This is an optimization exercise on Yosys and OpenROAD, whose aim is small area, not a production implementation. In this exercise RTL edits were held to simulation tests only and were not proved equivalent to the original. The series may have gaps, and a smaller design here may also do less where the tests do not look.

File: flow/config.mk
export PLATFORM = sky130hd
export DESIGN_NAME = fft_top
export DESIGN_NICKNAME = fft_top
export VERILOG_FILES = /design/flow/design.v
export SDC_FILE = /design/flow/constraint.sdc
export NUM_CORES = 4
export LEC_CHECK = 0
export CAP_MARGIN = 20
export CORE_MARGIN = 2
export CORE_UTILIZATION = 40
export SLEW_MARGIN = 20
File: flow/constraint.sdc
create_clock -name core_clock -period 10.0 [get_ports {sys_clk}]
set_input_delay 2.0000 -clock core_clock [delete_from_list [all_inputs] [get_ports {sys_clk}]]
set_output_delay 2.0000 -clock core_clock [all_outputs]
set_load 0.01 [all_outputs]
File: flow/design.v
`timescale 1ns / 1ps
module clk_div #(parameter Isysclk_Tns =20 , Osysclk_Tns=200)
(
    input       locked   ,
    input       clk_in ,              
    output reg clkout 
);
reg [4:0] cnt;
localparam bps_tx_low=Osysclk_Tns/Isysclk_Tns/2;
localparam bps_tx_hig=Osysclk_Tns/Isysclk_Tns;
always @(posedge clk_in) begin
  if(!locked) begin
    clkout  <=0;
    cnt     <=5'd0;
  end 
  else if(cnt == bps_tx_low-1)
  begin
    clkout <= ~clkout;
    cnt <=5'd0;
  end
  else begin
    cnt <= cnt + 5'd1;
    clkout <= clkout;
  end
end
endmodule
  `timescale 1ns / 1ps
  module ads1258 #(parameter Fs_Hz = 1000)
  (
       input                  sysclk            ,
       input                  locked           ,
       input                  Rx_0              ,
       output    reg          Tx_0              ,
       output    reg          Clk_0              ,
       output    reg          CS                ,
       output                   en_Ain0     , 
       output    reg [31:0]   Ain0          
      );
  parameter [4:0] Bit_Num=8       ;
  localparam K_Fs = 28'h2F003A0;
  localparam Num_Cha = 4'd2;
  reg [4:0] spi_reg_c;
  reg          data_32_en;
  reg          data_8_en ;
  reg          CLK_DIV_s ;
  reg          CLK_pp    ;
  wire [7:0] spi_reg [0:23];
  assign spi_reg[0] = 8'h60, spi_reg[1] = 8'h12;
  assign spi_reg[2] = 8'h61, spi_reg[3] = 8'h10;                                              
  assign spi_reg[4] = 8'h62, spi_reg[5] = 8'h00;                                              
  assign spi_reg[6] = 8'h63, spi_reg[7] = 8'h00;                                              
  assign spi_reg[8] = 8'h64, spi_reg[9] = 8'h07;     
  assign spi_reg[10]= 8'h65, spi_reg[11]= 8'h00;     
  assign spi_reg[12]= 8'h66, spi_reg[13]= 8'h00;                                              
  assign spi_reg[14]= 8'h67, spi_reg[15]= 8'hff;                                              
  assign spi_reg[16]= 8'h68, spi_reg[17]= 8'h00;                                              
  assign spi_reg[18]= 8'h80, spi_reg[19]= 8'h30;                                              
  assign spi_reg[20]= 8'hff;                                                                 
  assign spi_reg[21]= 8'hff;                                                                 
  assign spi_reg[22]= 8'hff;                                                                 
  assign spi_reg[23]= 8'hff;                                                                 
  wire Sclk;
  clk_div #(.Isysclk_Tns(20), .Osysclk_Tns(320)) u_sclk(
      .locked(locked)   ,
      .clk_in(sysclk)   ,              
      .clkout(Sclk)
  );
  always @(posedge sysclk ) begin
      if (!locked) begin
          CLK_DIV_s <= 0;
      end else begin
          CLK_DIV_s <= Sclk;
      end
  end
  always @(posedge sysclk ) begin
      if (!locked) begin
          CLK_pp <= 0;
      end else begin
          if (Sclk == 1 && CLK_DIV_s == 0) begin
              CLK_pp <= 1;
          end else begin
              CLK_pp <= 0;
          end
      end
  end    
  wire  [7:0] Tx_med;
  assign Tx_med = spi_reg[spi_reg_c];
  reg [3:0] SPI_Write_State ;
  reg [8:0] Send_Num          ;
  reg [7:0] WRITE_CODE,Send_Code        ;
  reg [7:0] In_Code_0;
  reg [7:0]     READ_CODE_0       ;
  reg         spi_stop,spi_start        ;
  always @(posedge sysclk ) begin
      if (!locked) begin
          SPI_Write_State <= 4'd0;
          Send_Num <= 0;
          CS <= 1'b1;
          Clk_0 <= 1'b0;
          Tx_0 <= 1'b0;
          Send_Code <= 8'b0;
          In_Code_0 <= 8'b0;
          READ_CODE_0 <= 8'b0;
          spi_stop <= 1'b0;
      end 
      else begin
          case (SPI_Write_State)
              0: begin
                  Tx_0 <= 1'b0;
                  spi_stop <= 1'b0;
                  if (spi_start == 1'b1) begin
                      Send_Num <= 0;
                      SPI_Write_State <= 1;
                  end
              end
              1: begin
                  if (CLK_pp == 1'b1) begin
                      Clk_0 <= 1'b0;
                      Send_Code <= WRITE_CODE;
                      SPI_Write_State <= SPI_Write_State + 1;
                  end
              end
              2: begin
                  if (CLK_pp == 1'b1) begin
                      Clk_0 <= 1'b0;
                      Tx_0 <= Send_Code[Bit_Num - 1];    
                      Send_Code <= Send_Code<<1;
                      Send_Num <= Send_Num + 1;
                      SPI_Write_State <= SPI_Write_State + 1;
                      CS <= 1'b0;
                  end
              end
              3: begin
                  if (CLK_pp == 1'b1) begin
                      Clk_0 <= 1'b1;
                      In_Code_0 <= {In_Code_0[Bit_Num - 2:0], Rx_0};           
                      if (Send_Num >= Bit_Num) begin
                          Send_Num <= 0;
                          SPI_Write_State <= SPI_Write_State + 1;
                      end else begin
                          SPI_Write_State <= 2;
                      end
                  end
              end
              4: begin
                  READ_CODE_0 <= In_Code_0;
                  if (CLK_pp == 1'b1) begin
                      Clk_0 <= 1'b0;
                      CS    <= 1'b0;
                      SPI_Write_State <= SPI_Write_State + 1;
                  end
              end
              5: begin
                  Tx_0 <= 1'b0;
                  Clk_0 <= 1'b0;
                  CS <= 1'b0;
                  SPI_Write_State <= 0;
                  spi_stop <= 1'b1;
              end
              default: begin
                  CS <= 1'b1;
                  Clk_0 <= 1'b0;
                  Tx_0 <= 1'b0;
                  Send_Num <= 0;
                  SPI_Write_State <= 0;
              end
          endcase
      end
  end
  reg [15:0] delay_c0 ;
  reg [27:0] delay_c1;
  always @(posedge sysclk ) begin
      if (!locked) begin
          spi_start <= 1'b0;
          WRITE_CODE <= 8'b0;
          spi_reg_c <= 5'd0;
          delay_c0 <= 16'b0;
          delay_c1 <= 28'b0;
          data_8_en <= 1'b0;
          data_32_en <= 1'b0;
      end else begin
          case (spi_reg_c)
              0: begin
                  if (delay_c0 == 16'hf000) begin
                      spi_start <= 1'b1;
                      WRITE_CODE <= Tx_med; 
                      spi_reg_c <= spi_reg_c + 1;
                      delay_c0 <= 16'b0;
                      data_8_en <= 1'b0;
                      data_32_en <= 1'b0;
                  end else begin
                      spi_start <= 1'b0;
                      delay_c0 <= delay_c0 + 1;
                      data_8_en <= 1'b0;
                      data_32_en <= 1'b0;
                  end
              end
              1, 2, 3, 4, 5, 6, 7, 8, 9, 10, 11, 12, 13, 14, 15, 16, 17, 18, 20: begin
                  data_8_en <= 1'b0;
                  data_32_en <= 1'b0;
                  if (spi_stop == 1'b1) begin
                      spi_start <= 1'b1;
                      WRITE_CODE <= Tx_med; 
                      spi_reg_c <= spi_reg_c + 1;
                  end else begin
                      spi_start <= 1'b0;
                  end
              end
              19: begin
                  data_8_en <= 1'b0;
                  data_32_en <= 1'b0;                
                  if (delay_c1 == 28'd98568 ) begin      
                      spi_start <= 1'b1;
                      WRITE_CODE <= Tx_med; 
                      spi_reg_c <= spi_reg_c + 1;
                      delay_c1 <= 28'b0;
                  end else begin
                      spi_start <= 1'b0;
                      delay_c1 <= delay_c1 + 1;
                  end
              end
              21, 22, 23: begin
                  data_32_en <= 1'b0;
                  if (spi_stop == 1'b1) begin
                      spi_start <= 1'b1;
                      WRITE_CODE <= Tx_med; 
                      spi_reg_c <= spi_reg_c + 1;
                      data_8_en <= 1'b1;
                  end else begin
                      spi_start <= 1'b0;
                      data_8_en <= 1'b0;
                  end
              end
              24: begin
                  if (spi_stop == 1'b1) begin
                      spi_start <= 1'b1;
                      WRITE_CODE <= spi_reg[18];
                      spi_reg_c <= spi_reg_c + 1;
                      data_8_en <= 1'b1;
                 end else begin
                      spi_start <= 1'b0;
                      data_8_en <= 1'b0;
                      data_32_en <= 1'b0;
                  end
              end
              25: begin
                  data_8_en <= 1'b0;
                  spi_reg_c <= 18 + 1;
                  data_32_en <= 1'b1;
              end
              default: begin
                  spi_start <= 1'b0;
                  WRITE_CODE <= 8'b00000000;
                  spi_reg_c <= 5'd0;
                  data_8_en <= 1'b0;
                  data_32_en <= 1'b0;
              end
          endcase
      end
  end
    reg [2:0]  Odata_bit_num;
    reg [0:0]  en_Ain0_med,en_Ain1_med;   
    assign en_Ain0 = en_Ain0_med ;
    assign en_Ain1 = en_Ain1_med ;
 always @(posedge sysclk ) begin
      if (!locked) begin
           Ain0 <= 32'b0   ;
           en_Ain0_med <= 1'b0;
           en_Ain1_med <= 1'b0;
           Odata_bit_num<=3'b000;
      end
      else if(data_8_en==1) begin  
           case (Odata_bit_num)
              3'b000: begin
                  Ain0 <= {READ_CODE_0,24'b0};
                  Odata_bit_num<=3'b001;
                 end
              3'b001:begin
                  Ain0 <= {Ain0[31:24],READ_CODE_0,16'b0};
                  Odata_bit_num<=3'b011;
                end  
              3'b011:begin
                  Ain0 <= {Ain0[31:16],READ_CODE_0,8'b0};
                  Odata_bit_num<=3'b010;
                end 
              3'b010:begin
                  Ain0 <= {Ain0[31:8],READ_CODE_0};
                  en_Ain0_med <= 1'b1 ;
                  Odata_bit_num<=3'b000;
                end
              default: ;
          endcase  
     end
     else begin
        en_Ain0_med <= 1'b0 ;
        en_Ain1_med <= 1'b0 ;
     end
  end
endmodule
`timescale 1ns / 1ps
module PID_UV_LED(
    input wire          clk         ,             
    input wire          rst_n       , 
    input wire [31:0]   P_measure           ,       
    input wire [31:0]   P_target    , 
    output reg [31:0]   i_current 
);
parameter KP = 32'd41943040;         
parameter KI = 32'd838861;         
parameter KD = 32'd83886;         
reg [31:0] error;          
reg [31:0] integral;       
reg [31:0] previous_error;  
reg [31:0] derivative;     
reg [31:0] control_signal;  
always @(posedge clk ) begin
    if (!rst_n) begin
        i_current       <= 32'd0;
        error           <= 32'd0;
        integral        <= 32'd0;
        previous_error  <= 32'd0;
        derivative      <= 32'd0;
        control_signal  <= 32'd0;
    end else begin
        error <= P_target - P_measure;
        integral <= integral + error;
        derivative <= error - previous_error ;
        control_signal <= ((KP * error) >> 23) + ((KI * integral) >> 23) + ((KD * derivative) >> 23);
        i_current <= i_current + control_signal;
        if (i_current < 32'd0) begin
            i_current <= 32'd0;
        end else if (i_current > 32'd167772 ) begin  
            i_current <= 32'd167772  ;
        end
        previous_error <= error;
    end
end
endmodule
module fft_top(
    input                   sys_clk     	,
    input                   sys_rst_n   	,
    input                   Rx_0            ,
    output                  Tx_0            ,
    output                  Clk_0            ,
    output                  CS               ,
    output  [31:0]          ad_data0        ,
    output  [31:0]          ad_data1     ,
    output  [31:0]          ad_data2        ,
    output                  en_Ain0       ,
    output                  en_Ain1       ,
    input   [31:0]          P_target        ,
    output  [31:0]          i_current       ,
    input   [31:0]          P_measure
    );
wire [31:0]  Ain0             ;
ads1258 #(.Fs_Hz(1000)) u_ads1258
(
    .sysclk    (sys_clk),
    .locked    (sys_rst_n),
    .Rx_0      (Rx_0 ),
    .Tx_0      (Tx_0 ),
    .Clk_0     (Clk_0),
    .CS        (CS   ),
    .en_Ain0   (en_Ain0   ),
    .Ain0       (Ain0   )
);
reg [31:0] ad_data0_med ;
reg [31:0] ad_data1_med ;
reg [31:0] ad_data2_med ;
assign en_Ain1 = en_Ain0;
assign ad_data0=ad_data0_med[23]? {9'b1,ad_data0_med[22:0]}:{9'b0,ad_data0_med[22:0]} ;
assign ad_data1=ad_data1_med[23]? {9'b1,ad_data1_med[22:0]}:{9'b0,ad_data1_med[22:0]} ;
assign ad_data2=ad_data2_med[23]? {9'b1,ad_data2_med[22:0]}:{9'b0,ad_data2_med[22:0]} ;
    always @(posedge sys_clk)
        begin
            if(!sys_rst_n)   begin
                ad_data0_med <= 32'b111;
                ad_data1_med <= 32'b111;
                ad_data2_med <= 32'd0   ;
            end
            else if(en_Ain0 ==1'b1) begin
                if (Ain0[31:24]== 8'h88) begin
                    ad_data0_med <= Ain0;
                end
                else if (Ain0[31:24]== 8'h89) begin
                    ad_data1_med <= Ain0;
                end
                else if (Ain0[31:24]== 8'h8A) begin
                    ad_data2_med <= Ain0;
                end
                else begin
                    ad_data0_med <= ad_data0_med ;
                    ad_data1_med <= ad_data1_med ;
                    ad_data2_med <= ad_data2_med ;
                end
            end
            else begin
                ad_data0_med <= ad_data0_med ;
                ad_data1_med <= ad_data1_med ;
                ad_data2_med <= ad_data2_med ;
            end
        end
PID_UV_LED PID_UV_LED(
    .clk       (sys_clk)    ,
    .rst_n     (sys_rst_n)   ,
    .P_measure (P_measure)           ,
    .P_target  (P_target)           ,
    .i_current (i_current)
);
endmodule
File: flow/run.sh
#!/bin/bash
# synth_recipe.tcl (not shown) runs the flow's synth.tcl, then flattens the netlist and writes it again
# the make line also repeats each setting of config.mk as NAME=value (left out here)
make -C /OpenROAD-flow-scripts/flow DESIGN_CONFIG=/design/flow/config.mk WORK_HOME=/design/flow/orfs CLKGATE_MAP_FILE= SYNTH_SCRIPT=/design/flow/synth_recipe.tcl finish
==> run_1/final_worst_path.png <==
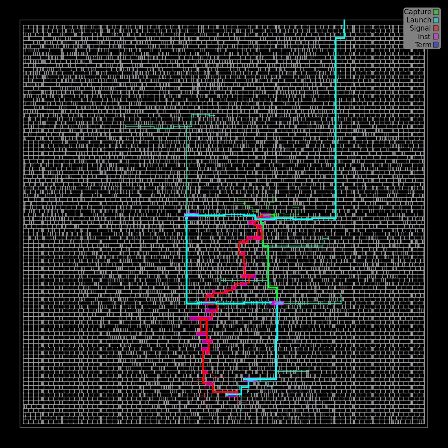
Finished Layout Cells: 4,856
Tmin final: 8.12 ns

==> run_1/port_nets.png <==
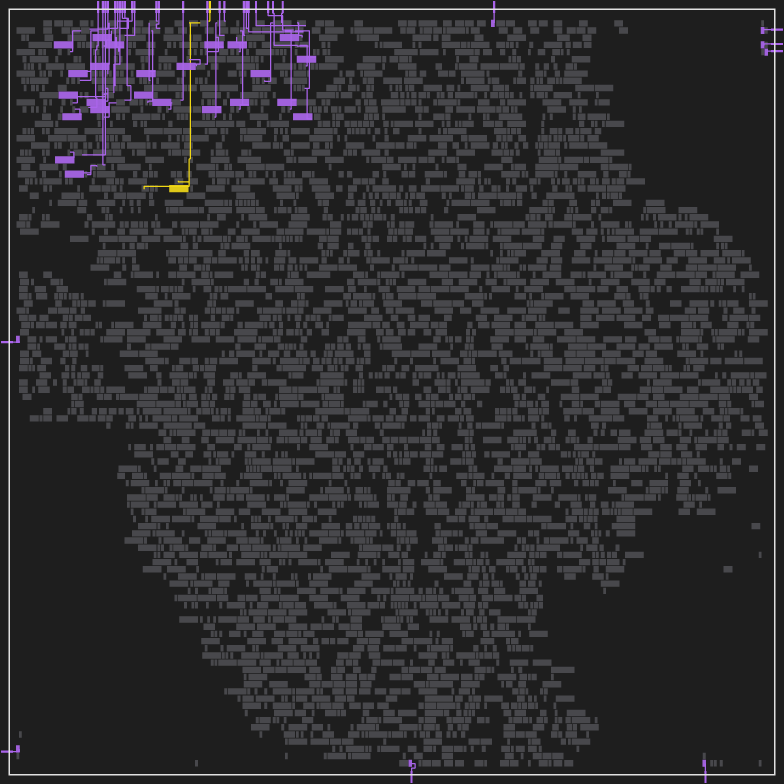
Key: yellow = `en_Ain1` [bits 1, direction output, edge north, end cells 1, buffers 1, wire 93.4 um]; purple = `ad_data2` [bits 32, direction output, edge 25 north, 3 east, 2 south, 2 west, end cells 32, buffers 24, wire 971 um]
buffers added on ports: 175
# IOs: 200

==> run_1/hierarchy.png <==
Other sequential cells in the stronger gray, the rest of the logic in the fainter gray.
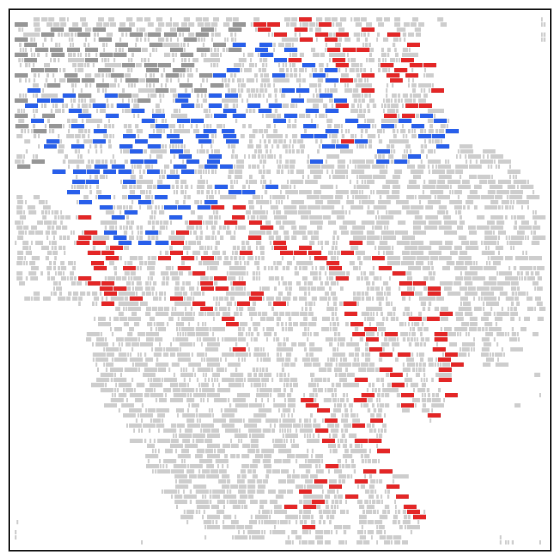
Key: red = `PID_UV_LED` [sequential cells 169]; blue = `u_ads1258` [sequential cells 143]
Another 72 sequential cells are not colored.
final core occ: 45.7%
total die area: 83,700 um2

==> flow_summary.toml, run 1 <==
[worst_setup_path]
reg2reg_slack_ns = 1.88
crit_buf_inv = 2
critical_path_arrival_ns = 8.58
critical_path_class = "flip-flop to flip-flop"
required_ns = 10.45
r2r-end = "PID_UV_LED.control_signal[9]"
cp_common_cell = "fa_1"
critPathTopFamily = "adder cells"
slowest_delay_ns = 0.54
crit_path_max_fanout = 9
cp_num_cells = 31
end_kind = "flip-flop"
rr_worst_depth = 31

[drt]
via_count = 24100
dr_wl_met2_um = 36500
final_antenna_net_count = 0
wl_per_cell_um = 16.6
via_per_inst = 4.96
route.met3.wl_um = 3330
drt_wl_total_um = 80400

[status]
status = "timing/DRC/antenna clean"

[clock_tree]
post_cts_buffers = 0
clock-root-buffer = "clkbuf_16"
clock-sinks = 384
cts-htree-levels = 2
cts_resized = 0
cts_max_path_buffers = 3
cts_tree = "built"
holdBufCountCts = 0
clk_latency_ns = 0.59

[synthesis]
syn_area_um2 = 32600
synthArstFlopShare_pct = 0
synth_cell_type_count = 78
synth.most_common_cell = "inv_1"
avgSynthCellArea_um2 = 9.02
syn_inst = 3611
synth_xor_area_share_pct = 5.76
synth_common_cells = "inv_1 (586), ha_1 (446), dfxtp_1 (384)"
synthAdderAreaFrac_pct = 37.3
synth_compound_gate_area_share_pct = 11.3
yosysSeqAreaShare_pct = 23.6
ys_warn_count = 5
synth.area.top_cells = "dfxtp_1 (24%), fa_1 (20%), ha_1 (17%)"
synthMuxAreaShare_pct = 0.769
synth_top_family_by_area = "adder cells"
synth_simple_gate_area_share_pct = 12.9

[final_layout]
seq_area_um2 = 7690
diodes = 0
largestClassByArea = "multi-input combinational cells"
drive_gt1_share_pct = 2.71
nets = 4611
multi_input_area_um2 = 22300
buffer_area_share_pct = 4.90
nClkBuffers = 61
final_cell_mix = "inv_1 (586), ha_1 (446), dfxtp_1 (384), fa_1 (328), nand2_1 (293)"
multi_input_cells = 2570
nNonClkBuffers = 182
mostFrequentLayoutCell = "inv_1"
clock_cell_area_share_pct = 3.90
n_sequential_cell = 384
fillers = 7703

[floorplanning]
core_region_area_um2 = 80500
start_util_pct = 40.4
die_x_um = 289
core.rowCount = 104
tap_cells = 1060

[sta]
rsz0062_at_grt = "no"
tightest_slew_ns = 1.14
skew_ns = 0.0359
fin_setup_tns_ns = 0
period_share_pct = 81.2
setup_violations = 0
hold_viol = 0

[hold_path]
hp-class = "flip-flop to flip-flop"
hp-start = "u_ads1258.u_sclk.cnt[0]"
hold_path_end = "u_ads1258.u_sclk.cnt[0]"

[global_routing]
grtUsageMet1_pct = 28.1
antenna_found_initial = 1
grtUsageTotal_pct = 19.6
grt_busiest_layer = "met2"
grt_util_met3_pct = 2.64
met2_usage_pct = 31.4

[job]
drv_cap = 0

[placed_design]
place_congestion = 0.892
## run 1: metrics by stage
step                      instance area (um2)  setup WS, ns  hold WS, ns  cells
after floorplan                         32700          2.55        0.367   3648
after global placement                  35300          2.01        0.425   4784
after detailed placement                35300          1.92        0.424   4784
after CTS                               36800          1.90        0.451   4856
after global routing                    36800          1.25        0.467   4856
final                                   36800          1.88        0.447   4856
## run 1: state kept, by name, indices dropped and copies added, names as in the netlist, 9 cells and up
name	cells
u_ads1258.delay_c1	28
ad_data1_med	24
PID_UV_LED.derivative	31
PID_UV_LED.control_signal	11
u_ads1258.Ain0	32
PID_UV_LED.integral	32
PID_UV_LED.error	32
ad_data2_med	24
u_ads1258.Send_Num	9
ad_data0_med	24
u_ads1258.delay_c0	16
PID_UV_LED.previous_error	31
PID_UV_LED.i_current	32
## run 1: cells by family after synthesis
group,count (synthesis)
AND/OR/NAND/NOR,916
buffers and inverters,694
AO/OA/AOI/OAI,603
adder cells (fa/ha/maj),774
flip-flops,384
other,1
multiplexers,25
XOR/XNOR,214
--- run 2 (changed files replaced; the others as in run 1) ---
==> flow/design.v <==
module clk_div (
    input            clk,
    input            rst_n,
    output reg [3:0] p
);
always @(posedge clk) begin
    if (!rst_n) p <= 4'd0;
    else        p <= p + 4'd1;
end
endmodule
module ads1258 (
    input             sysclk,
    input             locked,
    input             Rx_0,
    output reg        Tx_0,
    output reg        Clk_0,
    output reg        CS,
    output reg        en_Ain0,
    output reg [1:0]  tag,       
    output reg [23:0] sr         
);
wire [3:0] p;
clk_div u_sclk (.clk(sysclk), .rst_n(locked), .p(p));
wire pp = (p == 4'd9);
reg [2:0]  st;         
reg [2:0]  bn;         
reg        spi_stop, spi_start;
reg [4:0]  c;          
reg [12:0] wc;         
reg [7:0] code;
always @(*) begin
    case (c)
        5'd1:  code = 8'h60;  5'd2:  code = 8'h12;
        5'd3:  code = 8'h61;  5'd4:  code = 8'h10;
        5'd5:  code = 8'h62;  5'd6:  code = 8'h00;
        5'd7:  code = 8'h63;  5'd8:  code = 8'h00;
        5'd9:  code = 8'h64;  5'd10: code = 8'h07;
        5'd11: code = 8'h65;  5'd12: code = 8'h00;
        5'd13: code = 8'h66;  5'd14: code = 8'h00;
        5'd15: code = 8'h67;  5'd16: code = 8'hff;
        5'd17: code = 8'h68;  5'd18: code = 8'h00;
        5'd19: code = 8'h80;  5'd20: code = 8'h30;
        5'd21: code = 8'hff;  5'd22: code = 8'hff;
        5'd23: code = 8'hff;  5'd24: code = 8'hff;
        5'd26: code = 8'h80;
        default: code = 8'h00;
    endcase
end
wire txbit = code[~bn];
always @(posedge sysclk) begin
    if (!locked) begin
        st <= 3'd0; bn <= 3'd0;
        CS <= 1'b1; Clk_0 <= 1'b0; Tx_0 <= 1'b0;
        spi_stop <= 1'b0;
    end else begin
        if (pp) Clk_0 <= (st == 3'd3);
        case (st)
            3'd0: begin
                Tx_0 <= 1'b0;
                spi_stop <= 1'b0;
                if (spi_start) st <= 3'd1;
            end
            3'd1: if (pp) st <= 3'd2;
            3'd2: if (pp) begin
                Tx_0 <= txbit;
                bn <= bn + 3'd1;
                st <= 3'd3;
                CS <= 1'b0;
            end
            3'd3: if (pp) st <= (bn == 3'd0) ? 3'd4 : 3'd2;
            3'd4: if (pp) st <= 3'd5;
            default: begin
                Tx_0 <= 1'b0;
                st <= 3'd0;
                spi_stop <= 1'b1;
            end
        endcase
    end
end
always @(posedge sysclk) begin
    if (st == 3'd3 && pp) sr <= {sr[22:0], Rx_0};
end
wire wait_done = (c == 5'd0)  ? (wc == 13'd3840 && p == 4'd0) :
                 (c == 5'd19) ? (wc == 13'd6161 && p == 4'd4) :
                                (wc == 13'd6161 && p == 4'd5);
always @(posedge sysclk) begin
    if (!locked) begin
        spi_start <= 1'b0;
        c <= 5'd0;
        wc <= 13'd0;
        en_Ain0 <= 1'b0;
        tag <= 2'd3;
    end else begin
        en_Ain0 <= (c == 5'd25);
        if (c == 5'd21 && spi_stop)
            tag <= (sr[7:2] == 6'b100010) ? sr[1:0] : 2'd3;
        case (c)
            5'd0, 5'd19, 5'd26: begin
                if (wait_done) begin
                    spi_start <= 1'b1;
                    c <= (c == 5'd0) ? 5'd1 : 5'd20;
                    wc <= 13'd0;
                end else begin
                    spi_start <= 1'b0;
                    if (p == 4'd15) wc <= wc + 13'd1;
                end
            end
            5'd25: begin
                spi_start <= 1'b0;
                c <= 5'd26;
            end
            default: begin
                spi_start <= spi_stop;
                if (spi_stop) c <= c + 5'd1;
            end
        endcase
    end
end
endmodule
module PID_UV_LED (
    input  wire        clk,
    input  wire        rst_n,
    input  wire [31:0] P_measure,
    input  wire [31:0] P_target,
    output wire [31:0] i_current
);
reg [31:0] error, integral;
reg [30:0] prev;
reg [8:0]  cv;
reg [10:0] cs;
reg [17:0] ic;
wire [30:0] dd = error[30:0] - prev;
wire [30:0] yy = dd * 31'd41943;
wire [31:0] rr = integral * 32'd838861;
wire [8:0]  aa = error[8:0] * 9'd5;
always @(posedge clk) begin
    if (!rst_n) begin
        error <= 0; integral <= 0; prev <= 0; cv <= 0; cs <= 0; ic <= 0;
    end else begin
        error <= P_target - P_measure;
        integral <= integral + error;
        prev <= error[30:0];
        cv <= yy[30:22];
        cs <= {2'b0, aa} + {2'b0, rr[31:23]} + {2'b0, cv};
        ic <= (ic > 18'd167772) ? 18'd167772 : ic + {7'b0, cs};
    end
end
assign i_current = {14'd0, ic};
endmodule
module fft_top(
    input          sys_clk,
    input          sys_rst_n,
    input          Rx_0,
    output         Tx_0,
    output         Clk_0,
    output         CS,
    output [31:0]  ad_data0,
    output [31:0]  ad_data1,
    output [31:0]  ad_data2,
    output         en_Ain0,
    output         en_Ain1,
    input  [31:0]  P_target,
    output [31:0]  i_current,
    input  [31:0]  P_measure
);
wire [1:0]  tag;
wire [23:0] sr;
ads1258 u_ads1258 (
    .sysclk(sys_clk), .locked(sys_rst_n), .Rx_0(Rx_0),
    .Tx_0(Tx_0), .Clk_0(Clk_0), .CS(CS),
    .en_Ain0(en_Ain0), .tag(tag), .sr(sr)
);
assign en_Ain1 = en_Ain0;
reg [23:0] d0, d1, d2;
always @(posedge sys_clk) begin
    if (!sys_rst_n) begin
        d0 <= 24'd7; d1 <= 24'd7; d2 <= 24'd0;
    end else if (en_Ain0) begin
        if (tag == 2'd0) d0 <= sr;
        if (tag == 2'd1) d1 <= sr;
        if (tag == 2'd2) d2 <= sr;
    end
end
assign ad_data0 = {8'd0, d0};
assign ad_data1 = {8'd0, d1};
assign ad_data2 = {8'd0, d2};
PID_UV_LED PID_UV_LED (
    .clk(sys_clk), .rst_n(sys_rst_n),
    .P_measure(P_measure), .P_target(P_target), .i_current(i_current)
);
endmodule
==> run_2/hierarchy.png <==
Other sequential cells in the stronger gray, the rest of the logic in the fainter gray.
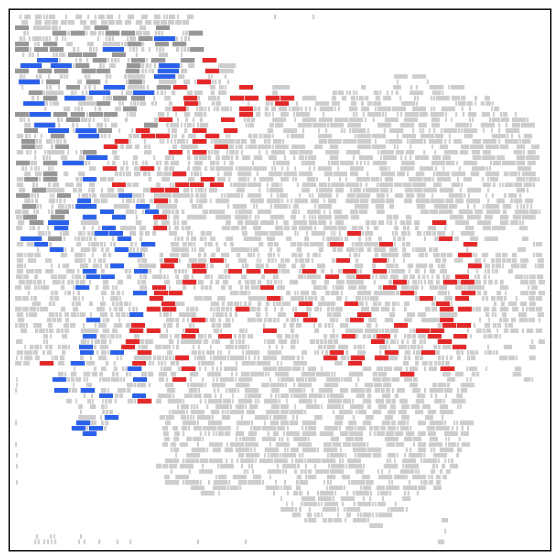
Key: red = `PID_UV_LED` [sequential cells 133]; blue = `u_ads1258` [sequential cells 68]
total die area: 73,700 um2
Finished Layout Cells: 4,240
final core occ: 45.4%

==> run_2/port_nets.png <==
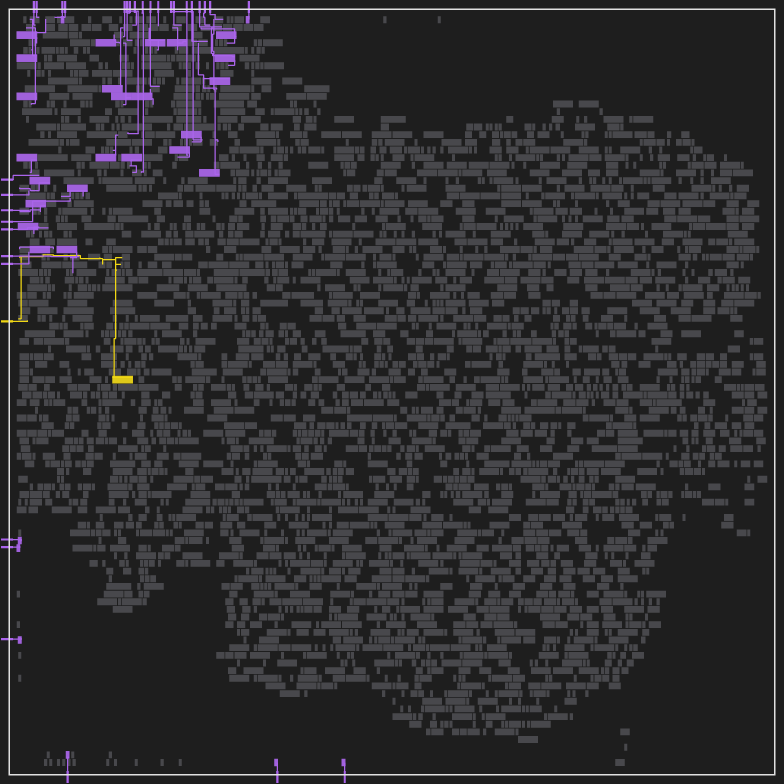
Key: purple = `ad_data2` [bits 32, direction output, edge 19 north, 10 west, 3 south, end cells 32, buffers 24, wire 867 um]; yellow = `en_Ain1` [bits 1, direction output, edge west, end cells 1, buffers 1, wire 123 um]
buffers added on ports: 161

==> flow_summary.toml, run 2 <==
[drt]
wl_per_cell_um = 15.8
drt_wl_total_um = 67100
via_count = 20300
final_antenna_net_count = 0

[worst_setup_path]
crit_path_max_fanout = 6
reg2reg_slack_ns = 1.11
end_kind = "flip-flop"
critical_path_class = "flip-flop to flip-flop"
r2r-end = "PID_UV_LED.cv[8]"
rr_worst_depth = 33
critical_path_arrival_ns = 9.40
crit_buf_inv = 6

[final_layout]
drive_gt1_share_pct = 3.19
nets = 4110
top_regs = "PID_UV_LED.error (32), PID_UV_LED.integral (32), PID_UV_LED.prev (31)"
fillers = 6970
diodes = 0

[hold_path]
hp-start = "u_ads1258.CS"
hold_path_end = "u_ads1258.CS"
hp-class = "flip-flop to flip-flop"

[synthesis]
synth_common_cells = "inv_1 (665), ha_1 (448), fa_1 (329)"
synth_xor_area_share_pct = 5.52
syn_inst = 3107
yosysSeqAreaShare_pct = 19.9
synthMuxAreaShare_pct = 0.656
synth.area.top_cells = "fa_1 (23%), ha_1 (20%), dfxtp_1 (17%)"
synthArstFlopShare_pct = 0
synth_simple_gate_area_share_pct = 10.6
synthAdderAreaFrac_pct = 42.6
avgSynthCellArea_um2 = 9.21
ys_warn_count = 4
synth_cell_type_count = 79
synth_top_family_by_area = "adder cells"
syn_area_um2 = 28600

[placed_design]
place_ws_ns = 1.13

[sta]
fin_setup_tns_ns = 0
setup_violations = 0
period_share_pct = 88.9
tightest_slew_ns = 1.02
finalWorstSetupSlack_ns = 1.11

[clock_tree]
cts_resized = 0
cts_max_path_buffers = 3
clock-root-buffer = "clkbuf_16"
clock-sinks = 273
post_cts_buffers = 0
holdBufCountCts = 0

[floorplanning]
start_util_pct = 40.2
core_region_area_um2 = 71100
ioPinCount = 200

[status]
status = "timing/DRC/antenna clean"

[job]
drv_cap = 0
## run 2: cell count changes in the layout (fill, tap and decap cells not counted), sizes merged, moves of 26 or more
cell	change
o21ai	-48
xor2	-26
inv	+77
nor2	-95
dfxtp	-135
a21oi	-80
nand2	-69
## run 2: cell type report
class / instances / area (um2) / share of cell area (%)
sequential: 273 / 5710 / 17.7
timing repair buffer: 179 / 1740 / 5.39
inverter: 665 / 2500 / 7.74
clock buffer: 46 / 933 / 2.89
clock inverter: 11 / 180 / 0.558
tap: 950 / 1190 / 3.68
multi-input combinational: 2116 / 20100 / 62.1
## run 2: routing by layer
metal,vias to the layer above,part of all wire (%),global-route usage (%)
li1,10200,-,-
met1,9638,48,26.4
met2,405,45,29.9
met3,58,5.4,3.18
met4,0,1.7,3.31
met5,-,0,0
## run 2: through the flow
| step | instances | hold slack (ns) | cell area (um2) |
|---|---|---|---|
| 6_report | 4240 | 0.446 | 32300 |
| 3_5_place_dp | 4183 | 0.441 | 31200 |
| 5_1_grt | 4240 | 0.469 | 32300 |
| 4_1_cts | 4240 | 0.451 | 32300 |
| 2_1_floorplan | 3144 | 0.462 | 28700 |
| 3_3_place_gp | 4183 | 0.433 | 31200 |
==> run 3: changes to the inputs <==
--- a/flow/design.v
+++ b/flow/design.v
@@ -117,6 +117,42 @@
     end
 end
 endmodule
+module pid_rca #(parameter N = 16) (
+    input  [N-1:0] a,
+    input  [N-1:0] b,
+    input          ci,
+    output [N-1:0] s,
+    output         co
+);
+wire [N:0] c;
+assign c[0] = ci;
+genvar j;
+generate for (j = 0; j < N; j = j + 1) begin : g
+    assign s[j]   = a[j] ^ b[j] ^ c[j];
+    assign c[j+1] = (a[j] & b[j]) | (a[j] & c[j]) | (b[j] & c[j]);
+end endgenerate
+assign co = c[N];
+endmodule
+module pid_div5 #(parameter N = 16) (
+    input  [N-1:0] x,
+    input          bi,
+    input          r2i,
+    input          r1i,
+    output [N-1:0] r,
+    output         bo
+);
+wire [N+1:0] rr;
+wire [N:0]   b;
+assign rr[1:0] = {r1i, r2i};
+assign rr[N+1:2] = r;
+assign b[0] = bi;
+genvar j;
+generate for (j = 0; j < N; j = j + 1) begin : g
+    assign r[j]   = x[j] ^ rr[j] ^ b[j];
+    assign b[j+1] = (~x[j] & rr[j]) | (~x[j] & b[j]) | (rr[j] & b[j]);
+end endgenerate
+assign bo = b[N];
+endmodule
 module PID_UV_LED (
     input  wire        clk,
     input  wire        rst_n,
@@ -124,25 +160,79 @@
     input  wire [31:0] P_target,
     output wire [31:0] i_current
 );
-reg [31:0] error, integral;
-reg [30:0] prev;
-reg [8:0]  cv;
-reg [10:0] cs;
-reg [17:0] ic;
-wire [30:0] dd = error[30:0] - prev;
-wire [30:0] yy = dd * 31'd41943;
-wire [31:0] rr = integral * 32'd838861;
-wire [8:0]  aa = error[8:0] * 9'd5;
+reg  [31:0] eb;
+reg         ke;
+wire [15:0] eb_lo_n, eb_hi_n;
+wire        ke_n;
+pid_rca #(16) u_e0 (.a(P_target[15:0]),  .b(~P_measure[15:0]),  .ci(1'b1), .s(eb_lo_n), .co(ke_n));
+pid_rca #(16) u_e1 (.a(P_target[31:16]), .b(~P_measure[31:16]), .ci(1'b0), .s(eb_hi_n), .co());
+wire [15:0] er_hi;
+pid_rca #(16) u_e2 (.a(eb[31:16]), .b(16'd0), .ci(ke), .s(er_hi), .co());
+wire [31:0] er = {er_hi, eb[15:0]};
+reg  [31:0] ib;
+reg         ki;
+wire [15:0] ib_lo_n, ib_hi_n;
+wire        ki_n;
+pid_rca #(16) u_i0 (.a(ib[15:0]),  .b(eb[15:0]), .ci(1'b0), .s(ib_lo_n), .co(ki_n));
+pid_rca #(16) u_i1 (.a(ib[31:16]), .b(er_hi),    .ci(ki),   .s(ib_hi_n), .co());
+wire [15:0] rl;
+wire        rl_b;
+pid_div5 #(16) u_r0 (.x(ib_lo_n), .bi(1'b0), .r2i(1'b0), .r1i(1'b0), .r(rl), .bo(rl_b));
+reg  [2:0]  rs;
+wire [15:0] xh, rh;
+pid_rca  #(16) u_x  (.a(ib[31:16]), .b({ib[9:0], 6'd0}), .ci(ki), .s(xh), .co());
+pid_div5 #(16) u_r1 (.x(xh), .bi(rs[2]), .r2i(rs[1]), .r1i(rs[0]), .r(rh), .bo());
+reg  [30:0] pe;
+wire [15:0] xl;
+wire        xl_c;
+pid_rca #(16) u_d0 (.a(pe[15:0]), .b(~eb[15:0]), .ci(1'b1), .s(xl), .co(xl_c));
+wire [10:0] q_hi;
+pid_rca #(11) u_d1 (.a(pe[30:20]), .b(~xl[10:0]), .ci(1'b1), .s(q_hi), .co());
+wire [15:0] vl, wl;
+wire        vl_b, wl_b;
+pid_div5 #(16) u_v0 (.x(xl), .bi(1'b0), .r2i(1'b0), .r1i(1'b0), .r(vl), .bo(vl_b));
+pid_div5 #(16) u_w0 (.x(vl), .bi(1'b0), .r2i(1'b0), .r1i(1'b0), .r(wl), .bo(wl_b));
+reg  [14:0] dq;
+reg         dbw;
+reg  [2:0]  vs, ws;
+wire [14:0] xph, vh, wh;
+pid_rca  #(15) u_d2 (.a(dq), .b(~pe[30:16]), .ci(~dbw), .s(xph), .co());
+pid_div5 #(15) u_v1 (.x(xph), .bi(vs[2]), .r2i(vs[1]), .r1i(vs[0]), .r(vh), .bo());
+pid_div5 #(15) u_w1 (.x(vh),  .bi(ws[2]), .r2i(ws[1]), .r1i(ws[0]), .r(wh), .bo());
+reg  [8:0]  bv, cv;
+wire [6:0]  a_hi;
+pid_rca #(7) u_a (.a(pe[8:2]), .b(pe[6:0]), .ci(1'b0), .s(a_hi), .co());
+wire [8:0]  aa = {a_hi, pe[1:0]};
+wire [8:0]  s1 = aa ^ bv ^ cv;
+wire [8:0]  k1 = (aa & bv) | (aa & cv) | (bv & cv);
+wire [9:0]  cs;
+wire        cs_c;
+pid_rca #(9) u_c (.a({1'b0, s1[8:1]}), .b(k1), .ci(1'b0), .s(cs[9:1]), .co(cs_c));
+assign cs[0] = s1[0];
+reg  [17:0] ic;
+wire [17:0] ic_sum;
+pid_rca #(18) u_s (.a(ic), .b({7'd0, cs_c, cs}), .ci(1'b0), .s(ic_sum), .co());
+wire        clamp = (ic > 18'd167772);
 always @(posedge clk) begin
     if (!rst_n) begin
-        error <= 0; integral <= 0; prev <= 0; cv <= 0; cs <= 0; ic <= 0;
+        eb <= 32'd0; ke <= 1'b0;
+        ib <= 32'd0; ki <= 1'b0;
+        rs <= 3'd0;
+        pe <= 31'd0;
+        dq <= 15'd0; dbw <= 1'b0; vs <= 3'd0; ws <= 3'd0;
+        bv <= 9'd0; cv <= 9'd0;
+        ic <= 18'd0;
     end else begin
-        error <= P_target - P_measure;
-        integral <= integral + error;
-        prev <= error[30:0];
-        cv <= yy[30:22];
-        cs <= {2'b0, aa} + {2'b0, rr[31:23]} + {2'b0, cv};
-        ic <= (ic > 18'd167772) ? 18'd167772 : ic + {7'b0, cs};
+        eb <= {eb_hi_n, eb_lo_n}; ke <= ke_n;
+        ib <= {ib_hi_n, ib_lo_n}; ki <= ki_n;
+        rs <= {rl_b, rl[14], rl[15]};
+        pe <= er[30:0];
+        dq <= {q_hi, pe[19:16]}; dbw <= ~xl_c;
+        vs <= {vl_b, vl[14], vl[15]};
+        ws <= {wl_b, wl[14], wl[15]};
+        bv <= rh[15:7];
+        cv <= wh[14:6];
+        ic <= clamp ? 18'd167772 : ic_sum;
     end
 end
 assign i_current = {14'd0, ic};
==> run_3/port_nets.png <==
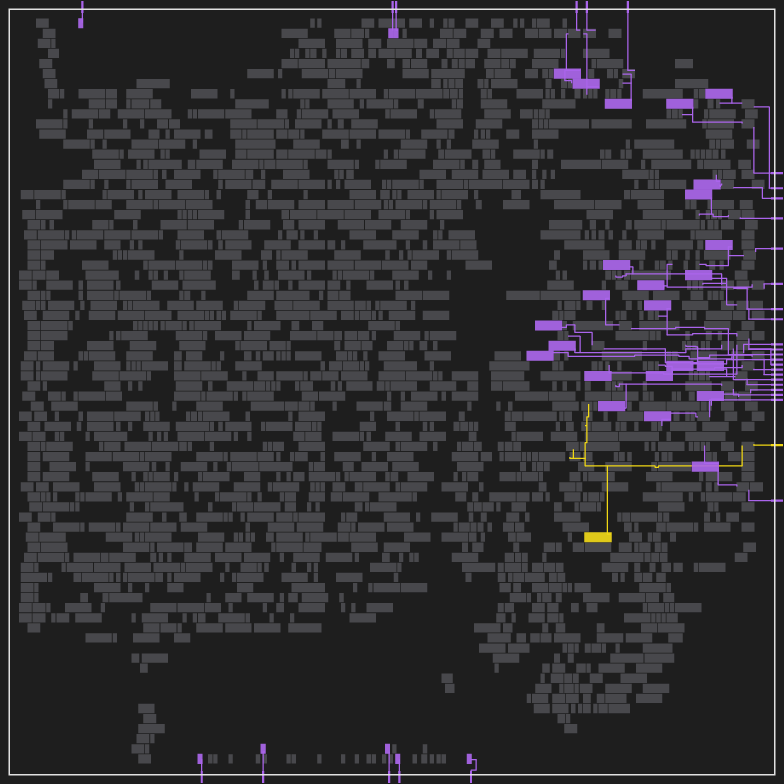
Key: yellow = `en_Ain1` [bits 1, direction output, edge east, end cells 1, buffers 1, wire 97.6 um]; purple = `ad_data2` [bits 32, direction output, edge 21 east, 6 north, 5 south, end cells 32, buffers 24, wire 928 um]

==> run_3/final_worst_path.png <==
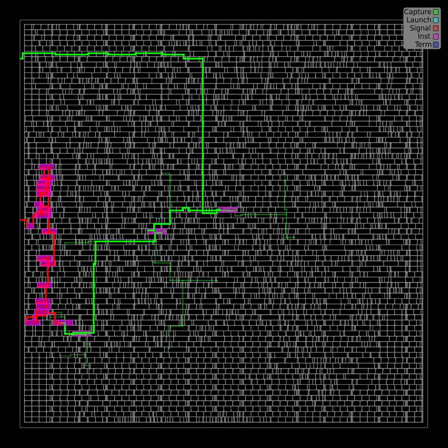
Final WS setup: 1.52 ns
final core occ: 48.0%

==> flow_summary.toml, run 3 <==
[hold_path]
hp-class = "flip-flop to flip-flop"

[drt]
drt_wl_total_um = 31600
top_layer_used = "met4"
wl_per_cell_um = 13.5
route.met3.wl_um = 1430
via_count = 10500
final_antenna_net_count = 0
via_per_inst = 4.51
dr_wl_met2_um = 15700

[clock_tree]
cts_resized = 0
cts_tree = "built"
clock-root-buffer = "clkbuf_16"
clock-sinks = 298
cts-htree-levels = 2
post_cts_buffers = 0
holdBufCountCts = 0
cts_max_path_buffers = 3

[synthesis]
synthAdderAreaFrac_pct = 30.1
avgSynthCellArea_um2 = 10.0
synthArstFlopShare_pct = 0
synth.most_common_cell = "inv_1"
synth_top_family_by_area = "adder cells"
syn_area_um2 = 16400
yosysSeqAreaShare_pct = 37.9
synth_xor_area_share_pct = 3.27
syn_inst = 1636
synth_cell_type_count = 70
synth_compound_gate_area_share_pct = 5.30
synthMuxAreaShare_pct = 0.773
ys_warn_count = 4

[floorplanning]
die-area_um2 = 42500
start_util_pct = 40.3
die_h_um = 206
core.rowCount = 74
tap_cells = 532
die_x_um = 206
core_region_area_um2 = 40600
ioPinCount = 200

[final_layout]
n_sequential_cell = 298
buffer_area_share_pct = 8.61
seq_area_um2 = 6210
diodes = 0
fillers = 3783
top_regs = "PID_UV_LED.eb (32), PID_UV_LED.ib (32), PID_UV_LED.pe (31)"
multi_input_area_share_pct = 44.2
final_cell_mix = "inv_1 (309), dfxtp_1 (274), fa_1 (202), nand2_1 (165), nor2_1 (162)"
postLayoutCellArea_um2 = 19500
nNonClkBuffers = 168
multi_input_area_um2 = 8600
mostFrequentLayoutCell = "inv_1"
largestClassByArea = "multi-input combinational cells"
seq_share_pct = 31.9
num-nonclk-inverters = 311
drive_gt1_share_pct = 4.93
nClkBuffers = 47
nets = 2117
clock_cell_area_share_pct = 5.83
multi_input_cells = 969
final_cells = 2338

[placed_design]
dpl.cell_count = 2277
portBuffers = 161
place_ws_ns = 0.998
post_dp_cell_area_um2 = 18300
place_congestion = 0.793

[global_routing]
grtUsageTotal_pct = 15.5
antenna_found_initial = 0
met2_usage_pct = 28.1
grtUsageMet1_pct = 19.7
grt_busiest_layer = "met2"
grt_util_met3_pct = 2.14

[worst_setup_path]
critical_path_class = "primary input to flip-flop"
critical_path_arrival_ns = 8.86
crit_path_max_fanout = 1
end_kind = "flip-flop"
reg2reg_slack_ns = 1.96
required_ns = 10.39

[status]
status = "timing/DRC/antenna clean"

[sta]
hold_viol = 0
finalHoldWorstSlack_ns = 0.452
setup_violations = 0
timing.final.crit_period_ns = 8.48
rsz0062_at_grt = "no"
period_share_pct = 84.8
tightest_slew_ns = 0.986
skew_ns = 0.0209
fin_setup_tns_ns = 0

[job]
drv_cap = 0
-- run 3: critical path: stages --
cell and delay (ns):
clkdlybuf4s50_1 0.45, inv_1 0.04, ha_1 0.20, fa_1 0.38, fa_1 0.40, fa_1 0.40
fa_1 0.40, fa_1 0.40, fa_1 0.39, fa_1 0.41, fa_1 0.41, fa_1 0.40
fa_1 0.40, fa_1 0.40, fa_1 0.39, fa_1 0.39, fa_1 0.37, inv_1 0.08
fa_1 0.40, and2_1 0.16
-- run 3: path summary, 6_finish.rpt --
| check | startpoint | end | cells past startpoint |
|---|---|---|---|
| setup / recovery | P_target[0] | PID_UV_LED.eb[15] | 20 |
| hold reg to reg | PID_UV_LED.pe[16] | PID_UV_LED.dq[0] | 2 |
| setup reg to reg | PID_UV_LED.dbw | PID_UV_LED.cv[8] | 26 |
| hold / removal | PID_UV_LED.pe[16] | PID_UV_LED.dq[0] | 2 |
--- run 4 (changed files replaced; the others as in run 3) ---
==> flow/design.v <==
module clk_div (
    input            clk,
    input            rst_n,
    output reg [3:0] p
);
always @(posedge clk) begin
    if (!rst_n) p <= 4'd0;
    else        p <= p + 4'd1;
end
endmodule
module ads1258 (
    input             sysclk,
    input             locked,
    input             Rx_0,
    output reg        Tx_0,
    output reg        Clk_0,
    output reg        CS,
    output reg        en_Ain0,
    output reg [1:0]  tag,       
    output reg [23:0] sr         
);
wire [3:0] p;
clk_div u_sclk (.clk(sysclk), .rst_n(locked), .p(p));
wire pp = (p == 4'd9);
reg [2:0]  st;         
reg [2:0]  bn;         
reg        spi_stop, spi_start;
reg [4:0]  c;          
reg [12:0] wc;         
reg [7:0] code;
always @(*) begin
    case (c)
        5'd1:  code = 8'h60;  5'd2:  code = 8'h12;
        5'd3:  code = 8'h61;  5'd4:  code = 8'h10;
        5'd5:  code = 8'h62;  5'd6:  code = 8'h00;
        5'd7:  code = 8'h63;  5'd8:  code = 8'h00;
        5'd9:  code = 8'h64;  5'd10: code = 8'h07;
        5'd11: code = 8'h65;  5'd12: code = 8'h00;
        5'd13: code = 8'h66;  5'd14: code = 8'h00;
        5'd15: code = 8'h67;  5'd16: code = 8'hff;
        5'd17: code = 8'h68;  5'd18: code = 8'h00;
        5'd19: code = 8'h80;  5'd20: code = 8'h30;
        5'd21: code = 8'hff;  5'd22: code = 8'hff;
        5'd23: code = 8'hff;  5'd24: code = 8'hff;
        5'd26: code = 8'h80;
        default: code = 8'h00;
    endcase
end
wire txbit = code[~bn];
always @(posedge sysclk) begin
    if (!locked) begin
        st <= 3'd0; bn <= 3'd0;
        CS <= 1'b1; Clk_0 <= 1'b0; Tx_0 <= 1'b0;
        spi_stop <= 1'b0;
    end else begin
        if (pp) Clk_0 <= (st == 3'd3);
        case (st)
            3'd0: begin
                Tx_0 <= 1'b0;
                spi_stop <= 1'b0;
                if (spi_start) st <= 3'd1;
            end
            3'd1: if (pp) st <= 3'd2;
            3'd2: if (pp) begin
                Tx_0 <= txbit;
                bn <= bn + 3'd1;
                st <= 3'd3;
                CS <= 1'b0;
            end
            3'd3: if (pp) st <= (bn == 3'd0) ? 3'd4 : 3'd2;
            3'd4: if (pp) st <= 3'd5;
            default: begin
                Tx_0 <= 1'b0;
                st <= 3'd0;
                spi_stop <= 1'b1;
            end
        endcase
    end
end
always @(posedge sysclk) begin
    if (st == 3'd3 && pp) sr <= {sr[22:0], Rx_0};
end
wire wait_done = (c == 5'd0)  ? (wc == 13'd3840 && p == 4'd0) :
                 (c == 5'd19) ? (wc == 13'd6161 && p == 4'd4) :
                                (wc == 13'd6161 && p == 4'd5);
always @(posedge sysclk) begin
    if (!locked) begin
        spi_start <= 1'b0;
        c <= 5'd0;
        wc <= 13'd0;
        en_Ain0 <= 1'b0;
        tag <= 2'd3;
    end else begin
        en_Ain0 <= (c == 5'd25);
        if (c == 5'd21 && spi_stop)
            tag <= (sr[7:2] == 6'b100010) ? sr[1:0] : 2'd3;
        case (c)
            5'd0, 5'd19, 5'd26: begin
                if (wait_done) begin
                    spi_start <= 1'b1;
                    c <= (c == 5'd0) ? 5'd1 : 5'd20;
                    wc <= 13'd0;
                end else begin
                    spi_start <= 1'b0;
                    if (p == 4'd15) wc <= wc + 13'd1;
                end
            end
            5'd25: begin
                spi_start <= 1'b0;
                c <= 5'd26;
            end
            default: begin
                spi_start <= spi_stop;
                if (spi_stop) c <= c + 5'd1;
            end
        endcase
    end
end
endmodule
module pid_rca #(parameter N = 16) (
    input  [N-1:0] a,
    input  [N-1:0] b,
    input          ci,
    output [N-1:0] s,
    output         co
);
wire [N:0] c;
assign c[0] = ci;
genvar j;
generate for (j = 0; j < N; j = j + 1) begin : g
    assign s[j]   = a[j] ^ b[j] ^ c[j];
    assign c[j+1] = (a[j] & b[j]) | (a[j] & c[j]) | (b[j] & c[j]);
end endgenerate
assign co = c[N];
endmodule
module pid_div5 #(parameter N = 16) (
    input  [N-1:0] x,
    input          nbi,
    input          nr2i,
    input          nr1i,
    output [N-1:0] r,
    output         nbo
);
wire [N+1:0] nrr;
wire [N:0]   nb;
assign nrr[1:0] = {nr1i, nr2i};
assign nrr[N+1:2] = ~r;
assign nb[0] = nbi;
genvar j;
generate for (j = 0; j < N; j = j + 1) begin : g
    assign r[j]    = x[j] ^ nrr[j] ^ nb[j];
    assign nb[j+1] = (x[j] & nrr[j]) | (x[j] & nb[j]) | (nrr[j] & nb[j]);
end endgenerate
assign nbo = nb[N];
endmodule
module pid_div25 #(parameter N = 16) (
    input  [N-1:0] nx,
    input  [3:0]   wi,       
    input          b1i,
    input          b2i,
    output [N-1:0] w,
    output         b1o,
    output         b2o
);
wire [N+3:0] ww;
wire [N-1:0] np, nw;
wire [N:0]   b1, b2;
assign ww[3:0] = wi;
assign ww[N+3:4] = w;
assign b1[0] = b1i;
assign b2[0] = b2i;
genvar j;
generate for (j = 0; j < N; j = j + 1) begin : g
    assign np[j]   = nx[j] ^ ww[j+1] ^ b1[j];
    assign b1[j+1] = (nx[j] & ww[j+1]) | (nx[j] & b1[j]) | (ww[j+1] & b1[j]);
    assign nw[j]   = np[j] ^ ww[j] ^ b2[j];
    assign b2[j+1] = (np[j] & ww[j]) | (np[j] & b2[j]) | (ww[j] & b2[j]);
    assign w[j]    = ~nw[j];
end endgenerate
assign b1o = b1[N];
assign b2o = b2[N];
endmodule
module PID_UV_LED (
    input  wire        clk,
    input  wire        rst_n,
    input  wire [31:0] P_measure,
    input  wire [31:0] P_target,
    output wire [31:0] i_current
);
reg  [31:0] eb;
reg         ke;
wire [15:0] neb_lo_n, neb_hi_n;
wire        nke_n;
wire [31:0] nP_target = ~P_target;
pid_rca #(16) u_e0 (.a(nP_target[15:0]),  .b(P_measure[15:0]),  .ci(1'b0), .s(neb_lo_n), .co(nke_n));
pid_rca #(16) u_e1 (.a(nP_target[31:16]), .b(P_measure[31:16]), .ci(1'b1), .s(neb_hi_n), .co());
wire [15:0] er_hi;
pid_rca #(16) u_e2 (.a(eb[31:16]), .b(16'd0), .ci(ke), .s(er_hi), .co());
reg  [31:0] ib;
reg         ki;
wire [15:0] ib_lo_n, ib_hi_n;
wire        ki_n;
pid_rca #(16) u_i0 (.a(ib[15:0]),  .b(eb[15:0]), .ci(1'b0), .s(ib_lo_n), .co(ki_n));
pid_rca #(16) u_i1 (.a(ib[31:16]), .b(er_hi),    .ci(ki),   .s(ib_hi_n), .co());
wire [15:0] rl;
wire        nrl_b;
pid_div5 #(16) u_r0 (.x(ib_lo_n), .nbi(1'b1), .nr2i(1'b1), .nr1i(1'b1), .r(rl), .nbo(nrl_b));
reg  [2:0]  nrs;
wire [15:0] xh, rh;
pid_rca  #(16) u_x  (.a(ib[31:16]), .b({ib[9:0], 6'd0}), .ci(ki), .s(xh), .co());
pid_div5 #(16) u_r1 (.x(xh), .nbi(nrs[2]), .nr2i(nrs[1]), .nr1i(nrs[0]), .r(rh), .nbo());
reg  [15:0] npe_lo;
reg  [14:0] pe_hi;
wire [15:0] nxl;
wire        dbw_n;
pid_rca #(16) u_d0 (.a(npe_lo), .b(eb[15:0]), .ci(1'b0), .s(nxl), .co(dbw_n));
wire [10:0] q_hi;
pid_rca #(11) u_d1 (.a(pe_hi[14:4]), .b(nxl[10:0]), .ci(1'b1), .s(q_hi), .co());
wire [15:0] wl;
wire        wl_b1, wl_b2;
pid_div25 #(16) u_w0 (.nx(nxl), .wi(4'd0), .b1i(1'b0), .b2i(1'b0), .w(wl), .b1o(wl_b1), .b2o(wl_b2));
reg  [14:0] ndq;
reg         dbw;
reg  [5:0]  ws;
wire [14:0] nxph, wh;
pid_rca   #(15) u_d2 (.a(ndq), .b(pe_hi), .ci(dbw), .s(nxph), .co());
pid_div25 #(15) u_w1 (.nx(nxph), .wi(ws[5:2]), .b1i(ws[1]), .b2i(ws[0]), .w(wh), .b1o(), .b2o());
wire [6:0]  a_hi;
pid_rca #(7) u_a (.a(eb[8:2]), .b(eb[6:0]), .ci(1'b0), .s(a_hi), .co());
wire [8:0]  aa = {a_hi, eb[1:0]};
wire [8:0]  bb = rh[15:7];
wire [8:0]  cc = wh[14:6];
wire [8:0]  s1 = aa ^ bb ^ cc;
wire [8:0]  k1 = (aa & bb) | (aa & cc) | (bb & cc);
wire [9:0]  cs_hi;
pid_rca #(9) u_c (.a({1'b0, s1[8:1]}), .b(k1), .ci(1'b0), .s(cs_hi[8:0]), .co(cs_hi[9]));
reg  [10:0] cs;
reg  [17:0] ic;
wire [17:0] ic_sum;
pid_rca #(18) u_s (.a(ic), .b({7'd0, cs}), .ci(1'b0), .s(ic_sum), .co());
wire        clamp = (ic > 18'd167772);
always @(posedge clk) begin
    if (!rst_n) begin
        eb <= 32'd0; ke <= 1'b0;
        ib <= 32'd0; ki <= 1'b0;
        nrs <= 3'b111;
        npe_lo <= 16'hffff; pe_hi <= 15'd0;
        ndq <= 15'h7fff; dbw <= 1'b0; ws <= 6'd0;
        cs <= 11'd0;
        ic <= 18'd0;
    end else begin
        eb <= ~{neb_hi_n, neb_lo_n}; ke <= ~nke_n;
        ib <= {ib_hi_n, ib_lo_n}; ki <= ki_n;
        nrs <= {nrl_b, ~rl[14], ~rl[15]};
        npe_lo <= ~eb[15:0]; pe_hi <= er_hi[14:0];
        ndq <= ~{q_hi, pe_hi[3:0]}; dbw <= dbw_n;
        ws <= {wl[15], wl[14], wl[13], wl[12], wl_b1, wl_b2};
        cs <= {cs_hi, s1[0]};
        ic <= clamp ? 18'd167772 : ic_sum;
    end
end
assign i_current = {14'd0, ic};
endmodule
module fft_top(
    input          sys_clk,
    input          sys_rst_n,
    input          Rx_0,
    output         Tx_0,
    output         Clk_0,
    output         CS,
    output [31:0]  ad_data0,
    output [31:0]  ad_data1,
    output [31:0]  ad_data2,
    output         en_Ain0,
    output         en_Ain1,
    input  [31:0]  P_target,
    output [31:0]  i_current,
    input  [31:0]  P_measure
);
wire [1:0]  tag;
wire [23:0] sr;
ads1258 u_ads1258 (
    .sysclk(sys_clk), .locked(sys_rst_n), .Rx_0(Rx_0),
    .Tx_0(Tx_0), .Clk_0(Clk_0), .CS(CS),
    .en_Ain0(en_Ain0), .tag(tag), .sr(sr)
);
assign en_Ain1 = en_Ain0;
reg [23:0] d0, d1, d2;
always @(posedge sys_clk) begin
    if (!sys_rst_n) begin
        d0 <= 24'd7; d1 <= 24'd7; d2 <= 24'd0;
    end else if (en_Ain0) begin
        if (tag == 2'd0) d0 <= sr;
        if (tag == 2'd1) d1 <= sr;
        if (tag == 2'd2) d2 <= sr;
    end
end
assign ad_data0 = {8'd0, d0};
assign ad_data1 = {8'd0, d1};
assign ad_data2 = {8'd0, d2};
PID_UV_LED PID_UV_LED (
    .clk(sys_clk), .rst_n(sys_rst_n),
    .P_measure(P_measure), .P_target(P_target), .i_current(i_current)
);
endmodule
==> flow/config.mk <==
export PLATFORM = sky130hd
export DESIGN_NAME = fft_top
export DESIGN_NICKNAME = fft_top
export VERILOG_FILES = /design/flow/design.v
export SDC_FILE = /design/flow/constraint.sdc
export NUM_CORES = 4
export LEC_CHECK = 0
export CAP_MARGIN = 20
export CORE_MARGIN = 2
export CORE_UTILIZATION = 40
export CTS_BUF_LIST = sky130_fd_sc_hd__clkbuf_4
export SLEW_MARGIN = 20
==> run_4/port_nets.png <==
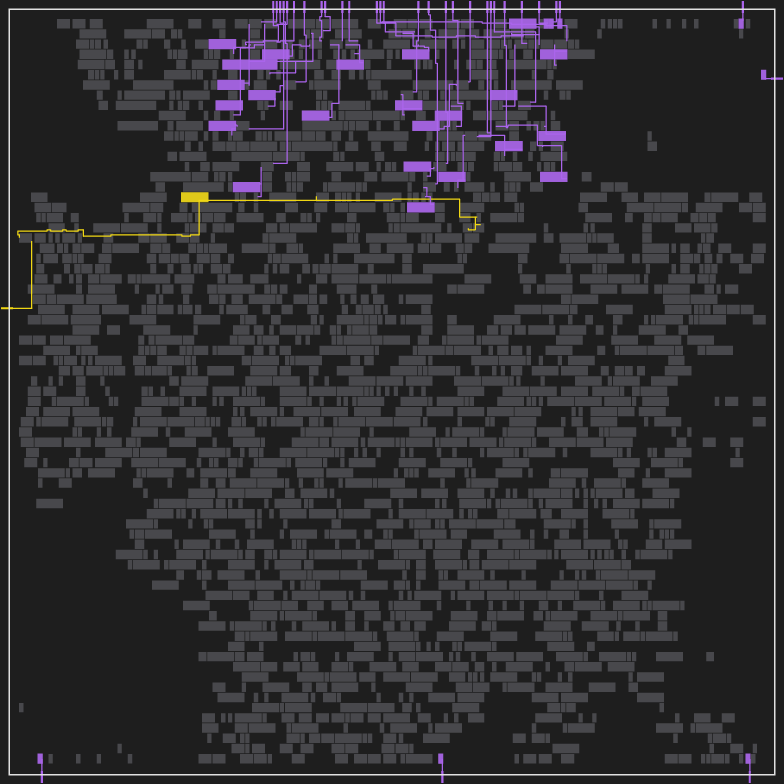
Key: yellow = `en_Ain1` [bits 1, direction output, edge west, end cells 1, buffers 1, wire 174 um]; purple = `ad_data2` [bits 32, direction output, edge 28 north, 3 south, 1 east, end cells 32, buffers 24, wire 999 um]

==> run_4/final_worst_path.png <==
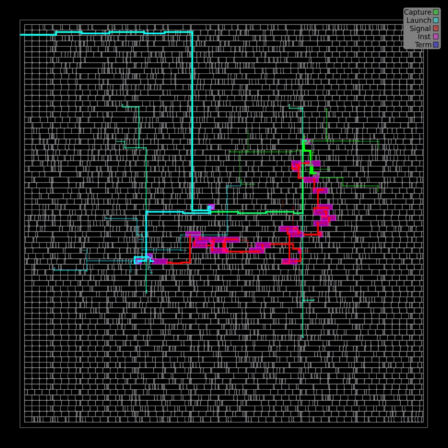
TNS Setup: 0 ns
final core occ: 48.0%

==> flow_summary.toml, run 4 <==
[worst_setup_path]
end_kind = "flip-flop"
reg2reg_slack_ns = 0.75
cp_common_cell = "fa_1"
required_ns = 10.61
cp_num_cells = 24
critPathTopFamily = "adder cells"
critical_path_arrival_ns = 9.87
crit_buf_inv = 5
path_cells = "fa_1, fa_1, fa_1, inv_1, fa_1, fa_1, fa_1, inv_1, fa_1, fa_1, inv_1, fa_1, fa_1, inv_1, fa_1, inv_1, fa_1, fa_1, fa_1, fa_1, fa_1, fa_1, ha_1, and2_1"
crit_path_max_fanout = 3

[sta]
setup_violations = 0
tightest_slew_ns = 1.11
rsz0062_at_grt = "no"
skew_ns = 0.0353
hold_viol = 0
finalHoldWorstSlack_ns = 0.383
finalWorstSetupSlack_ns = 0.746

[floorplanning]
start_util_pct = 40.3
ioPinCount = 200
tap_cells = 525
core.rowCount = 73

[global_routing]
grtUsageTotal_pct = 17.6
grt_util_met3_pct = 3.74
met2_usage_pct = 29.3
grtUsageMet1_pct = 22.9

[hold_path]
whs_path_depth = 1

[placed_design]
place_ws_ns = 0.697
post_dp_cell_area_um2 = 17900
place_congestion = 0.854

[final_layout]
seq_area_um2 = 6070
fillers = 3667
final_cells = 2353
postLayoutCellArea_um2 = 19000
nNonClkBuffers = 165
nets = 2102
multi_input_cells = 928
largestClassByArea = "multi-input combinational cells"
nClkBuffers = 126

[clock_tree]
cts_tree = "built"
clock-root-buffer = "clkbuf_4"
cts_resized = 0
cts-htree-levels = 3
post_cts_buffers = 0

[synthesis]
syn_inst = 1568
synth_common_cells = "inv_1 (293), dfxtp_1 (267), fa_1 (216)"
synth.area.top_cells = "dfxtp_1 (34%), fa_1 (27%), inv_1 (6.9%)"
synthAdderAreaFrac_pct = 31.5
synth_cell_type_count = 71
synth_simple_gate_area_share_pct = 12.2
avgSynthCellArea_um2 = 10.2
synth_top_family_by_area = "adder cells"

[drt]
via_per_inst = 4.49
drt_wl_total_um = 34500
via_count = 10600

[status]
status = "timing/DRC/antenna clean"
run 4: cell types whose count changed after synthesis, moves of 7 or more:
cell and delta:
a21oi_1 -8, and2_1 -8, dfxtp_1 -7, fa_1 +14, ha_1 -10, inv_1 -17
maj3_1 -7, nand2_1 +39, nor2_1 -31, nor3_1 -7, xnor2_1 -13, xor2_1 -14
run 4: kinds of logic after synthesis:
kind of cell	count (synthesis)
muxes	13
other	1
DFF	291
adders and majority gates	271
buffers and inverters	386
AOI/OAI and AO/OA	134
and+or+nand+nor	438
xor gates and xnor gates	34
run 4: metal layers:
metal | vias to the layer above | routed length, um | part of all wire [%]
li1 | 5139 | - | -
met4 | 0 | 546 | 1.6
met3 | 46 | 1650 | 4.8
met5 | - | 0 | 0
met1 | 5162 | 15500 | 45
met2 | 211 | 16800 | 49
run 4: final timing paths:
kind / from / to
worst min register to register: PID_UV_LED.pe_hi[2] / PID_UV_LED.ndq[2]
worst max-delay path: PID_UV_LED.dbw / PID_UV_LED.cs[9]
worst max register to register: PID_UV_LED.dbw / PID_UV_LED.cs[9]
worst min-delay path: PID_UV_LED.pe_hi[2] / PID_UV_LED.ndq[2]
==> run 5: changes to the inputs <==
--- a/flow/config.mk
+++ b/flow/config.mk
@@ -8,5 +8,4 @@
 export CAP_MARGIN = 20
 export CORE_MARGIN = 2
 export CORE_UTILIZATION = 40
-export CTS_BUF_LIST = sky130_fd_sc_hd__clkbuf_4
 export SLEW_MARGIN = 20
==> run_5/final_worst_path.png <==
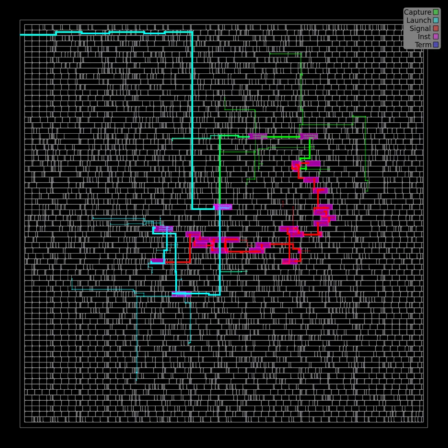
final core occ: 48.1%
Finished Layout Cells: 2,266
Tmin final: 9.25 ns
Final WS setup: 0.748 ns

==> run_5/met2.png <==
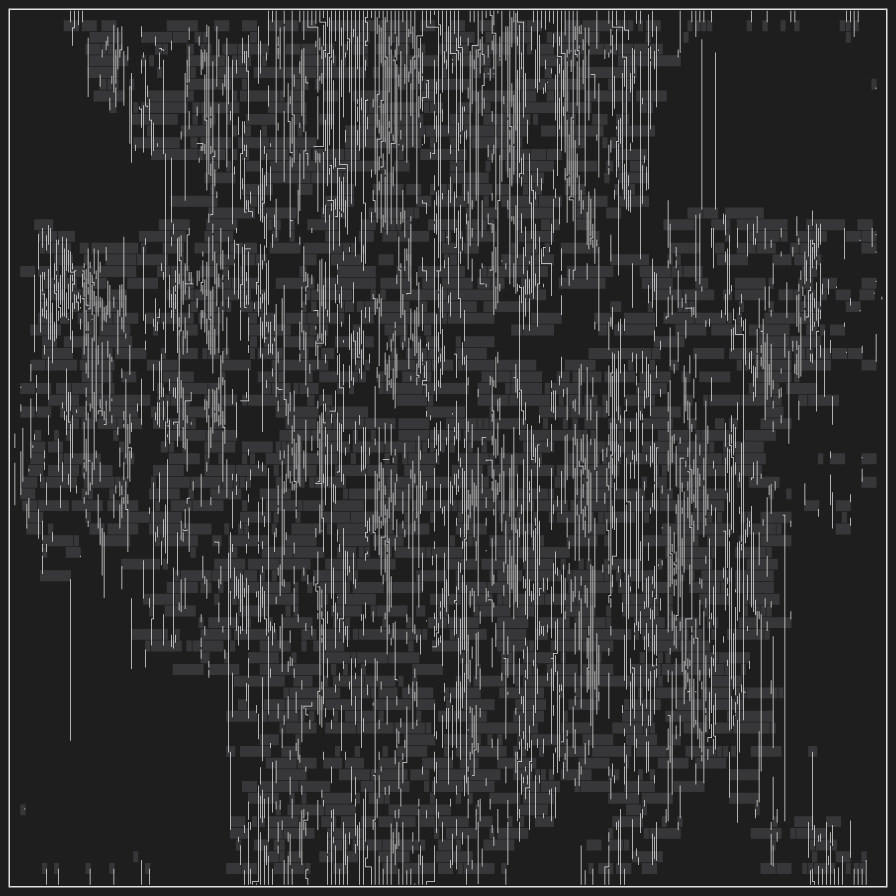
1,720 nets have wire on it. The wires run mostly vertical. The layer holds 49% of the routed length. The longest straight run is 89.6 um. The layer carries 16,500 um of wire.
routed wire length: 33,700 um
M2 GR Usage: 29.0%
total number of vias: 10,300

==> flow_summary.toml, run 5 <==
[status]
status = "timing/DRC/antenna clean"

[final_layout]
multi_input_area_share_pct = 44.2
seq_area_um2 = 6070
seq_share_pct = 31.9
nNonClkBuffers = 166
mostFrequentLayoutCell = "inv_1"
nets = 2055
area_delta_synth_final_pct = 19.4
nClkBuffers = 46
clock_cell_area_share_pct = 5.85
final_cell_mix = "inv_1 (293), dfxtp_1 (267), fa_1 (216), nand2_1 (204), clkdlybuf4s50_1 (160)"
top_regs = "PID_UV_LED.eb (32), PID_UV_LED.ib (32)"
diodes = 0
num-nonclk-inverters = 295
drive_gt1_share_pct = 5.00
multi_input_area_um2 = 8410
fillers = 3608
postLayoutCellArea_um2 = 19000
multi_input_cells = 928
n_sequential_cell = 291
largestClassByArea = "multi-input combinational cells"
buffer_area_share_pct = 8.74

[clock_tree]
clk_latency_ns = 0.51
post_cts_buffers = 0
clock-sinks = 291
clock-root-buffer = "clkbuf_16"
numCtsBuffers = 35
cts_tree = "built"
cts-htree-levels = 2
cts_resized = 0
cts_max_path_buffers = 3
clk_pin_slew_ns = 0.06
holdBufCountCts = 0

[floorplanning]
ioPinCount = 200
tap_cells = 525
die_h_um = 204
die-area_um2 = 41400
die_x_um = 204
start_util_pct = 40.3
core_region_area_um2 = 39500
core.rowCount = 73

[synthesis]
synth_edf_count = 24
ys_warn_count = 4
synth_seq_cells = 291
synth.most_common_cell = "inv_1"
synth.area.top_cells = "dfxtp_1 (34%), fa_1 (27%), inv_1 (6.9%)"
ys_dominant_reg_cell = "dfxtp_1"
syn_area_um2 = 15900
synth.largest_area_cell = "dfxtp_1"
synth_common_cells = "inv_1 (293), dfxtp_1 (267), fa_1 (216)"
yosysSeqAreaShare_pct = 38.1
syn_inst = 1568
avgSynthCellArea_um2 = 10.2
synth_cell_type_count = 71
synthArstFlopShare_pct = 0
synth_top_area_share_pct = 33.6

[sta]
slew_viol_final = 0
rsz0062_at_grt = "no"
setup_violations = 0
fin_setup_tns_ns = 0
skew_ns = 0.0152
hold_viol = 0
period_share_pct = 92.5
finalHoldWorstSlack_ns = 0.388
fmax_mhz = 108
maxSlewHeadroom_pct = 29.1
tightest_slew_ns = 1.06

[worst_setup_path]
regToRegStartpoint = "PID_UV_LED.dbw"
critical_path_arrival_ns = 9.66
path_cells = "fa_1, fa_1, fa_1, inv_1, fa_1, fa_1, fa_1, inv_1, fa_1, fa_1, inv_1, fa_1, fa_1, inv_1, fa_1, inv_1, fa_1, fa_1, fa_1, fa_1, fa_1, fa_1, ha_1, and2_1"
cp_common_cell = "fa_1"
crit_start = "PID_UV_LED.dbw"
cp-start-kind = "flip-flop"
required_ns = 10.41
slowest_delay_ns = 0.59
crit_buf_inv = 5
cp_slowest_cell = "fa_1"
critical_path_class = "flip-flop to flip-flop"
critPathTopFamily = "adder cells"
crit_path_max_fanout = 3
end_kind = "flip-flop"

[global_routing]
grt_max_degree = 109
grt_pass1_wl_um = 56100
gr-total-overflow = 0
first_global_vias = 10800
grt_busiest_layer = "met2"
grtUsageMet1_pct = 23.0
grt_util_met3_pct = 2.43
antenna_found_initial = 0
grtUsageTotal_pct = 17.0

[drt]
top_layer_used = "met4"
drc = 0
final_antenna_net_count = 0
dr_wl_met2_um = 16500
wl_per_cell_um = 14.9
first_pass_iters = 5
drt-initial-drc-count = 442
via_per_inst = 4.53
met1_length_um = 15500
route.met3.wl_um = 1150

[job]
drv_cap = 0

[placed_design]
place_congestion = 0.854
post_dp_cell_area_um2 = 17900
portBuffers = 161
hpwl_um = 25800
dpl.cell_count = 2202
place_ws_ns = 0.697

[hold_path]
hp-class = "flip-flop to flip-flop"
hp-start = "PID_UV_LED.eb[11]"
## run 5: cell count changes in the layout (fill, tap and decap cells not counted), moves of 2 or more
| cell | previous run | this run |
|---|---|---|
| clkbuf_1 | 0 | 5 |
| clkbuf_16 | 0 | 36 |
| clkbuf_4 | 126 | 0 |
| clkbuf_8 | 0 | 5 |
| clkinv_1 | 15 | 3 |
| clkinv_2 | 1 | 5 |
| inv_2 | 3 | 0 |
| inv_6 | 1 | 3 |
## run 5: path summary, 6_finish.rpt
kind	end	slack, ns	depth (start not counted)
min reg2reg	PID_UV_LED.npe_lo[11]	0.39	1
min	PID_UV_LED.npe_lo[11]	0.39	1
max reg2reg	PID_UV_LED.cs[9]	0.75	24
max	PID_UV_LED.cs[9]	0.75	24
## run 5: cell families (layout without fill, tap and decap cells)
family	count (synthesis)	in the layout	synth area share, %
compound gates	134	134	5.26
xor+xnor	34	34	1.87
simple gates	438	438	12.2
other cells	1	38	0.0235
mux	13	13	0.997
buf+inv	386	522	10.1
flops	291	291	38.1
fa+ha+maj	271	271	31.5
==> run 6: changes to the inputs <==
--- a/flow/design.v
+++ b/flow/design.v
@@ -1,11 +1,19 @@
 module clk_div (
-    input            clk,
-    input            rst_n,
-    output reg [3:0] p
-);
+    input             clk,
+    input             rst_n,
+    input             wclr,
+    output reg [3:0]  p,
+    output reg [12:0] wc
+);
+wire [16:0] nx = {wc, p} + 17'd1;
 always @(posedge clk) begin
-    if (!rst_n) p <= 4'd0;
-    else        p <= p + 4'd1;
+    if (!rst_n) begin
+        p  <= 4'd0;
+        wc <= 13'd0;
+    end else begin
+        p  <= nx[3:0];
+        wc <= wclr ? 13'd0 : nx[16:4];
+    end
 end
 endmodule
 module ads1258 (
@@ -19,14 +27,18 @@
     output reg [1:0]  tag,       
     output reg [23:0] sr         
 );
-wire [3:0] p;
-clk_div u_sclk (.clk(sysclk), .rst_n(locked), .p(p));
+localparam IDLE = 3'd0, WAIT1 = 3'd1, BIT = 3'd2, CLKH = 3'd3, ENDB = 3'd4;
+reg  [4:0]  c;          
+reg  [2:0]  st;         
+reg  [2:0]  bn;         
+wire [3:0]  p;
+wire [12:0] wc;
+wire in_wait   = (c == 5'd0) || (c == 5'd19) || (c == 5'd26);
+wire wait_done = in_wait && (p == 4'd0) &&
+                 (wc == ((c == 5'd0) ? 13'd3840 : 13'd6161));
+clk_div u_sclk (.clk(sysclk), .rst_n(locked), .wclr(!in_wait || wait_done), .p(p), .wc(wc));
 wire pp = (p == 4'd9);
-reg [2:0]  st;         
-reg [2:0]  bn;         
-reg        spi_stop, spi_start;
-reg [4:0]  c;          
-reg [12:0] wc;         
+wire byte_done = (st == ENDB) && pp;
 reg [7:0] code;
 always @(*) begin
     case (c)
@@ -46,73 +58,48 @@
         default: code = 8'h00;
     endcase
 end
-wire txbit = code[~bn];
 always @(posedge sysclk) begin
     if (!locked) begin
-        st <= 3'd0; bn <= 3'd0;
+        st <= IDLE; bn <= 3'd0;
         CS <= 1'b1; Clk_0 <= 1'b0; Tx_0 <= 1'b0;
-        spi_stop <= 1'b0;
-    end else begin
-        if (pp) Clk_0 <= (st == 3'd3);
+    end else begin
+        if (pp) Clk_0 <= (st == CLKH);
         case (st)
-            3'd0: begin
+            IDLE: begin
                 Tx_0 <= 1'b0;
-                spi_stop <= 1'b0;
-                if (spi_start) st <= 3'd1;
+                if (wait_done) st <= WAIT1;
             end
-            3'd1: if (pp) st <= 3'd2;
-            3'd2: if (pp) begin
-                Tx_0 <= txbit;
+            WAIT1: begin
+                Tx_0 <= 1'b0;
+                if (pp) st <= BIT;
+            end
+            BIT: if (pp) begin
+                Tx_0 <= code[~bn];
                 bn <= bn + 3'd1;
-                st <= 3'd3;
+                st <= CLKH;
                 CS <= 1'b0;
             end
-            3'd3: if (pp) st <= (bn == 3'd0) ? 3'd4 : 3'd2;
-            3'd4: if (pp) st <= 3'd5;
-            default: begin
-                Tx_0 <= 1'b0;
-                st <= 3'd0;
-                spi_stop <= 1'b1;
-            end
+            CLKH: if (pp) st <= (bn == 3'd0) ? ENDB : BIT;
+            default: if (pp) st <= (c == 5'd19 || c == 5'd26) ? IDLE : WAIT1;
         endcase
     end
 end
 always @(posedge sysclk) begin
-    if (st == 3'd3 && pp) sr <= {sr[22:0], Rx_0};
-end
-wire wait_done = (c == 5'd0)  ? (wc == 13'd3840 && p == 4'd0) :
-                 (c == 5'd19) ? (wc == 13'd6161 && p == 4'd4) :
-                                (wc == 13'd6161 && p == 4'd5);
+    if (st == CLKH && pp) sr <= {sr[22:0], Rx_0};
+    if (c == 5'd21 && byte_done)
+        tag <= (sr[7:2] == 6'b100010) ? sr[1:0] : 2'd3;
+end
 always @(posedge sysclk) begin
     if (!locked) begin
-        spi_start <= 1'b0;
         c <= 5'd0;
-        wc <= 13'd0;
         en_Ain0 <= 1'b0;
-        tag <= 2'd3;
-    end else begin
-        en_Ain0 <= (c == 5'd25);
-        if (c == 5'd21 && spi_stop)
-            tag <= (sr[7:2] == 6'b100010) ? sr[1:0] : 2'd3;
+    end else begin
+        en_Ain0 <= (c == 5'd25) && (p == 4'd12);
         case (c)
-            5'd0, 5'd19, 5'd26: begin
-                if (wait_done) begin
-                    spi_start <= 1'b1;
-                    c <= (c == 5'd0) ? 5'd1 : 5'd20;
-                    wc <= 13'd0;
-                end else begin
-                    spi_start <= 1'b0;
-                    if (p == 4'd15) wc <= wc + 13'd1;
-                end
-            end
-            5'd25: begin
-                spi_start <= 1'b0;
-                c <= 5'd26;
-            end
-            default: begin
-                spi_start <= spi_stop;
-                if (spi_stop) c <= c + 5'd1;
-            end
+            5'd0:          if (wait_done) c <= 5'd1;
+            5'd19, 5'd26:  if (wait_done) c <= 5'd20;
+            5'd25:         if (p == 4'd12) c <= 5'd26;
+            default:       if (byte_done) c <= c + 5'd1;
         endcase
     end
 end
@@ -239,9 +226,12 @@
 wire [17:0] ic_sum;
 pid_rca #(18) u_s (.a(ic), .b({7'd0, cs}), .ci(1'b0), .s(ic_sum), .co());
 wire        clamp = (ic > 18'd167772);
+reg  rst_d;
+wire run = rst_n & ~rst_d;
 always @(posedge clk) begin
-    if (!rst_n) begin
-        eb <= 32'd0; ke <= 1'b0;
+    rst_d <= ~rst_n;
+    eb <= ~{neb_hi_n, neb_lo_n}; ke <= ~nke_n;
+    if (!run) begin
         ib <= 32'd0; ki <= 1'b0;
         nrs <= 3'b111;
         npe_lo <= 16'hffff; pe_hi <= 15'd0;
@@ -249,7 +239,6 @@
         cs <= 11'd0;
         ic <= 18'd0;
     end else begin
-        eb <= ~{neb_hi_n, neb_lo_n}; ke <= ~nke_n;
         ib <= {ib_hi_n, ib_lo_n}; ki <= ki_n;
         nrs <= {nrl_b, ~rl[14], ~rl[15]};
         npe_lo <= ~eb[15:0]; pe_hi <= er_hi[14:0];
--- a/flow/config.mk
+++ b/flow/config.mk
@@ -8,4 +8,7 @@
 export CAP_MARGIN = 20
 export CORE_MARGIN = 2
 export CORE_UTILIZATION = 40
+export CTS_BUF_LIST = sky130_fd_sc_hd__clkbuf_8
+export CTS_CLUSTER_DIAMETER = 60
+export CTS_CLUSTER_SIZE = 12
 export SLEW_MARGIN = 20
==> run_6/port_nets.png <==
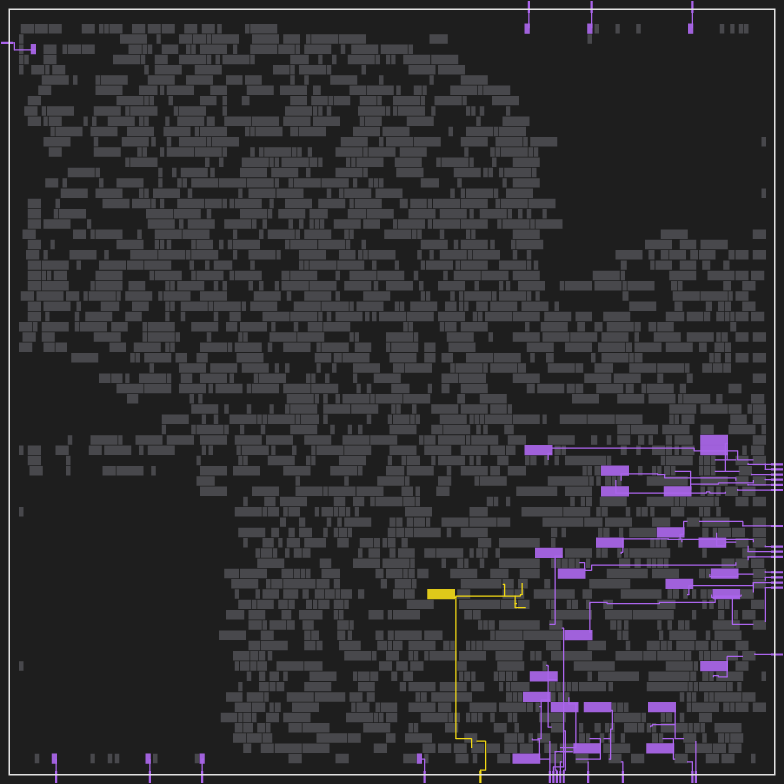
Key: purple = `ad_data2` [bits 32, direction output, edge 15 east, 13 south, 3 north, 1 west, end cells 32, buffers 24, wire 772 um]; yellow = `en_Ain1` [bits 1, direction output, edge south, end cells 1, buffers 1, wire 87.4 um]

==> run_6/final_worst_path.png <==
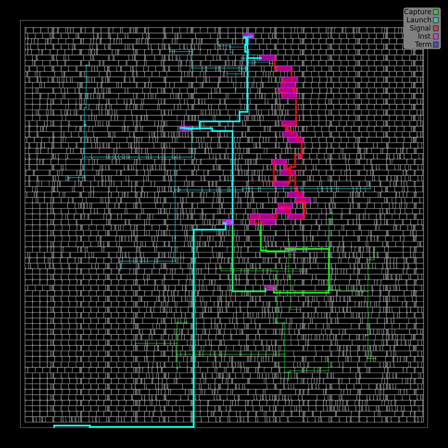
Tmin final: 9.18 ns
Finished Layout Cells: 2,216

==> flow_summary.toml, run 6 <==
[drt]
final_antenna_net_count = 0
drt-initial-drc-count = 335
via_per_inst = 4.35
wl_per_cell_um = 14.1
first_pass_iters = 5
drt_wl_total_um = 31100
via_count = 9629
drc = 0

[final_layout]
mostFrequentLayoutCell = "inv_1"
area_delta_synth_final_pct = 15.9
final_core_util_pct = 47.0
nClkBuffers = 30
multi_input_area_um2 = 8040
n_sequential_cell = 290
seq_share_pct = 33.3
postLayoutCellArea_um2 = 18200
top_regs = "PID_UV_LED.eb (32), PID_UV_LED.ib (32)"
multi_input_area_share_pct = 44.2
diodes = 0
multi_input_cells = 857
clock_cell_area_share_pct = 2.71
largestClassByArea = "multi-input combinational cells"
drive_gt1_share_pct = 4.06
nNonClkBuffers = 171
nets = 2018
final_cell_mix = "inv_1 (345), dfxtp_1 (264), fa_1 (216), nand2_1 (193), clkdlybuf4s50_1 (161)"
seq_area_um2 = 6070
buffer_area_share_pct = 9.32
num-nonclk-inverters = 334
fillers = 3649

[clock_tree]
numCtsBuffers = 29
post_cts_buffers = 0
clock-root-buffer = "clkbuf_8"
holdBufCountCts = 0
cts-htree-levels = 1
clock-sinks = 290
cts_resized = 0
cts_max_path_buffers = 3
clk_latency_ns = 0.63
clk_pin_slew_ns = 0.09
cts_tree = "built"

[sta]
fmax_mhz = 109
rsz0062_at_grt = "no"
fin_setup_tns_ns = 0
maxSlewHeadroom_pct = 32.0
period_share_pct = 91.8
skew_ns = 0.0405
finalHoldWorstSlack_ns = 0.373
setup_violations = 0
finalWorstSetupSlack_ns = 0.818
hold_viol = 0
slew_viol_final = 0
tightest_slew_ns = 1.02

[worst_setup_path]
r2r-end = "PID_UV_LED.cs[9]"
critical_path_arrival_ns = 9.69
cp-start-kind = "flip-flop"
regToRegStartpoint = "PID_UV_LED.dbw"
critical_path_class = "flip-flop to flip-flop"
crit_start = "PID_UV_LED.dbw"
crit_buf_inv = 5
required_ns = 10.51
slowest_delay_ns = 0.58
cp_num_cells = 24
path_cells = "fa_1, fa_1, fa_1, inv_1, fa_1, fa_1, fa_1, inv_1, fa_1, fa_1, inv_1, fa_1, fa_1, inv_1, fa_1, inv_1, fa_1, fa_1, fa_1, fa_1, fa_1, fa_1, ha_1, and2_1"
crit_path_end = "PID_UV_LED.cs[9]"
rr_worst_depth = 24
critPathTopFamily = "adder cells"
crit_path_max_fanout = 3
end_kind = "flip-flop"
reg2reg_slack_ns = 0.82
cp_common_cell = "fa_1"
cp_slowest_cell = "fa_1"

[hold_path]
whs_path_depth = 1
hp-class = "flip-flop to flip-flop"
hp-start = "PID_UV_LED.eb[6]"
hold_path_end = "PID_UV_LED.npe_lo[6]"

[global_routing]
grtUsageTotal_pct = 15.8
first_global_vias = 10100
grt_max_degree = 80
grt_pass1_wl_um = 51900
gr-total-overflow = 0
antenna_found_initial = 0

[floorplanning]
ioPinCount = 200
tap_cells = 518
start_util_pct = 40.5
die_x_um = 202
die-area_um2 = 40900
die_h_um = 202
core.rowCount = 72
core_region_area_um2 = 38700

[placed_design]
dpl.cell_count = 2167
place_congestion = 0.804
post_dp_cell_area_um2 = 17700
hpwl_um = 24100
portBuffers = 161
place_ws_ns = 0.771

[synthesis]
ys_dominant_reg_cell = "dfxtp_1"
syn_inst = 1530
synthArstFlopShare_pct = 0
yosysSeqAreaShare_pct = 38.6
synth_top_area_share_pct = 33.7
synth_seq_cells = 290
ys_warn_count = 4
synth_edf_count = 26
synth.most_common_cell = "inv_1"
synth_common_cells = "inv_1 (332), dfxtp_1 (264), fa_1 (216)"
synth.largest_area_cell = "dfxtp_1"
avgSynthCellArea_um2 = 10.3
synth_cell_type_count = 63
synth.area.top_cells = "dfxtp_1 (34%), fa_1 (28%), inv_1 (7.9%)"
syn_area_um2 = 15700

[job]
drv_cap = 0

[status]
status = "timing/DRC/antenna clean"
run 6: changes by cell type after synthesis, sizes merged, moves of 6 or more:
| cell | before | now |
|---|---|---|
| and2 | 28 | 19 |
| o21ai | 15 | 7 |
| nand2 | 205 | 193 |
| nor2 | 133 | 86 |
| o211ai | 1 | 7 |
| and3 | 2 | 12 |
| inv | 294 | 334 |
run 6: layer usage:
| metal | global-route usage (%) | vias up | part of all wire [%] |
|---|---|---|---|
| li1 | - | 4793 | - |
| met1 | 22.8 | 4618 | 49 |
| met2 | 25.1 | 177 | 45 |
| met3 | 2.18 | 41 | 4.0 |
| met4 | 3.86 | 0 | 1.9 |
| met5 | 0 | - | 0 |
run 6: logic make-up (layout without fill, tap and decap cells):
family | Yosys count | after routing | synth area share, %
AND/OR/NAND/NOR | 381 | 381 | 10.9
flip-flops | 290 | 290 | 38.6
buffers and inverters | 420 | 551 | 11.2
AO/OA/AOI/OAI | 120 | 120 | 4.57
multiplexers | 13 | 13 | 1.01
XOR/XNOR | 37 | 37 | 2.06
adder cells (fa/ha/maj) | 268 | 268 | 31.7
other | 1 | 38 | 0.0239
==> run 7: changes to the inputs <==
--- a/flow/config.mk
+++ b/flow/config.mk
@@ -8,7 +8,4 @@
 export CAP_MARGIN = 20
 export CORE_MARGIN = 2
 export CORE_UTILIZATION = 40
-export CTS_BUF_LIST = sky130_fd_sc_hd__clkbuf_8
-export CTS_CLUSTER_DIAMETER = 60
-export CTS_CLUSTER_SIZE = 12
 export SLEW_MARGIN = 20
==> run_7/port_nets.png <==
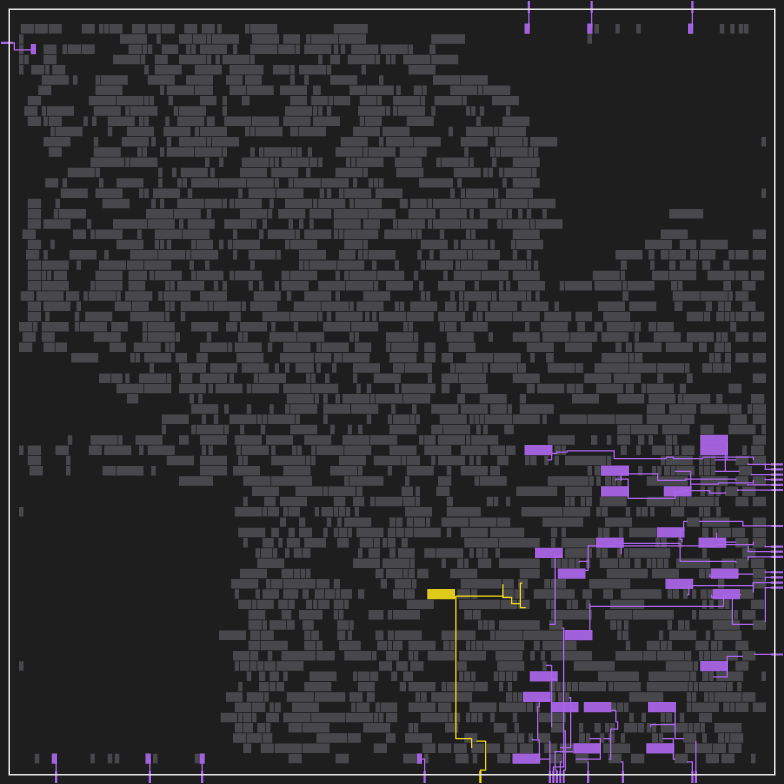

==> run_7/registers.png <==
Scale bar: 50 um. Other sequential cells in the stronger gray, the rest of the logic in the fainter gray.
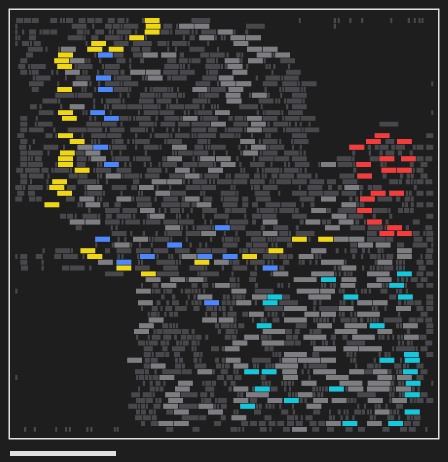
Key: cyan = `d1` [sequential cells 24, where south-east]; red = `PID_UV_LED.ic` [sequential cells 18]; yellow = `PID_UV_LED.eb` [sequential cells 32]; blue = `PID_UV_LED.npe_lo` [sequential cells 16, where west]
Another 200 sequential cells are not colored.
Storage cell area: 6070 um2

==> flow_summary.toml, run 7 <==
[status]
status = "timing/DRC/antenna clean"

[drt]
drt-initial-drc-count = 384
first_pass_iters = 4
wl_per_cell_um = 14.1
final_antenna_net_count = 0
drt_wl_total_um = 31300
via_count = 9745
via_per_inst = 4.38

[worst_setup_path]
crit_path_max_fanout = 3
reg2reg_slack_ns = 0.84
critical_path_class = "flip-flop to flip-flop"
cp_num_cells = 24
critPathTopFamily = "adder cells"
end_kind = "flip-flop"
crit_start = "PID_UV_LED.dbw"
r2r-end = "PID_UV_LED.cs[9]"
path_cells = "fa_1, fa_1, fa_1, inv_1, fa_1, fa_1, fa_1, inv_1, fa_1, fa_1, inv_1, fa_1, fa_1, inv_1, fa_1, inv_1, fa_1, fa_1, fa_1, fa_1, fa_1, fa_1, ha_1, and2_1"
cp_common_cell = "fa_1"
required_ns = 10.46
critical_path_arrival_ns = 9.62
crit_path_end = "PID_UV_LED.cs[9]"
rr_worst_depth = 24
cp_slowest_cell = "fa_1"
regToRegStartpoint = "PID_UV_LED.dbw"
crit_buf_inv = 5

[hold_path]
hold_path_end = "PID_UV_LED.npe_lo[10]"
hp-start = "PID_UV_LED.eb[10]"
hp-class = "flip-flop to flip-flop"
whs_path_depth = 1

[synthesis]
synthMuxAreaShare_pct = 1.01
synth_common_cells = "inv_1 (332), dfxtp_1 (264), fa_1 (216)"
synth_xor_area_share_pct = 2.06
synth_cell_type_count = 63
synth_simple_gate_area_share_pct = 10.9
synth_seq_cells = 290
synth.most_common_cell = "inv_1"
yosysSeqAreaShare_pct = 38.6
ys_warn_count = 4
synth_top_area_share_pct = 33.7
syn_area_um2 = 15700
synth.largest_area_cell = "dfxtp_1"
avgSynthCellArea_um2 = 10.3
syn_inst = 1530
synthArstFlopShare_pct = 0
synth_compound_gate_area_share_pct = 4.57
synthAdderAreaFrac_pct = 31.7

[final_layout]
fillers = 3581
drive_gt1_share_pct = 5.04
area_delta_synth_final_pct = 19.0
final_cell_mix = "inv_1 (332), dfxtp_1 (264), fa_1 (216), nand2_1 (193), clkdlybuf4s50_1 (161)"
final_core_util_pct = 48.3
diodes = 0
nets = 2019
top_regs = "PID_UV_LED.eb (32), PID_UV_LED.ib (32)"
mostFrequentLayoutCell = "inv_1"

[clock_tree]
clock-root-buffer = "clkbuf_16"
holdBufCountCts = 0
clk_pin_slew_ns = 0.06
post_cts_buffers = 0
cts_max_path_buffers = 3
cts-htree-levels = 1
numCtsBuffers = 30
cts_tree = "built"
clk_latency_ns = 0.57
cts_resized = 0
clock-sinks = 290

[global_routing]
antenna_found_initial = 0
gr-total-overflow = 0
grtUsageTotal_pct = 15.9
first_global_vias = 10200
grt_pass1_wl_um = 52000
grt_max_degree = 80

[placed_design]
place_congestion = 0.804
hpwl_um = 24100
portBuffers = 161

[floorplanning]
die-area_um2 = 40900
core_region_area_um2 = 38700
die_x_um = 202
ioPinCount = 200
start_util_pct = 40.5
core.rowCount = 72
die_h_um = 202

[sta]
fmax_mhz = 109
maxSlewHeadroom_pct = 32.4
tightest_slew_ns = 1.01
fin_setup_tns_ns = 0
period_share_pct = 91.6
rsz0062_at_grt = "no"
setup_violations = 0
skew_ns = 0.0115
timing.final.crit_period_ns = 9.16
hold_viol = 0

[job]
drv_cap = 0
==> run 7: changes by cell type in the layout (fill, tap and decap cells not counted), sizes merged <==
| cell | before | now |
|---|---|---|
| inv | 349 | 334 |
| clkbuf | 30 | 43 |
| clkinv | 1 | 9 |
| clkinvlp | 0 | 2 |
| bufinv | 0 | 1 |
==> run 7: area by class of cell <==
class	count	area, um2	share of cell area [%]
inverter	334	1250	6.71
multi-input combinational	857	8040	43.0
sequential	290	6070	32.5
clock inverter	12	105	0.562
timing repair buffer	171	1700	9.07
clock buffer	43	880	4.71
tap	518	648	3.47
==> run 7: routing by layer <==
metal | routed length [um] | global-route usage (%)
met5 | 0 | 0
met4 | 697 | 4.38
met3 | 1330 | 2.37
met2 | 14200 | 25.1
met1 | 15100 | 22.8
==> run 7: metrics by stage <==
stage               worst slack, ns  hold slack [ns]  cell area (um2)  instances
finish                        0.838            0.379            18700       2225
CTS                           0.761            0.382            18700       2222
detailed placement            0.771            0.368            17700       2167
floorplan                      1.07            0.358            15800       1567
global route                  0.403            0.392            18700       2225
global placement              0.856            0.365            17700       2167
==> run 8: changes to the inputs <==
==> flow/flow/run.sh (new file) <==
#!/bin/bash
# Own layout flow: the standard flow, with two changes.
#  1. Port buffers are the smallest buffer cell (buffer_ports -buffer_cell).
#  2. After the standard synthesis, flow/faflip.py re-chooses the polarity
#     of the full-adder cells to drop inverters (registers untouched).
# Each tool's output goes to a log file of its own in this folder.
set -euo pipefail
export BUFFER_PORTS_ARGS="-buffer_cell sky130_fd_sc_hd__buf_1"
R=orfs/results/${FLOW_PLATFORM}/fft_top/base
bash standard.sh synth > synth.log 2>&1
cp $R/1_2_yosys.v 1_2_yosys.standard.v
python3 flow/faflip.py 1_2_yosys.standard.v $R/1_2_yosys.v > faflip.log 2>&1
bash standard.sh > layout.log 2>&1
==> flow/flow/faflip.py (new file) <==
#!/usr/bin/env python3
"""Re-choose the polarity of full-adder cells in a mapped netlist.

A full adder is self-dual: complementing its three inputs complements both
outputs. Yosys picks the polarity of each extracted adder on its own, which
leaves inverters on many adder inputs and outputs. This script chooses, for
every sky130 fa cell, whether to use it as is or complemented so that fewer
signals need an inverter, then rebuilds the inverters the netlist needs.
Registers and all other cells are left as they are.

usage: faflip.py IN.v OUT.v
"""
import re, sys, random, collections

src = open(sys.argv[1]).read()
m = re.search(r'module\s+(\w+)\s*\((.*?)\);', src, re.S)
top = m.group(1)
body = src[m.end():src.rindex('endmodule')]

decls = []      # port / wire declaration lines, kept verbatim
cells = []      # [type, name, {pin: net}]
pos = 0
cell_re = re.compile(r'\s*(\S+)\s+(\\\S+\s|\S+)\s*\((.*?)\);', re.S)
for stmt in re.finditer(r'(input|output|inout|wire)\b[^;]*;|(\S+)\s+(\\\S+\s|\S+)\s*\(((?:[^;])*?)\);', body, re.S):
    if stmt.group(1):
        decls.append(stmt.group(0).strip())
    else:
        typ, name, conns = stmt.group(2), stmt.group(3), stmt.group(4)
        pins = {}
        for pm in re.finditer(r'\.(\w+)\s*\(\s*((?:\\\S+\s)|[^()\s]+(?:\s*\[[^\]]*\])?)\s*\)', conns):
            pins[pm.group(1)] = pm.group(2).strip() if not pm.group(2).startswith('\\') else pm.group(2).rstrip() + ' '
        cells.append([typ, name, pins])

OUTP = {'X', 'Y', 'Q', 'Q_N', 'SUM', 'COUT', 'HI', 'LO'}
def is_inv(t):
    return re.match(r'sky130_fd_sc_hd__(clk)?inv_\d+$', t) is not None
def is_fa(t):
    return re.match(r'sky130_fd_sc_hd__fa_\d+$', t) is not None

inputs, outputs = set(), set()
for d in decls:
    mm = re.match(r'(input|output)\s*(\[(\d+):(\d+)\])?\s*(.*?);', d, re.S)
    if not mm:
        continue
    names = [x.strip() for x in mm.group(5).split(',')]
    for nm in names:
        if mm.group(2):
            hi, lo = int(mm.group(3)), int(mm.group(4))
            bits = [f'{nm}[{i}]' for i in range(min(hi, lo), max(hi, lo) + 1)]
        else:
            bits = [nm]
        (inputs if mm.group(1) == 'input' else outputs).update(bits)

def key(n):
    return n.strip()

driver = {}
loads = collections.defaultdict(list)
for ci, (t, nm, pins) in enumerate(cells):
    for p, n in pins.items():
        if p in OUTP:
            driver[key(n)] = (ci, p)
        else:
            loads[key(n)].append((ci, p))
for o in outputs:
    loads[o].append((None, 'PORT'))

netname = {}
for t, nm, pins in cells:
    for p, n in pins.items():
        netname[key(n)] = n

# root of each net through inverter chains
rootmemo = {}
def root(n):
    if n in rootmemo:
        return rootmemo[n]
    d = driver.get(n)
    if d is not None and is_inv(cells[d[0]][0]):
        a = key(cells[d[0]][2]['A'])
        r, p = root(a)
        res = (r, p ^ 1)
    else:
        res = (n, 0)
    rootmemo[n] = res
    return res

allnets = set(driver) | set(loads)
# consumers per root: list of (cell index or None, pin, polarity)
cons = collections.defaultdict(list)
for n in allnets:
    r, p = root(n)
    for ci, pin in loads.get(n, []):
        if ci is not None and is_inv(cells[ci][0]):
            continue
        cons[r].append((ci, pin, p))
fa_ids = [i for i, c in enumerate(cells) if is_fa(c[0])]
x = {i: 0 for i in fa_ids}
fixed = set()
# never flip an adder whose output net is a port or has no usable name
for i in fa_ids:
    for p in ('SUM', 'COUT'):
        n = cells[i][2].get(p)
        if n is not None and key(n) in outputs:
            fixed.add(i)

def drv_flip(r):
    d = driver.get(r)
    if d is not None and d[0] in x:
        return x[d[0]]
    return 0

def cost(r):
    f = drv_flip(r)
    for ci, pin, p in cons[r]:
        if (p ^ (x[ci] if ci in x else 0) ^ f):
            return 1
    return 0

roots_of = collections.defaultdict(set)
for r in cons:
    d = driver.get(r)
    if d is not None and d[0] in x:
        roots_of[d[0]].add(r)
    for ci, pin, p in cons[r]:
        if ci in x:
            roots_of[ci].add(r)
roots = list(cons)
before = sum(cost(r) for r in roots)

def delta(group):
    rs = set()
    for i in group:
        rs |= roots_of[i]
    b = sum(cost(r) for r in rs)
    for i in group:
        x[i] ^= 1
    a = sum(cost(r) for r in rs)
    for i in group:
        x[i] ^= 1
    return a - b

# carry-chain neighbours
nbr = collections.defaultdict(set)
for i in fa_ids:
    for r in roots_of[i]:
        for j in [driver.get(r, (None,))[0]] + [ci for ci, _, _ in cons[r]]:
            if j in x and j != i:
                nbr[i].add(j)

rng = random.Random(1)
free = [i for i in fa_ids if i not in fixed]
best = dict(x); bestc = before; cur = before
T = 1.0
for it in range(200000):
    i = rng.choice(free)
    if rng.random() < 0.3 and nbr[i]:
        j = rng.choice(sorted(nbr[i]))
        g = [i] if j in fixed else [i, j]
    else:
        g = [i]
    dl = delta(g)
    if dl <= 0 or rng.random() < pow(2.718, -dl / T):
        for k in g:
            x[k] ^= 1
        cur += dl
        if cur < bestc:
            bestc = cur; best = dict(x)
    T = max(0.02, 1.0 * (1 - it / 150000))
x = best
after = sum(cost(r) for r in roots)

# rebuild
FLIP = {'A': 'A', 'B': 'B', 'CIN': 'CIN'}
newcells = []
newwires = []
cnt = [0]
def fresh(base):
    cnt[0] += 1
    nm = 'faflip_n%d' % cnt[0]
    newwires.append(nm)
    return nm
invnet = {}   # root -> net carrying the complement of the physical root
for r in roots:
    f = drv_flip(r)
    need = [(ci, pin) for ci, pin, p in cons[r] if p ^ (x[ci] if ci in x else 0) ^ f]
    if not need:
        continue
    ports = [1 for ci, pin in need if ci is None]
    assert not ports, ('output port needs an inverted value', r)
    invnet[r] = fresh(r)
# connect consumers
for r in roots:
    f = drv_flip(r)
    for ci, pin, p in cons[r]:
        if ci is None:
            continue
        want = p ^ (x[ci] if ci in x else 0) ^ f
        cells[ci][2][pin] = invnet[r] if want else netname.get(r, r)
for r, nn in invnet.items():
    newcells.append(['sky130_fd_sc_hd__inv_1', 'faflip_i%s' % nn.split('n')[-1], {'A': netname.get(r, r), 'Y': nn}])
# an output port that was fed through inverters must now be driven directly
for o in outputs:
    r, p = root(o)
    assert p == 0 and drv_flip(r) == 0, ('port polarity', o)

out = ['/* faflip: %d -> %d inverted signals */' % (before, after),
       'module %s(%s);' % (top, m.group(2).strip())]
for d in decls:
    out.append('  ' + d)
for w in newwires:
    out.append('  wire %s;' % w)
for t, nm, pins in cells:
    if is_inv(t):
        continue
    out.append('  %s %s (%s);' % (t, nm, ', '.join('.%s(%s)' % (p, n) for p, n in pins.items())))
for t, nm, pins in newcells:
    out.append('  %s %s (%s);' % (t, nm, ', '.join('.%s(%s)' % (p, n) for p, n in pins.items())))
out.append('endmodule')
open(sys.argv[2], 'w').write('\n'.join(out) + '\n')
ninv = sum(1 for c in cells if is_inv(c[0]))
print('adders %d, flipped %d; inverted signals %d -> %d; inverter cells %d -> %d'
      % (len(fa_ids), sum(x.values()), before, after, ninv, len(newcells)))
==> flow/standard.sh (new file) <==
#!/bin/bash
# synth_recipe.tcl (not shown) runs the flow's synth.tcl, then flattens the netlist and writes it again
# the make line also repeats each setting of config.mk as NAME=value (left out here)
make -C /OpenROAD-flow-scripts/flow DESIGN_CONFIG=/design/flow/config.mk WORK_HOME=/design/flow/orfs CLKGATE_MAP_FILE= SYNTH_SCRIPT=/design/flow/synth_recipe.tcl "${@:-finish}"
--- a/flow/config.mk
+++ b/flow/config.mk
@@ -7,5 +7,8 @@
 export LEC_CHECK = 0
 export CAP_MARGIN = 20
 export CORE_MARGIN = 2
-export CORE_UTILIZATION = 40
+export CORE_UTILIZATION = 65
+export CTS_BUF_LIST = sky130_fd_sc_hd__clkbuf_8
+export CTS_CLUSTER_DIAMETER = 60
+export CTS_CLUSTER_SIZE = 16
 export SLEW_MARGIN = 20
removed: flow/run.sh
==> run_8/port_nets.png <==
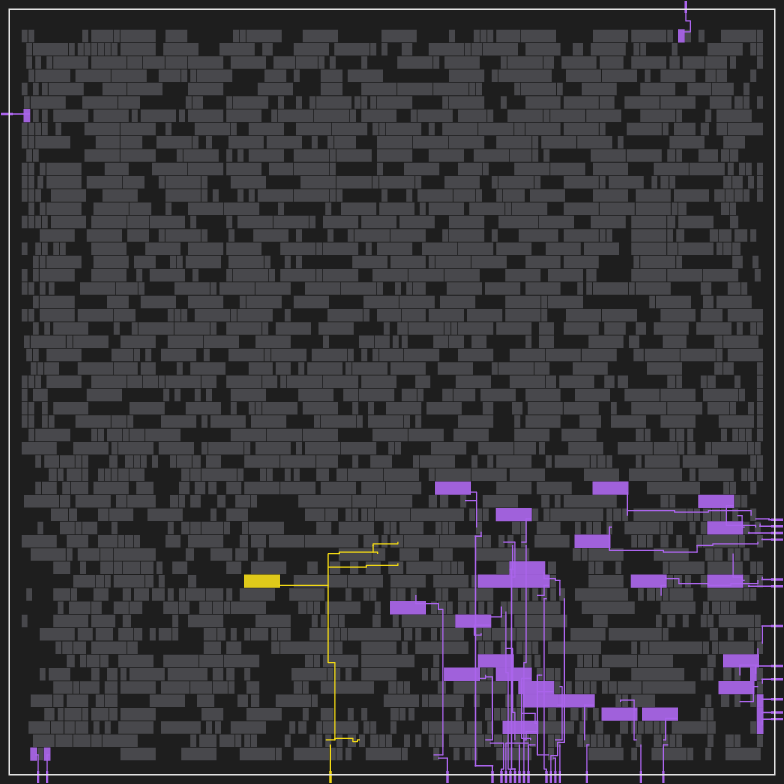
Key: yellow = `en_Ain1` [bits 1, direction output, edge south, end cells 1, buffers 1, wire 96.3 um]; purple = `ad_data2` [bits 32, direction output, edge 18 south, 12 east, 1 north, 1 west, end cells 32, buffers 24, wire 733 um]

==> run_8/final_worst_path.png <==
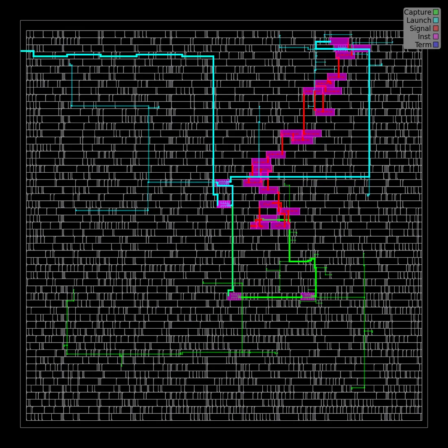
final core occ: 71.7%
Final WS setup: 0.435 ns
Tmin final: 9.57 ns
Finished Layout Cells: 1,811

==> flow_summary.toml, run 8 <==
[worst_setup_path]
critPathTopFamily = "adder cells"
critical_path_arrival_ns = 10.02
r2r-end = "PID_UV_LED.cs[9]"
reg2reg_slack_ns = 0.43
crit_buf_inv = 1
crit_path_max_fanout = 1
required_ns = 10.45
slowest_delay_ns = 0.57
path_cells = "fa_1, fa_1, fa_1, fa_1, fa_1, fa_1, fa_1, fa_1, fa_2, fa_2, fa_1, fa_1, fa_1, fa_1, fa_1, fa_1, inv_1, fa_1, fa_1, fa_1, ha_1, and2_1"
regToRegStartpoint = "PID_UV_LED.dbw"
critical_path_class = "flip-flop to flip-flop"
end_kind = "flip-flop"
cp_common_cell = "fa_1"
cp_num_cells = 22
cp_slowest_cell = "fa_1"
cp-start-kind = "flip-flop"
rr_worst_depth = 22

[synthesis]
syn_inst = 1361
syn_area_um2 = 15100
avgSynthCellArea_um2 = 11.1
ys_warn_count = 4

[final_layout]
seq_area_um2 = 6070
drive_gt1_share_pct = 4.72
multi_input_cells = 857
nClkBuffers = 28
multi_input_area_um2 = 8060
postLayoutCellArea_um2 = 16300
n_sequential_cell = 290
diodes = 1
nets = 1844
seq_share_pct = 37.2
mostFrequentLayoutCell = "dfxtp_1"
top_regs = "PID_UV_LED.eb (32), PID_UV_LED.ib (32)"
largestClassByArea = "multi-input combinational cells"
num-nonclk-inverters = 165
multi_input_area_share_pct = 49.5
fillers = 1726
area_delta_synth_final_pct = 8.08
clock_cell_area_share_pct = 3.13
buffer_area_share_pct = 4.16
nNonClkBuffers = 170
final_cell_mix = "dfxtp_1 (264), fa_1 (214), nand2_1 (193), inv_1 (171), buf_1 (161)"

[status]
status = "timing/DRC/antenna clean"

[global_routing]
grt_busiest_layer = "met2"
antenna_found_initial = 0
first_global_vias = 9051
grtUsageTotal_pct = 23.5
grt_max_degree = 81
grt_util_met3_pct = 2.71
grtUsageMet1_pct = 35.5
met2_usage_pct = 37.2
gr-total-overflow = 0
grt_pass1_wl_um = 45300

[clock_tree]
clock-root-buffer = "clkbuf_8"
cts_max_path_buffers = 3
clk_pin_slew_ns = 0.10
clk_latency_ns = 0.56
clock-sinks = 290
numCtsBuffers = 25
cts-htree-levels = 1
cts_tree = "built"
holdBufCountCts = 0

[job]
drv_cap = 0

[drt]
drt-initial-drc-count = 498
dr_wl_met2_um = 12500
top_layer_used = "met4"
drt_wl_total_um = 27500
final_antenna_net_count = 0
wl_per_cell_um = 15.2
via_per_inst = 5.07
first_pass_iters = 4
route.met3.wl_um = 1300
via_count = 9173
drc = 0
met1_length_um = 13100

[sta]
maxSlewHeadroom_pct = 27.4
skew_ns = 0.0232
tightest_slew_ns = 1.09
setup_violations = 0
hold_viol = 0
period_share_pct = 95.7
fmax_mhz = 105
slew_viol_final = 0
rsz0062_at_grt = "no"
fin_setup_tns_ns = 0

[hold_path]
hp-class = "flip-flop to flip-flop"
whs_path_depth = 1
hold_path_end = "PID_UV_LED.ndq[0]"
hp-start = "PID_UV_LED.pe_hi[0]"

[floorplanning]
tap_cells = 285
die_h_um = 156
core.rowCount = 55
core_region_area_um2 = 22700
ioPinCount = 200
start_util_pct = 66.4
die-area_um2 = 24400
die_x_um = 156

[placed_design]
post_dp_cell_area_um2 = 15700
hpwl_um = 20900
portBuffers = 161
place_ws_ns = 0.269
dpl.cell_count = 1764
place_congestion = 0.813
[run 8: worst max-delay path by stage]
stage / from / endpoint / slack, ns
5_1_grt: PID_UV_LED.dbw / PID_UV_LED.cs[9] / 0.007
4_1_cts: PID_UV_LED.dbw / PID_UV_LED.cs[9] / 0.26
2_1_floorplan: PID_UV_LED.dbw / PID_UV_LED.cs[9] / 0.51
3_3_place_gp: PID_UV_LED.dbw / PID_UV_LED.cs[9] / 0.37
3_5_place_dp: PID_UV_LED.dbw / PID_UV_LED.cs[9] / 0.27
6_report: PID_UV_LED.dbw / PID_UV_LED.cs[9] / 0.43
[run 8: repair_timing]
action / 4_1_cts / 5_1_grt
setup endpoints to repair: 0 / 1
setup buffers: 0 / 0
gates resized for setup: 0 / 2
[run 8: through the flow]
stage | hold WS, ns | util [%]
2_1_floorplan | 0.371 | -
3_5_place_dp | 0.384 | 69.3
6_report | 0.407 | 71.7
3_3_place_gp | 0.378 | 69.3
5_1_grt | 0.414 | 71.7
4_1_cts | 0.405 | 71.6
==> run 9: changes to the inputs <==
--- a/flow/config.mk
+++ b/flow/config.mk
@@ -5,9 +5,10 @@
 export SDC_FILE = /design/flow/constraint.sdc
 export NUM_CORES = 4
 export LEC_CHECK = 0
+export ABC_AREA = 1
 export CAP_MARGIN = 20
 export CORE_MARGIN = 2
-export CORE_UTILIZATION = 65
+export CORE_UTILIZATION = 80
 export CTS_BUF_LIST = sky130_fd_sc_hd__clkbuf_8
 export CTS_CLUSTER_DIAMETER = 60
 export CTS_CLUSTER_SIZE = 16
==> run_9/registers.png <==
Scale bar: 50 um. Other sequential cells in the stronger gray, the rest of the logic in the fainter gray.
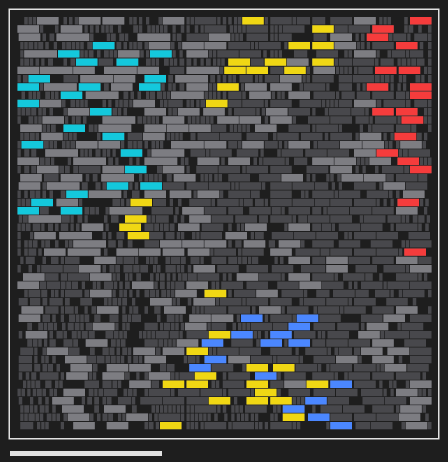
Key: blue = `PID_UV_LED.npe_lo` [sequential cells 16]; yellow = `PID_UV_LED.eb` [sequential cells 32]; cyan = `d1` [sequential cells 24, where north-west]; red = `PID_UV_LED.ic` [sequential cells 18, where north-east]
final core occ: 86.3%
fraction of area in registers: 37.8%

==> run_9/port_nets.png <==
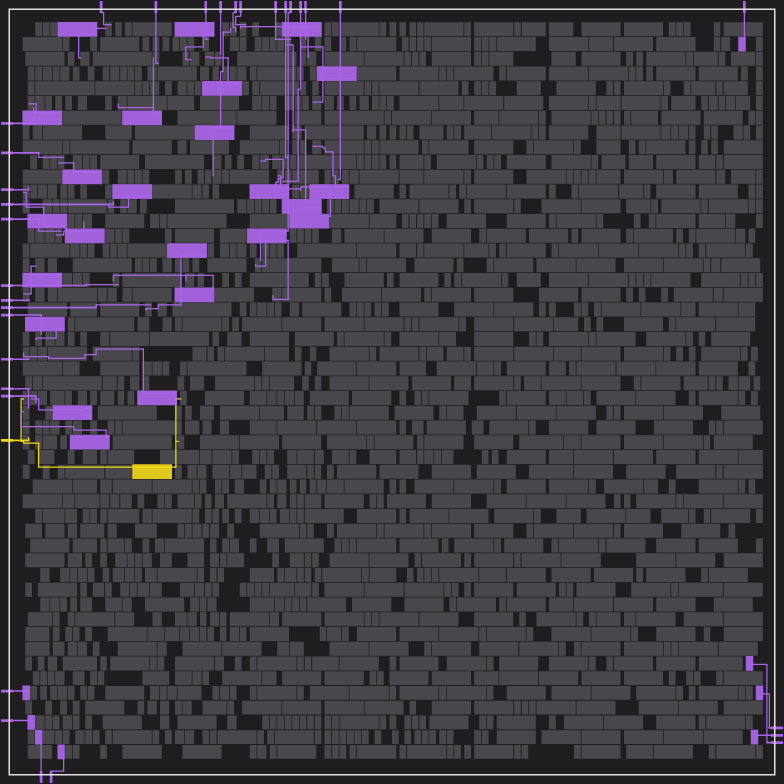
Key: yellow = `en_Ain1` [bits 1, direction output, edge west, end cells 1, buffers 1, wire 59.0 um]; purple = `ad_data2` [bits 32, direction output, edge 14 west, 13 north, 3 east, 2 south, end cells 32, buffers 24, wire 801 um]

==> flow_summary.toml, run 9 <==
[clock_tree]
clk_pin_slew_ns = 0.10
numCtsBuffers = 22
cts_resized = 0
cts_max_path_buffers = 3
cts_tree = "built"
cts-htree-levels = 1
post_cts_buffers = 0
clock-sinks = 290
clk_latency_ns = 0.57
holdBufCountCts = 0
clock-root-buffer = "clkbuf_8"

[synthesis]
avgSynthCellArea_um2 = 10.5
ys_warn_count = 4
syn_inst = 1429
syn_area_um2 = 15000

[floorplanning]
core.rowCount = 50
ioPinCount = 200
start_util_pct = 80.7
die-area_um2 = 19900
die_h_um = 141
core_region_area_um2 = 18600
die_x_um = 141

[worst_setup_path]
required_ns = 10.43
path_cells = "fa_1, fa_2, fa_2, fa_1, fa_1, fa_1, fa_1, fa_1, fa_1, fa_1, fa_1, fa_2, fa_2, fa_1, fa_1, fa_1, xor2_1, xnor2_1, xor2_1, fa_1, fa_1, ha_1, inv_1, nor2_1"
cp_slowest_cell = "fa_1"
crit_start = "PID_UV_LED.ndq[0]"
crit_path_max_fanout = 1
cp-start-kind = "flip-flop"
slowest_delay_ns = 0.59
critical_path_arrival_ns = 10.09
critical_path_class = "flip-flop to flip-flop"
regToRegStartpoint = "PID_UV_LED.ndq[0]"
reg2reg_slack_ns = 0.34
end_kind = "flip-flop"
cp_common_cell = "fa_1"

[sta]
setup_violations = 0
fmax_mhz = 104
hold_viol = 0
slew_viol_final = 0
timing.final.crit_period_ns = 9.66
rsz0062_at_grt = "no"
finalWorstSetupSlack_ns = 0.338
fin_setup_tns_ns = 0
maxSlewHeadroom_pct = 28.0
skew_ns = 0.0367
period_share_pct = 96.6
tightest_slew_ns = 1.08

[final_layout]
mostFrequentLayoutCell = "dfxtp_1"
multi_input_area_um2 = 7780
drive_gt1_share_pct = 4.03
seq_area_um2 = 6070
nets = 1917
postLayoutCellArea_um2 = 16000
top_regs = "PID_UV_LED.eb (32), PID_UV_LED.ib (32)"
final_cell_mix = "dfxtp_1 (264), inv_1 (237), fa_1 (212), nor2_1 (210), buf_1 (160)"
area_delta_synth_final_pct = 6.86
fillers = 1002
diodes = 0

[drt]
drc = 0
wl_per_cell_um = 16.7
via_count = 9766
via_per_inst = 5.35
final_antenna_net_count = 0
drt-initial-drc-count = 628
drt_wl_total_um = 30500
first_pass_iters = 8

[placed_design]
portBuffers = 161
place_congestion = 0.850
hpwl_um = 23900
post_dp_cell_area_um2 = 15700
place_ws_ns = 0.0725

[global_routing]
first_global_vias = 10700
gr-total-overflow = 0
grtUsageTotal_pct = 32.3
grt_max_degree = 88
grt_pass1_wl_um = 50500
antenna_found_initial = 0

[hold_path]
hp-start = "PID_UV_LED.pe_hi[2]"
hp-class = "flip-flop to flip-flop"

[status]
status = "timing/DRC/antenna clean"

[job]
drv_cap = 0
[run 9: path summary, 6_finish.rpt]
| kind | end | cells past startpoint |
|---|---|---|
| worst min-delay path | PID_UV_LED.ndq[2] | 1 |
| worst max-delay path | PID_UV_LED.cs[9] | 24 |
| worst max register to register | PID_UV_LED.cs[9] | 24 |
| worst min register to register | PID_UV_LED.ndq[2] | 1 |
[run 9: routing by layer]
metal	up-vias	global-route usage (%)	routed length, um
li1	4576	-	-
met1	4764	38.1	11200
met2	339	58.1	16100
met3	87	5.71	1770
met4	0	15.0	1460
met5	-	0	0
[run 9: critical path: cells and delay by family (launching register included)]
family	cells	cell delay [ns]
fa+ha+maj	19	8.39
flops	1	0.35
xor+xnor	3	0.68
buf+inv	1	0.05
simple gates	1	0.04
[run 9: final cells by class]
class	instances	share of cell area, %
clock buffers	23	1.98
clock inverters	9	0.297
inverters	232	5.43
multi-input cells	868	48.5
flip-flops and latches	290	37.8
well taps	234	1.83
repair buffers	168	4.11
[run 9: metrics by stage]
step | instances | hold slack (ns)
floorplan | 1466 | 0.380
global placement | 1792 | 0.387
detailed placement | 1792 | 0.397
CTS | 1824 | 0.412
global route | 1824 | 0.439
finish | 1824 | 0.413

==> layout pictures side by side <==
Metal 2.
picture 1
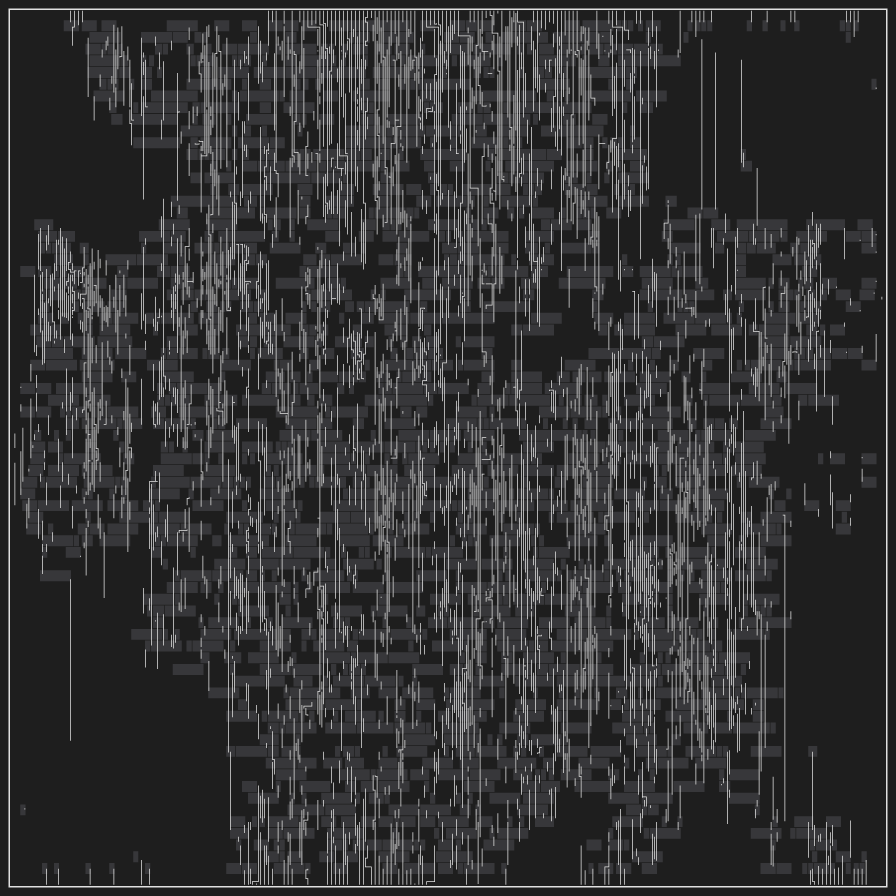
picture 2
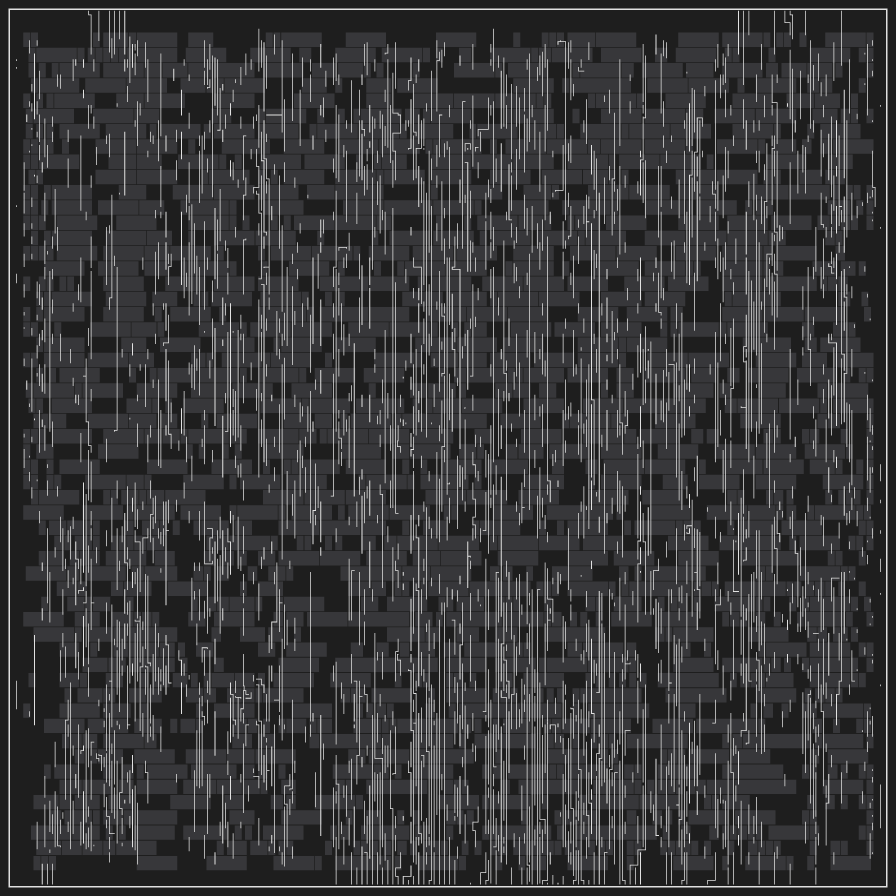
picture 3
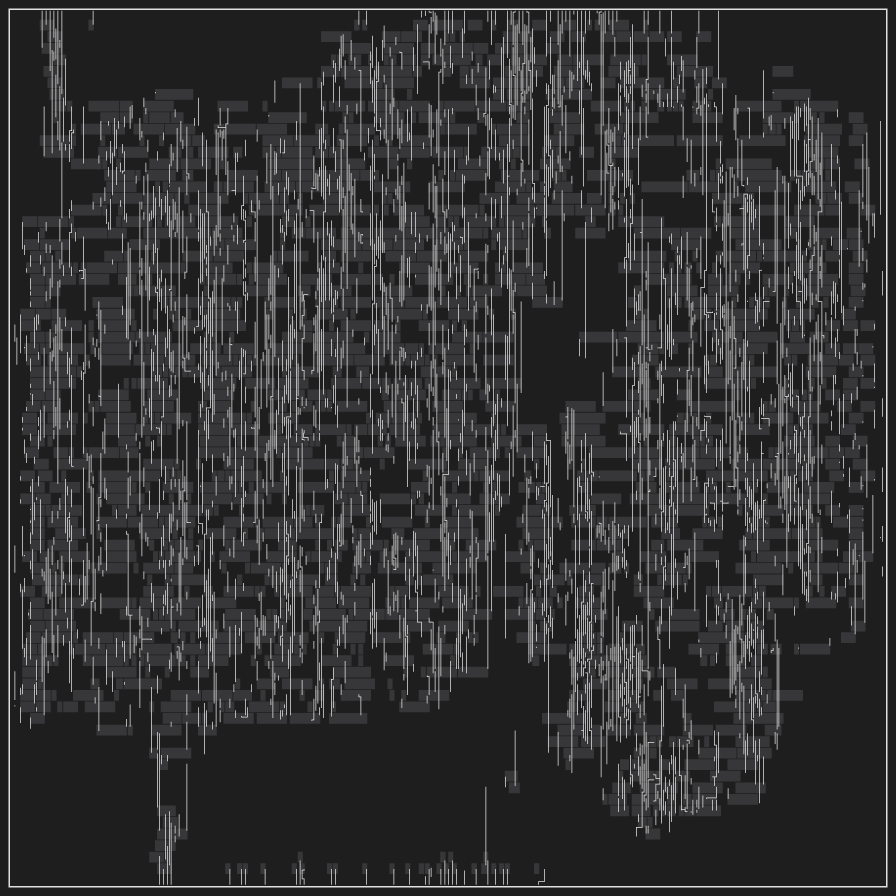
picture 4
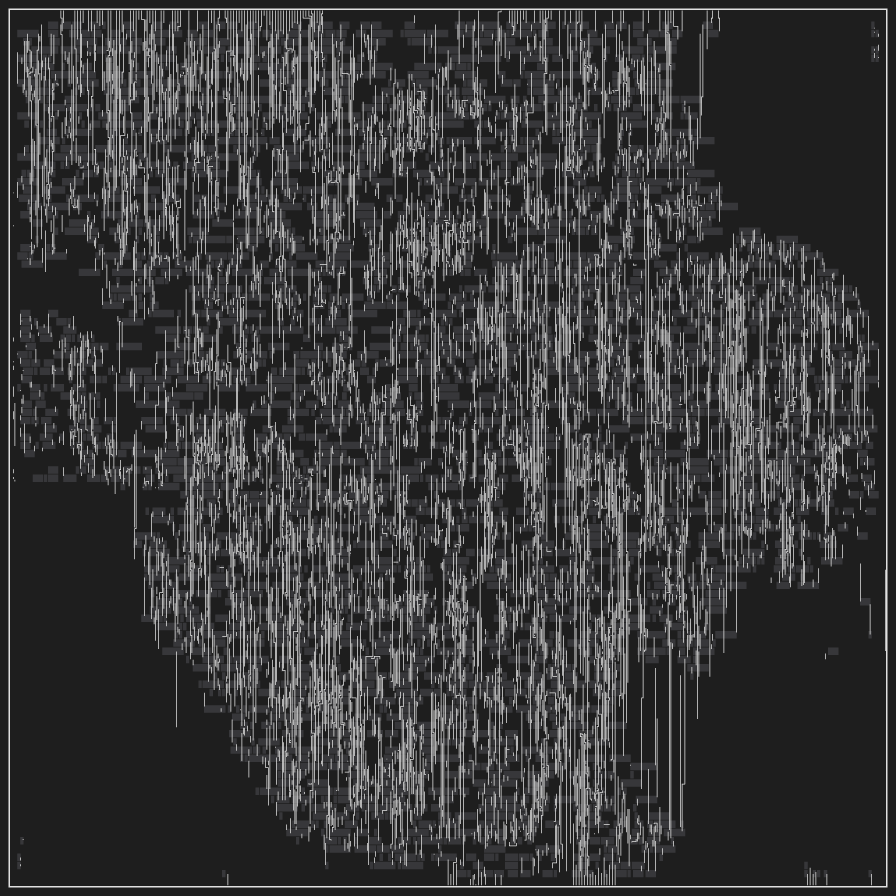
picture 5
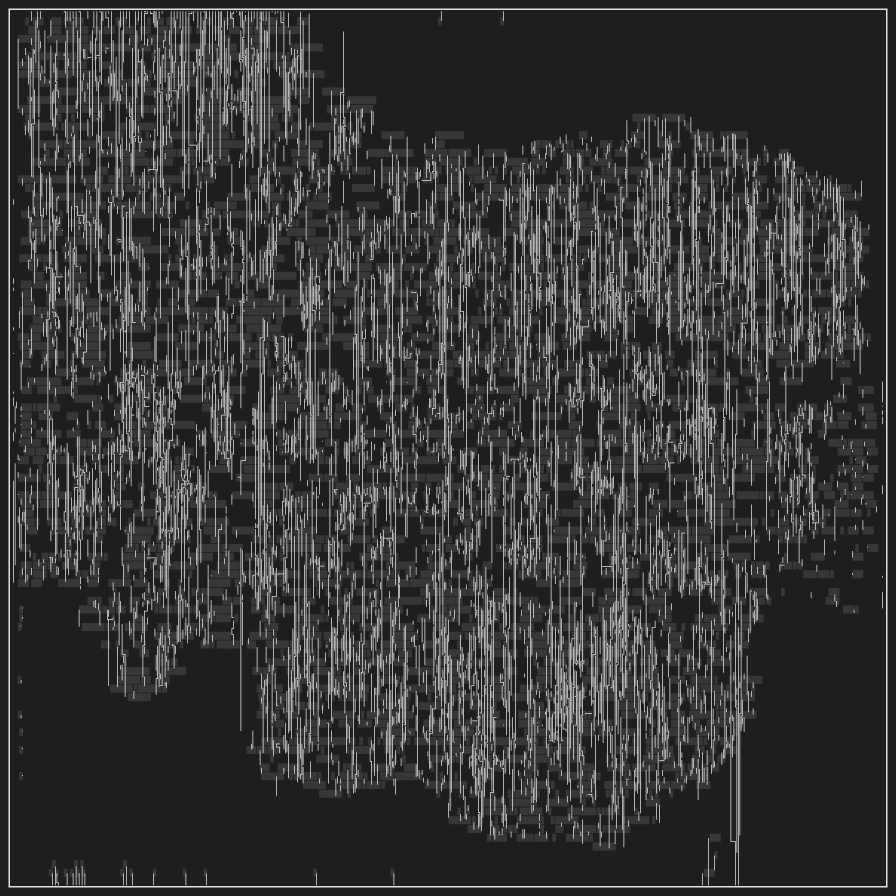
picture 6
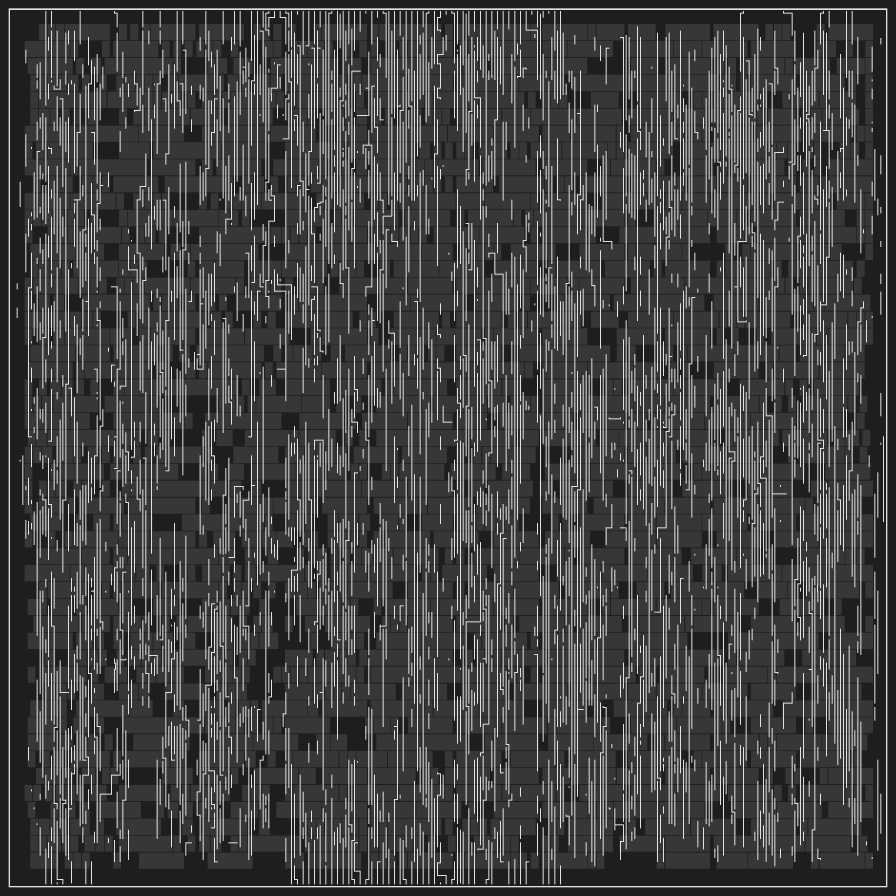
picture 3: run 3
picture 5: run 2
picture 4: run 1
picture 6: run 9
picture 2: run 8
picture 1: run 4

Key to picture 5:
The layer carries 30.0 mm of wire. The wires run mostly vertical.

[what the ideal ports hide]
The flow's constraints put no driver on any port. The routed layouts listed below were extracted and timed again, unchanged, in two steps.
Step 1 assumes that a clkbuf_16 drives the clock port and a buf_2 every other input.
Step 2 also shifts input and output timing later by t, the mid clock arrival at the registers, as if the neighbouring blocks saw the same clock.
a / b / c = ideal / step 1 / step 2; a / b = the first two.
| run | shift t [ns] | slack for setup (ns) | worst data-port slew with drivers (ns) |
|---|---|---|---|
| run 1 | 0.638 | 1.877 / 1.877 / 1.877 | 0.06 |
| run 2 | 0.642 | 1.107 / 1.107 / 1.107 | 0.08 |
| run 3 | 0.546 | 1.522 / 1.549 / 1.003 | 0.04 |
| run 4 | 0.780 | 0.746 / 0.746 / 0.746 | 0.05 |
| run 5 | 0.566 | 0.748 / 0.748 / 0.748 | 0.05 |
| run 6 | 0.657 | 0.818 / 0.818 / 0.818 | 0.07 |
| run 7 | 0.608 | 0.838 / 0.838 / 0.838 | 0.08 |
| run 8 | 0.589 | 0.435 / 0.435 / 0.435 | 0.08 |
| run 9 | 0.597 | 0.338 / 0.338 / 0.338 | 0.05 |
After both steps setup and hold are still met in every run listed. The setup slack of run 3, which loses most, moves by +0.027 ns with the drivers and by -0.519 ns with both steps.
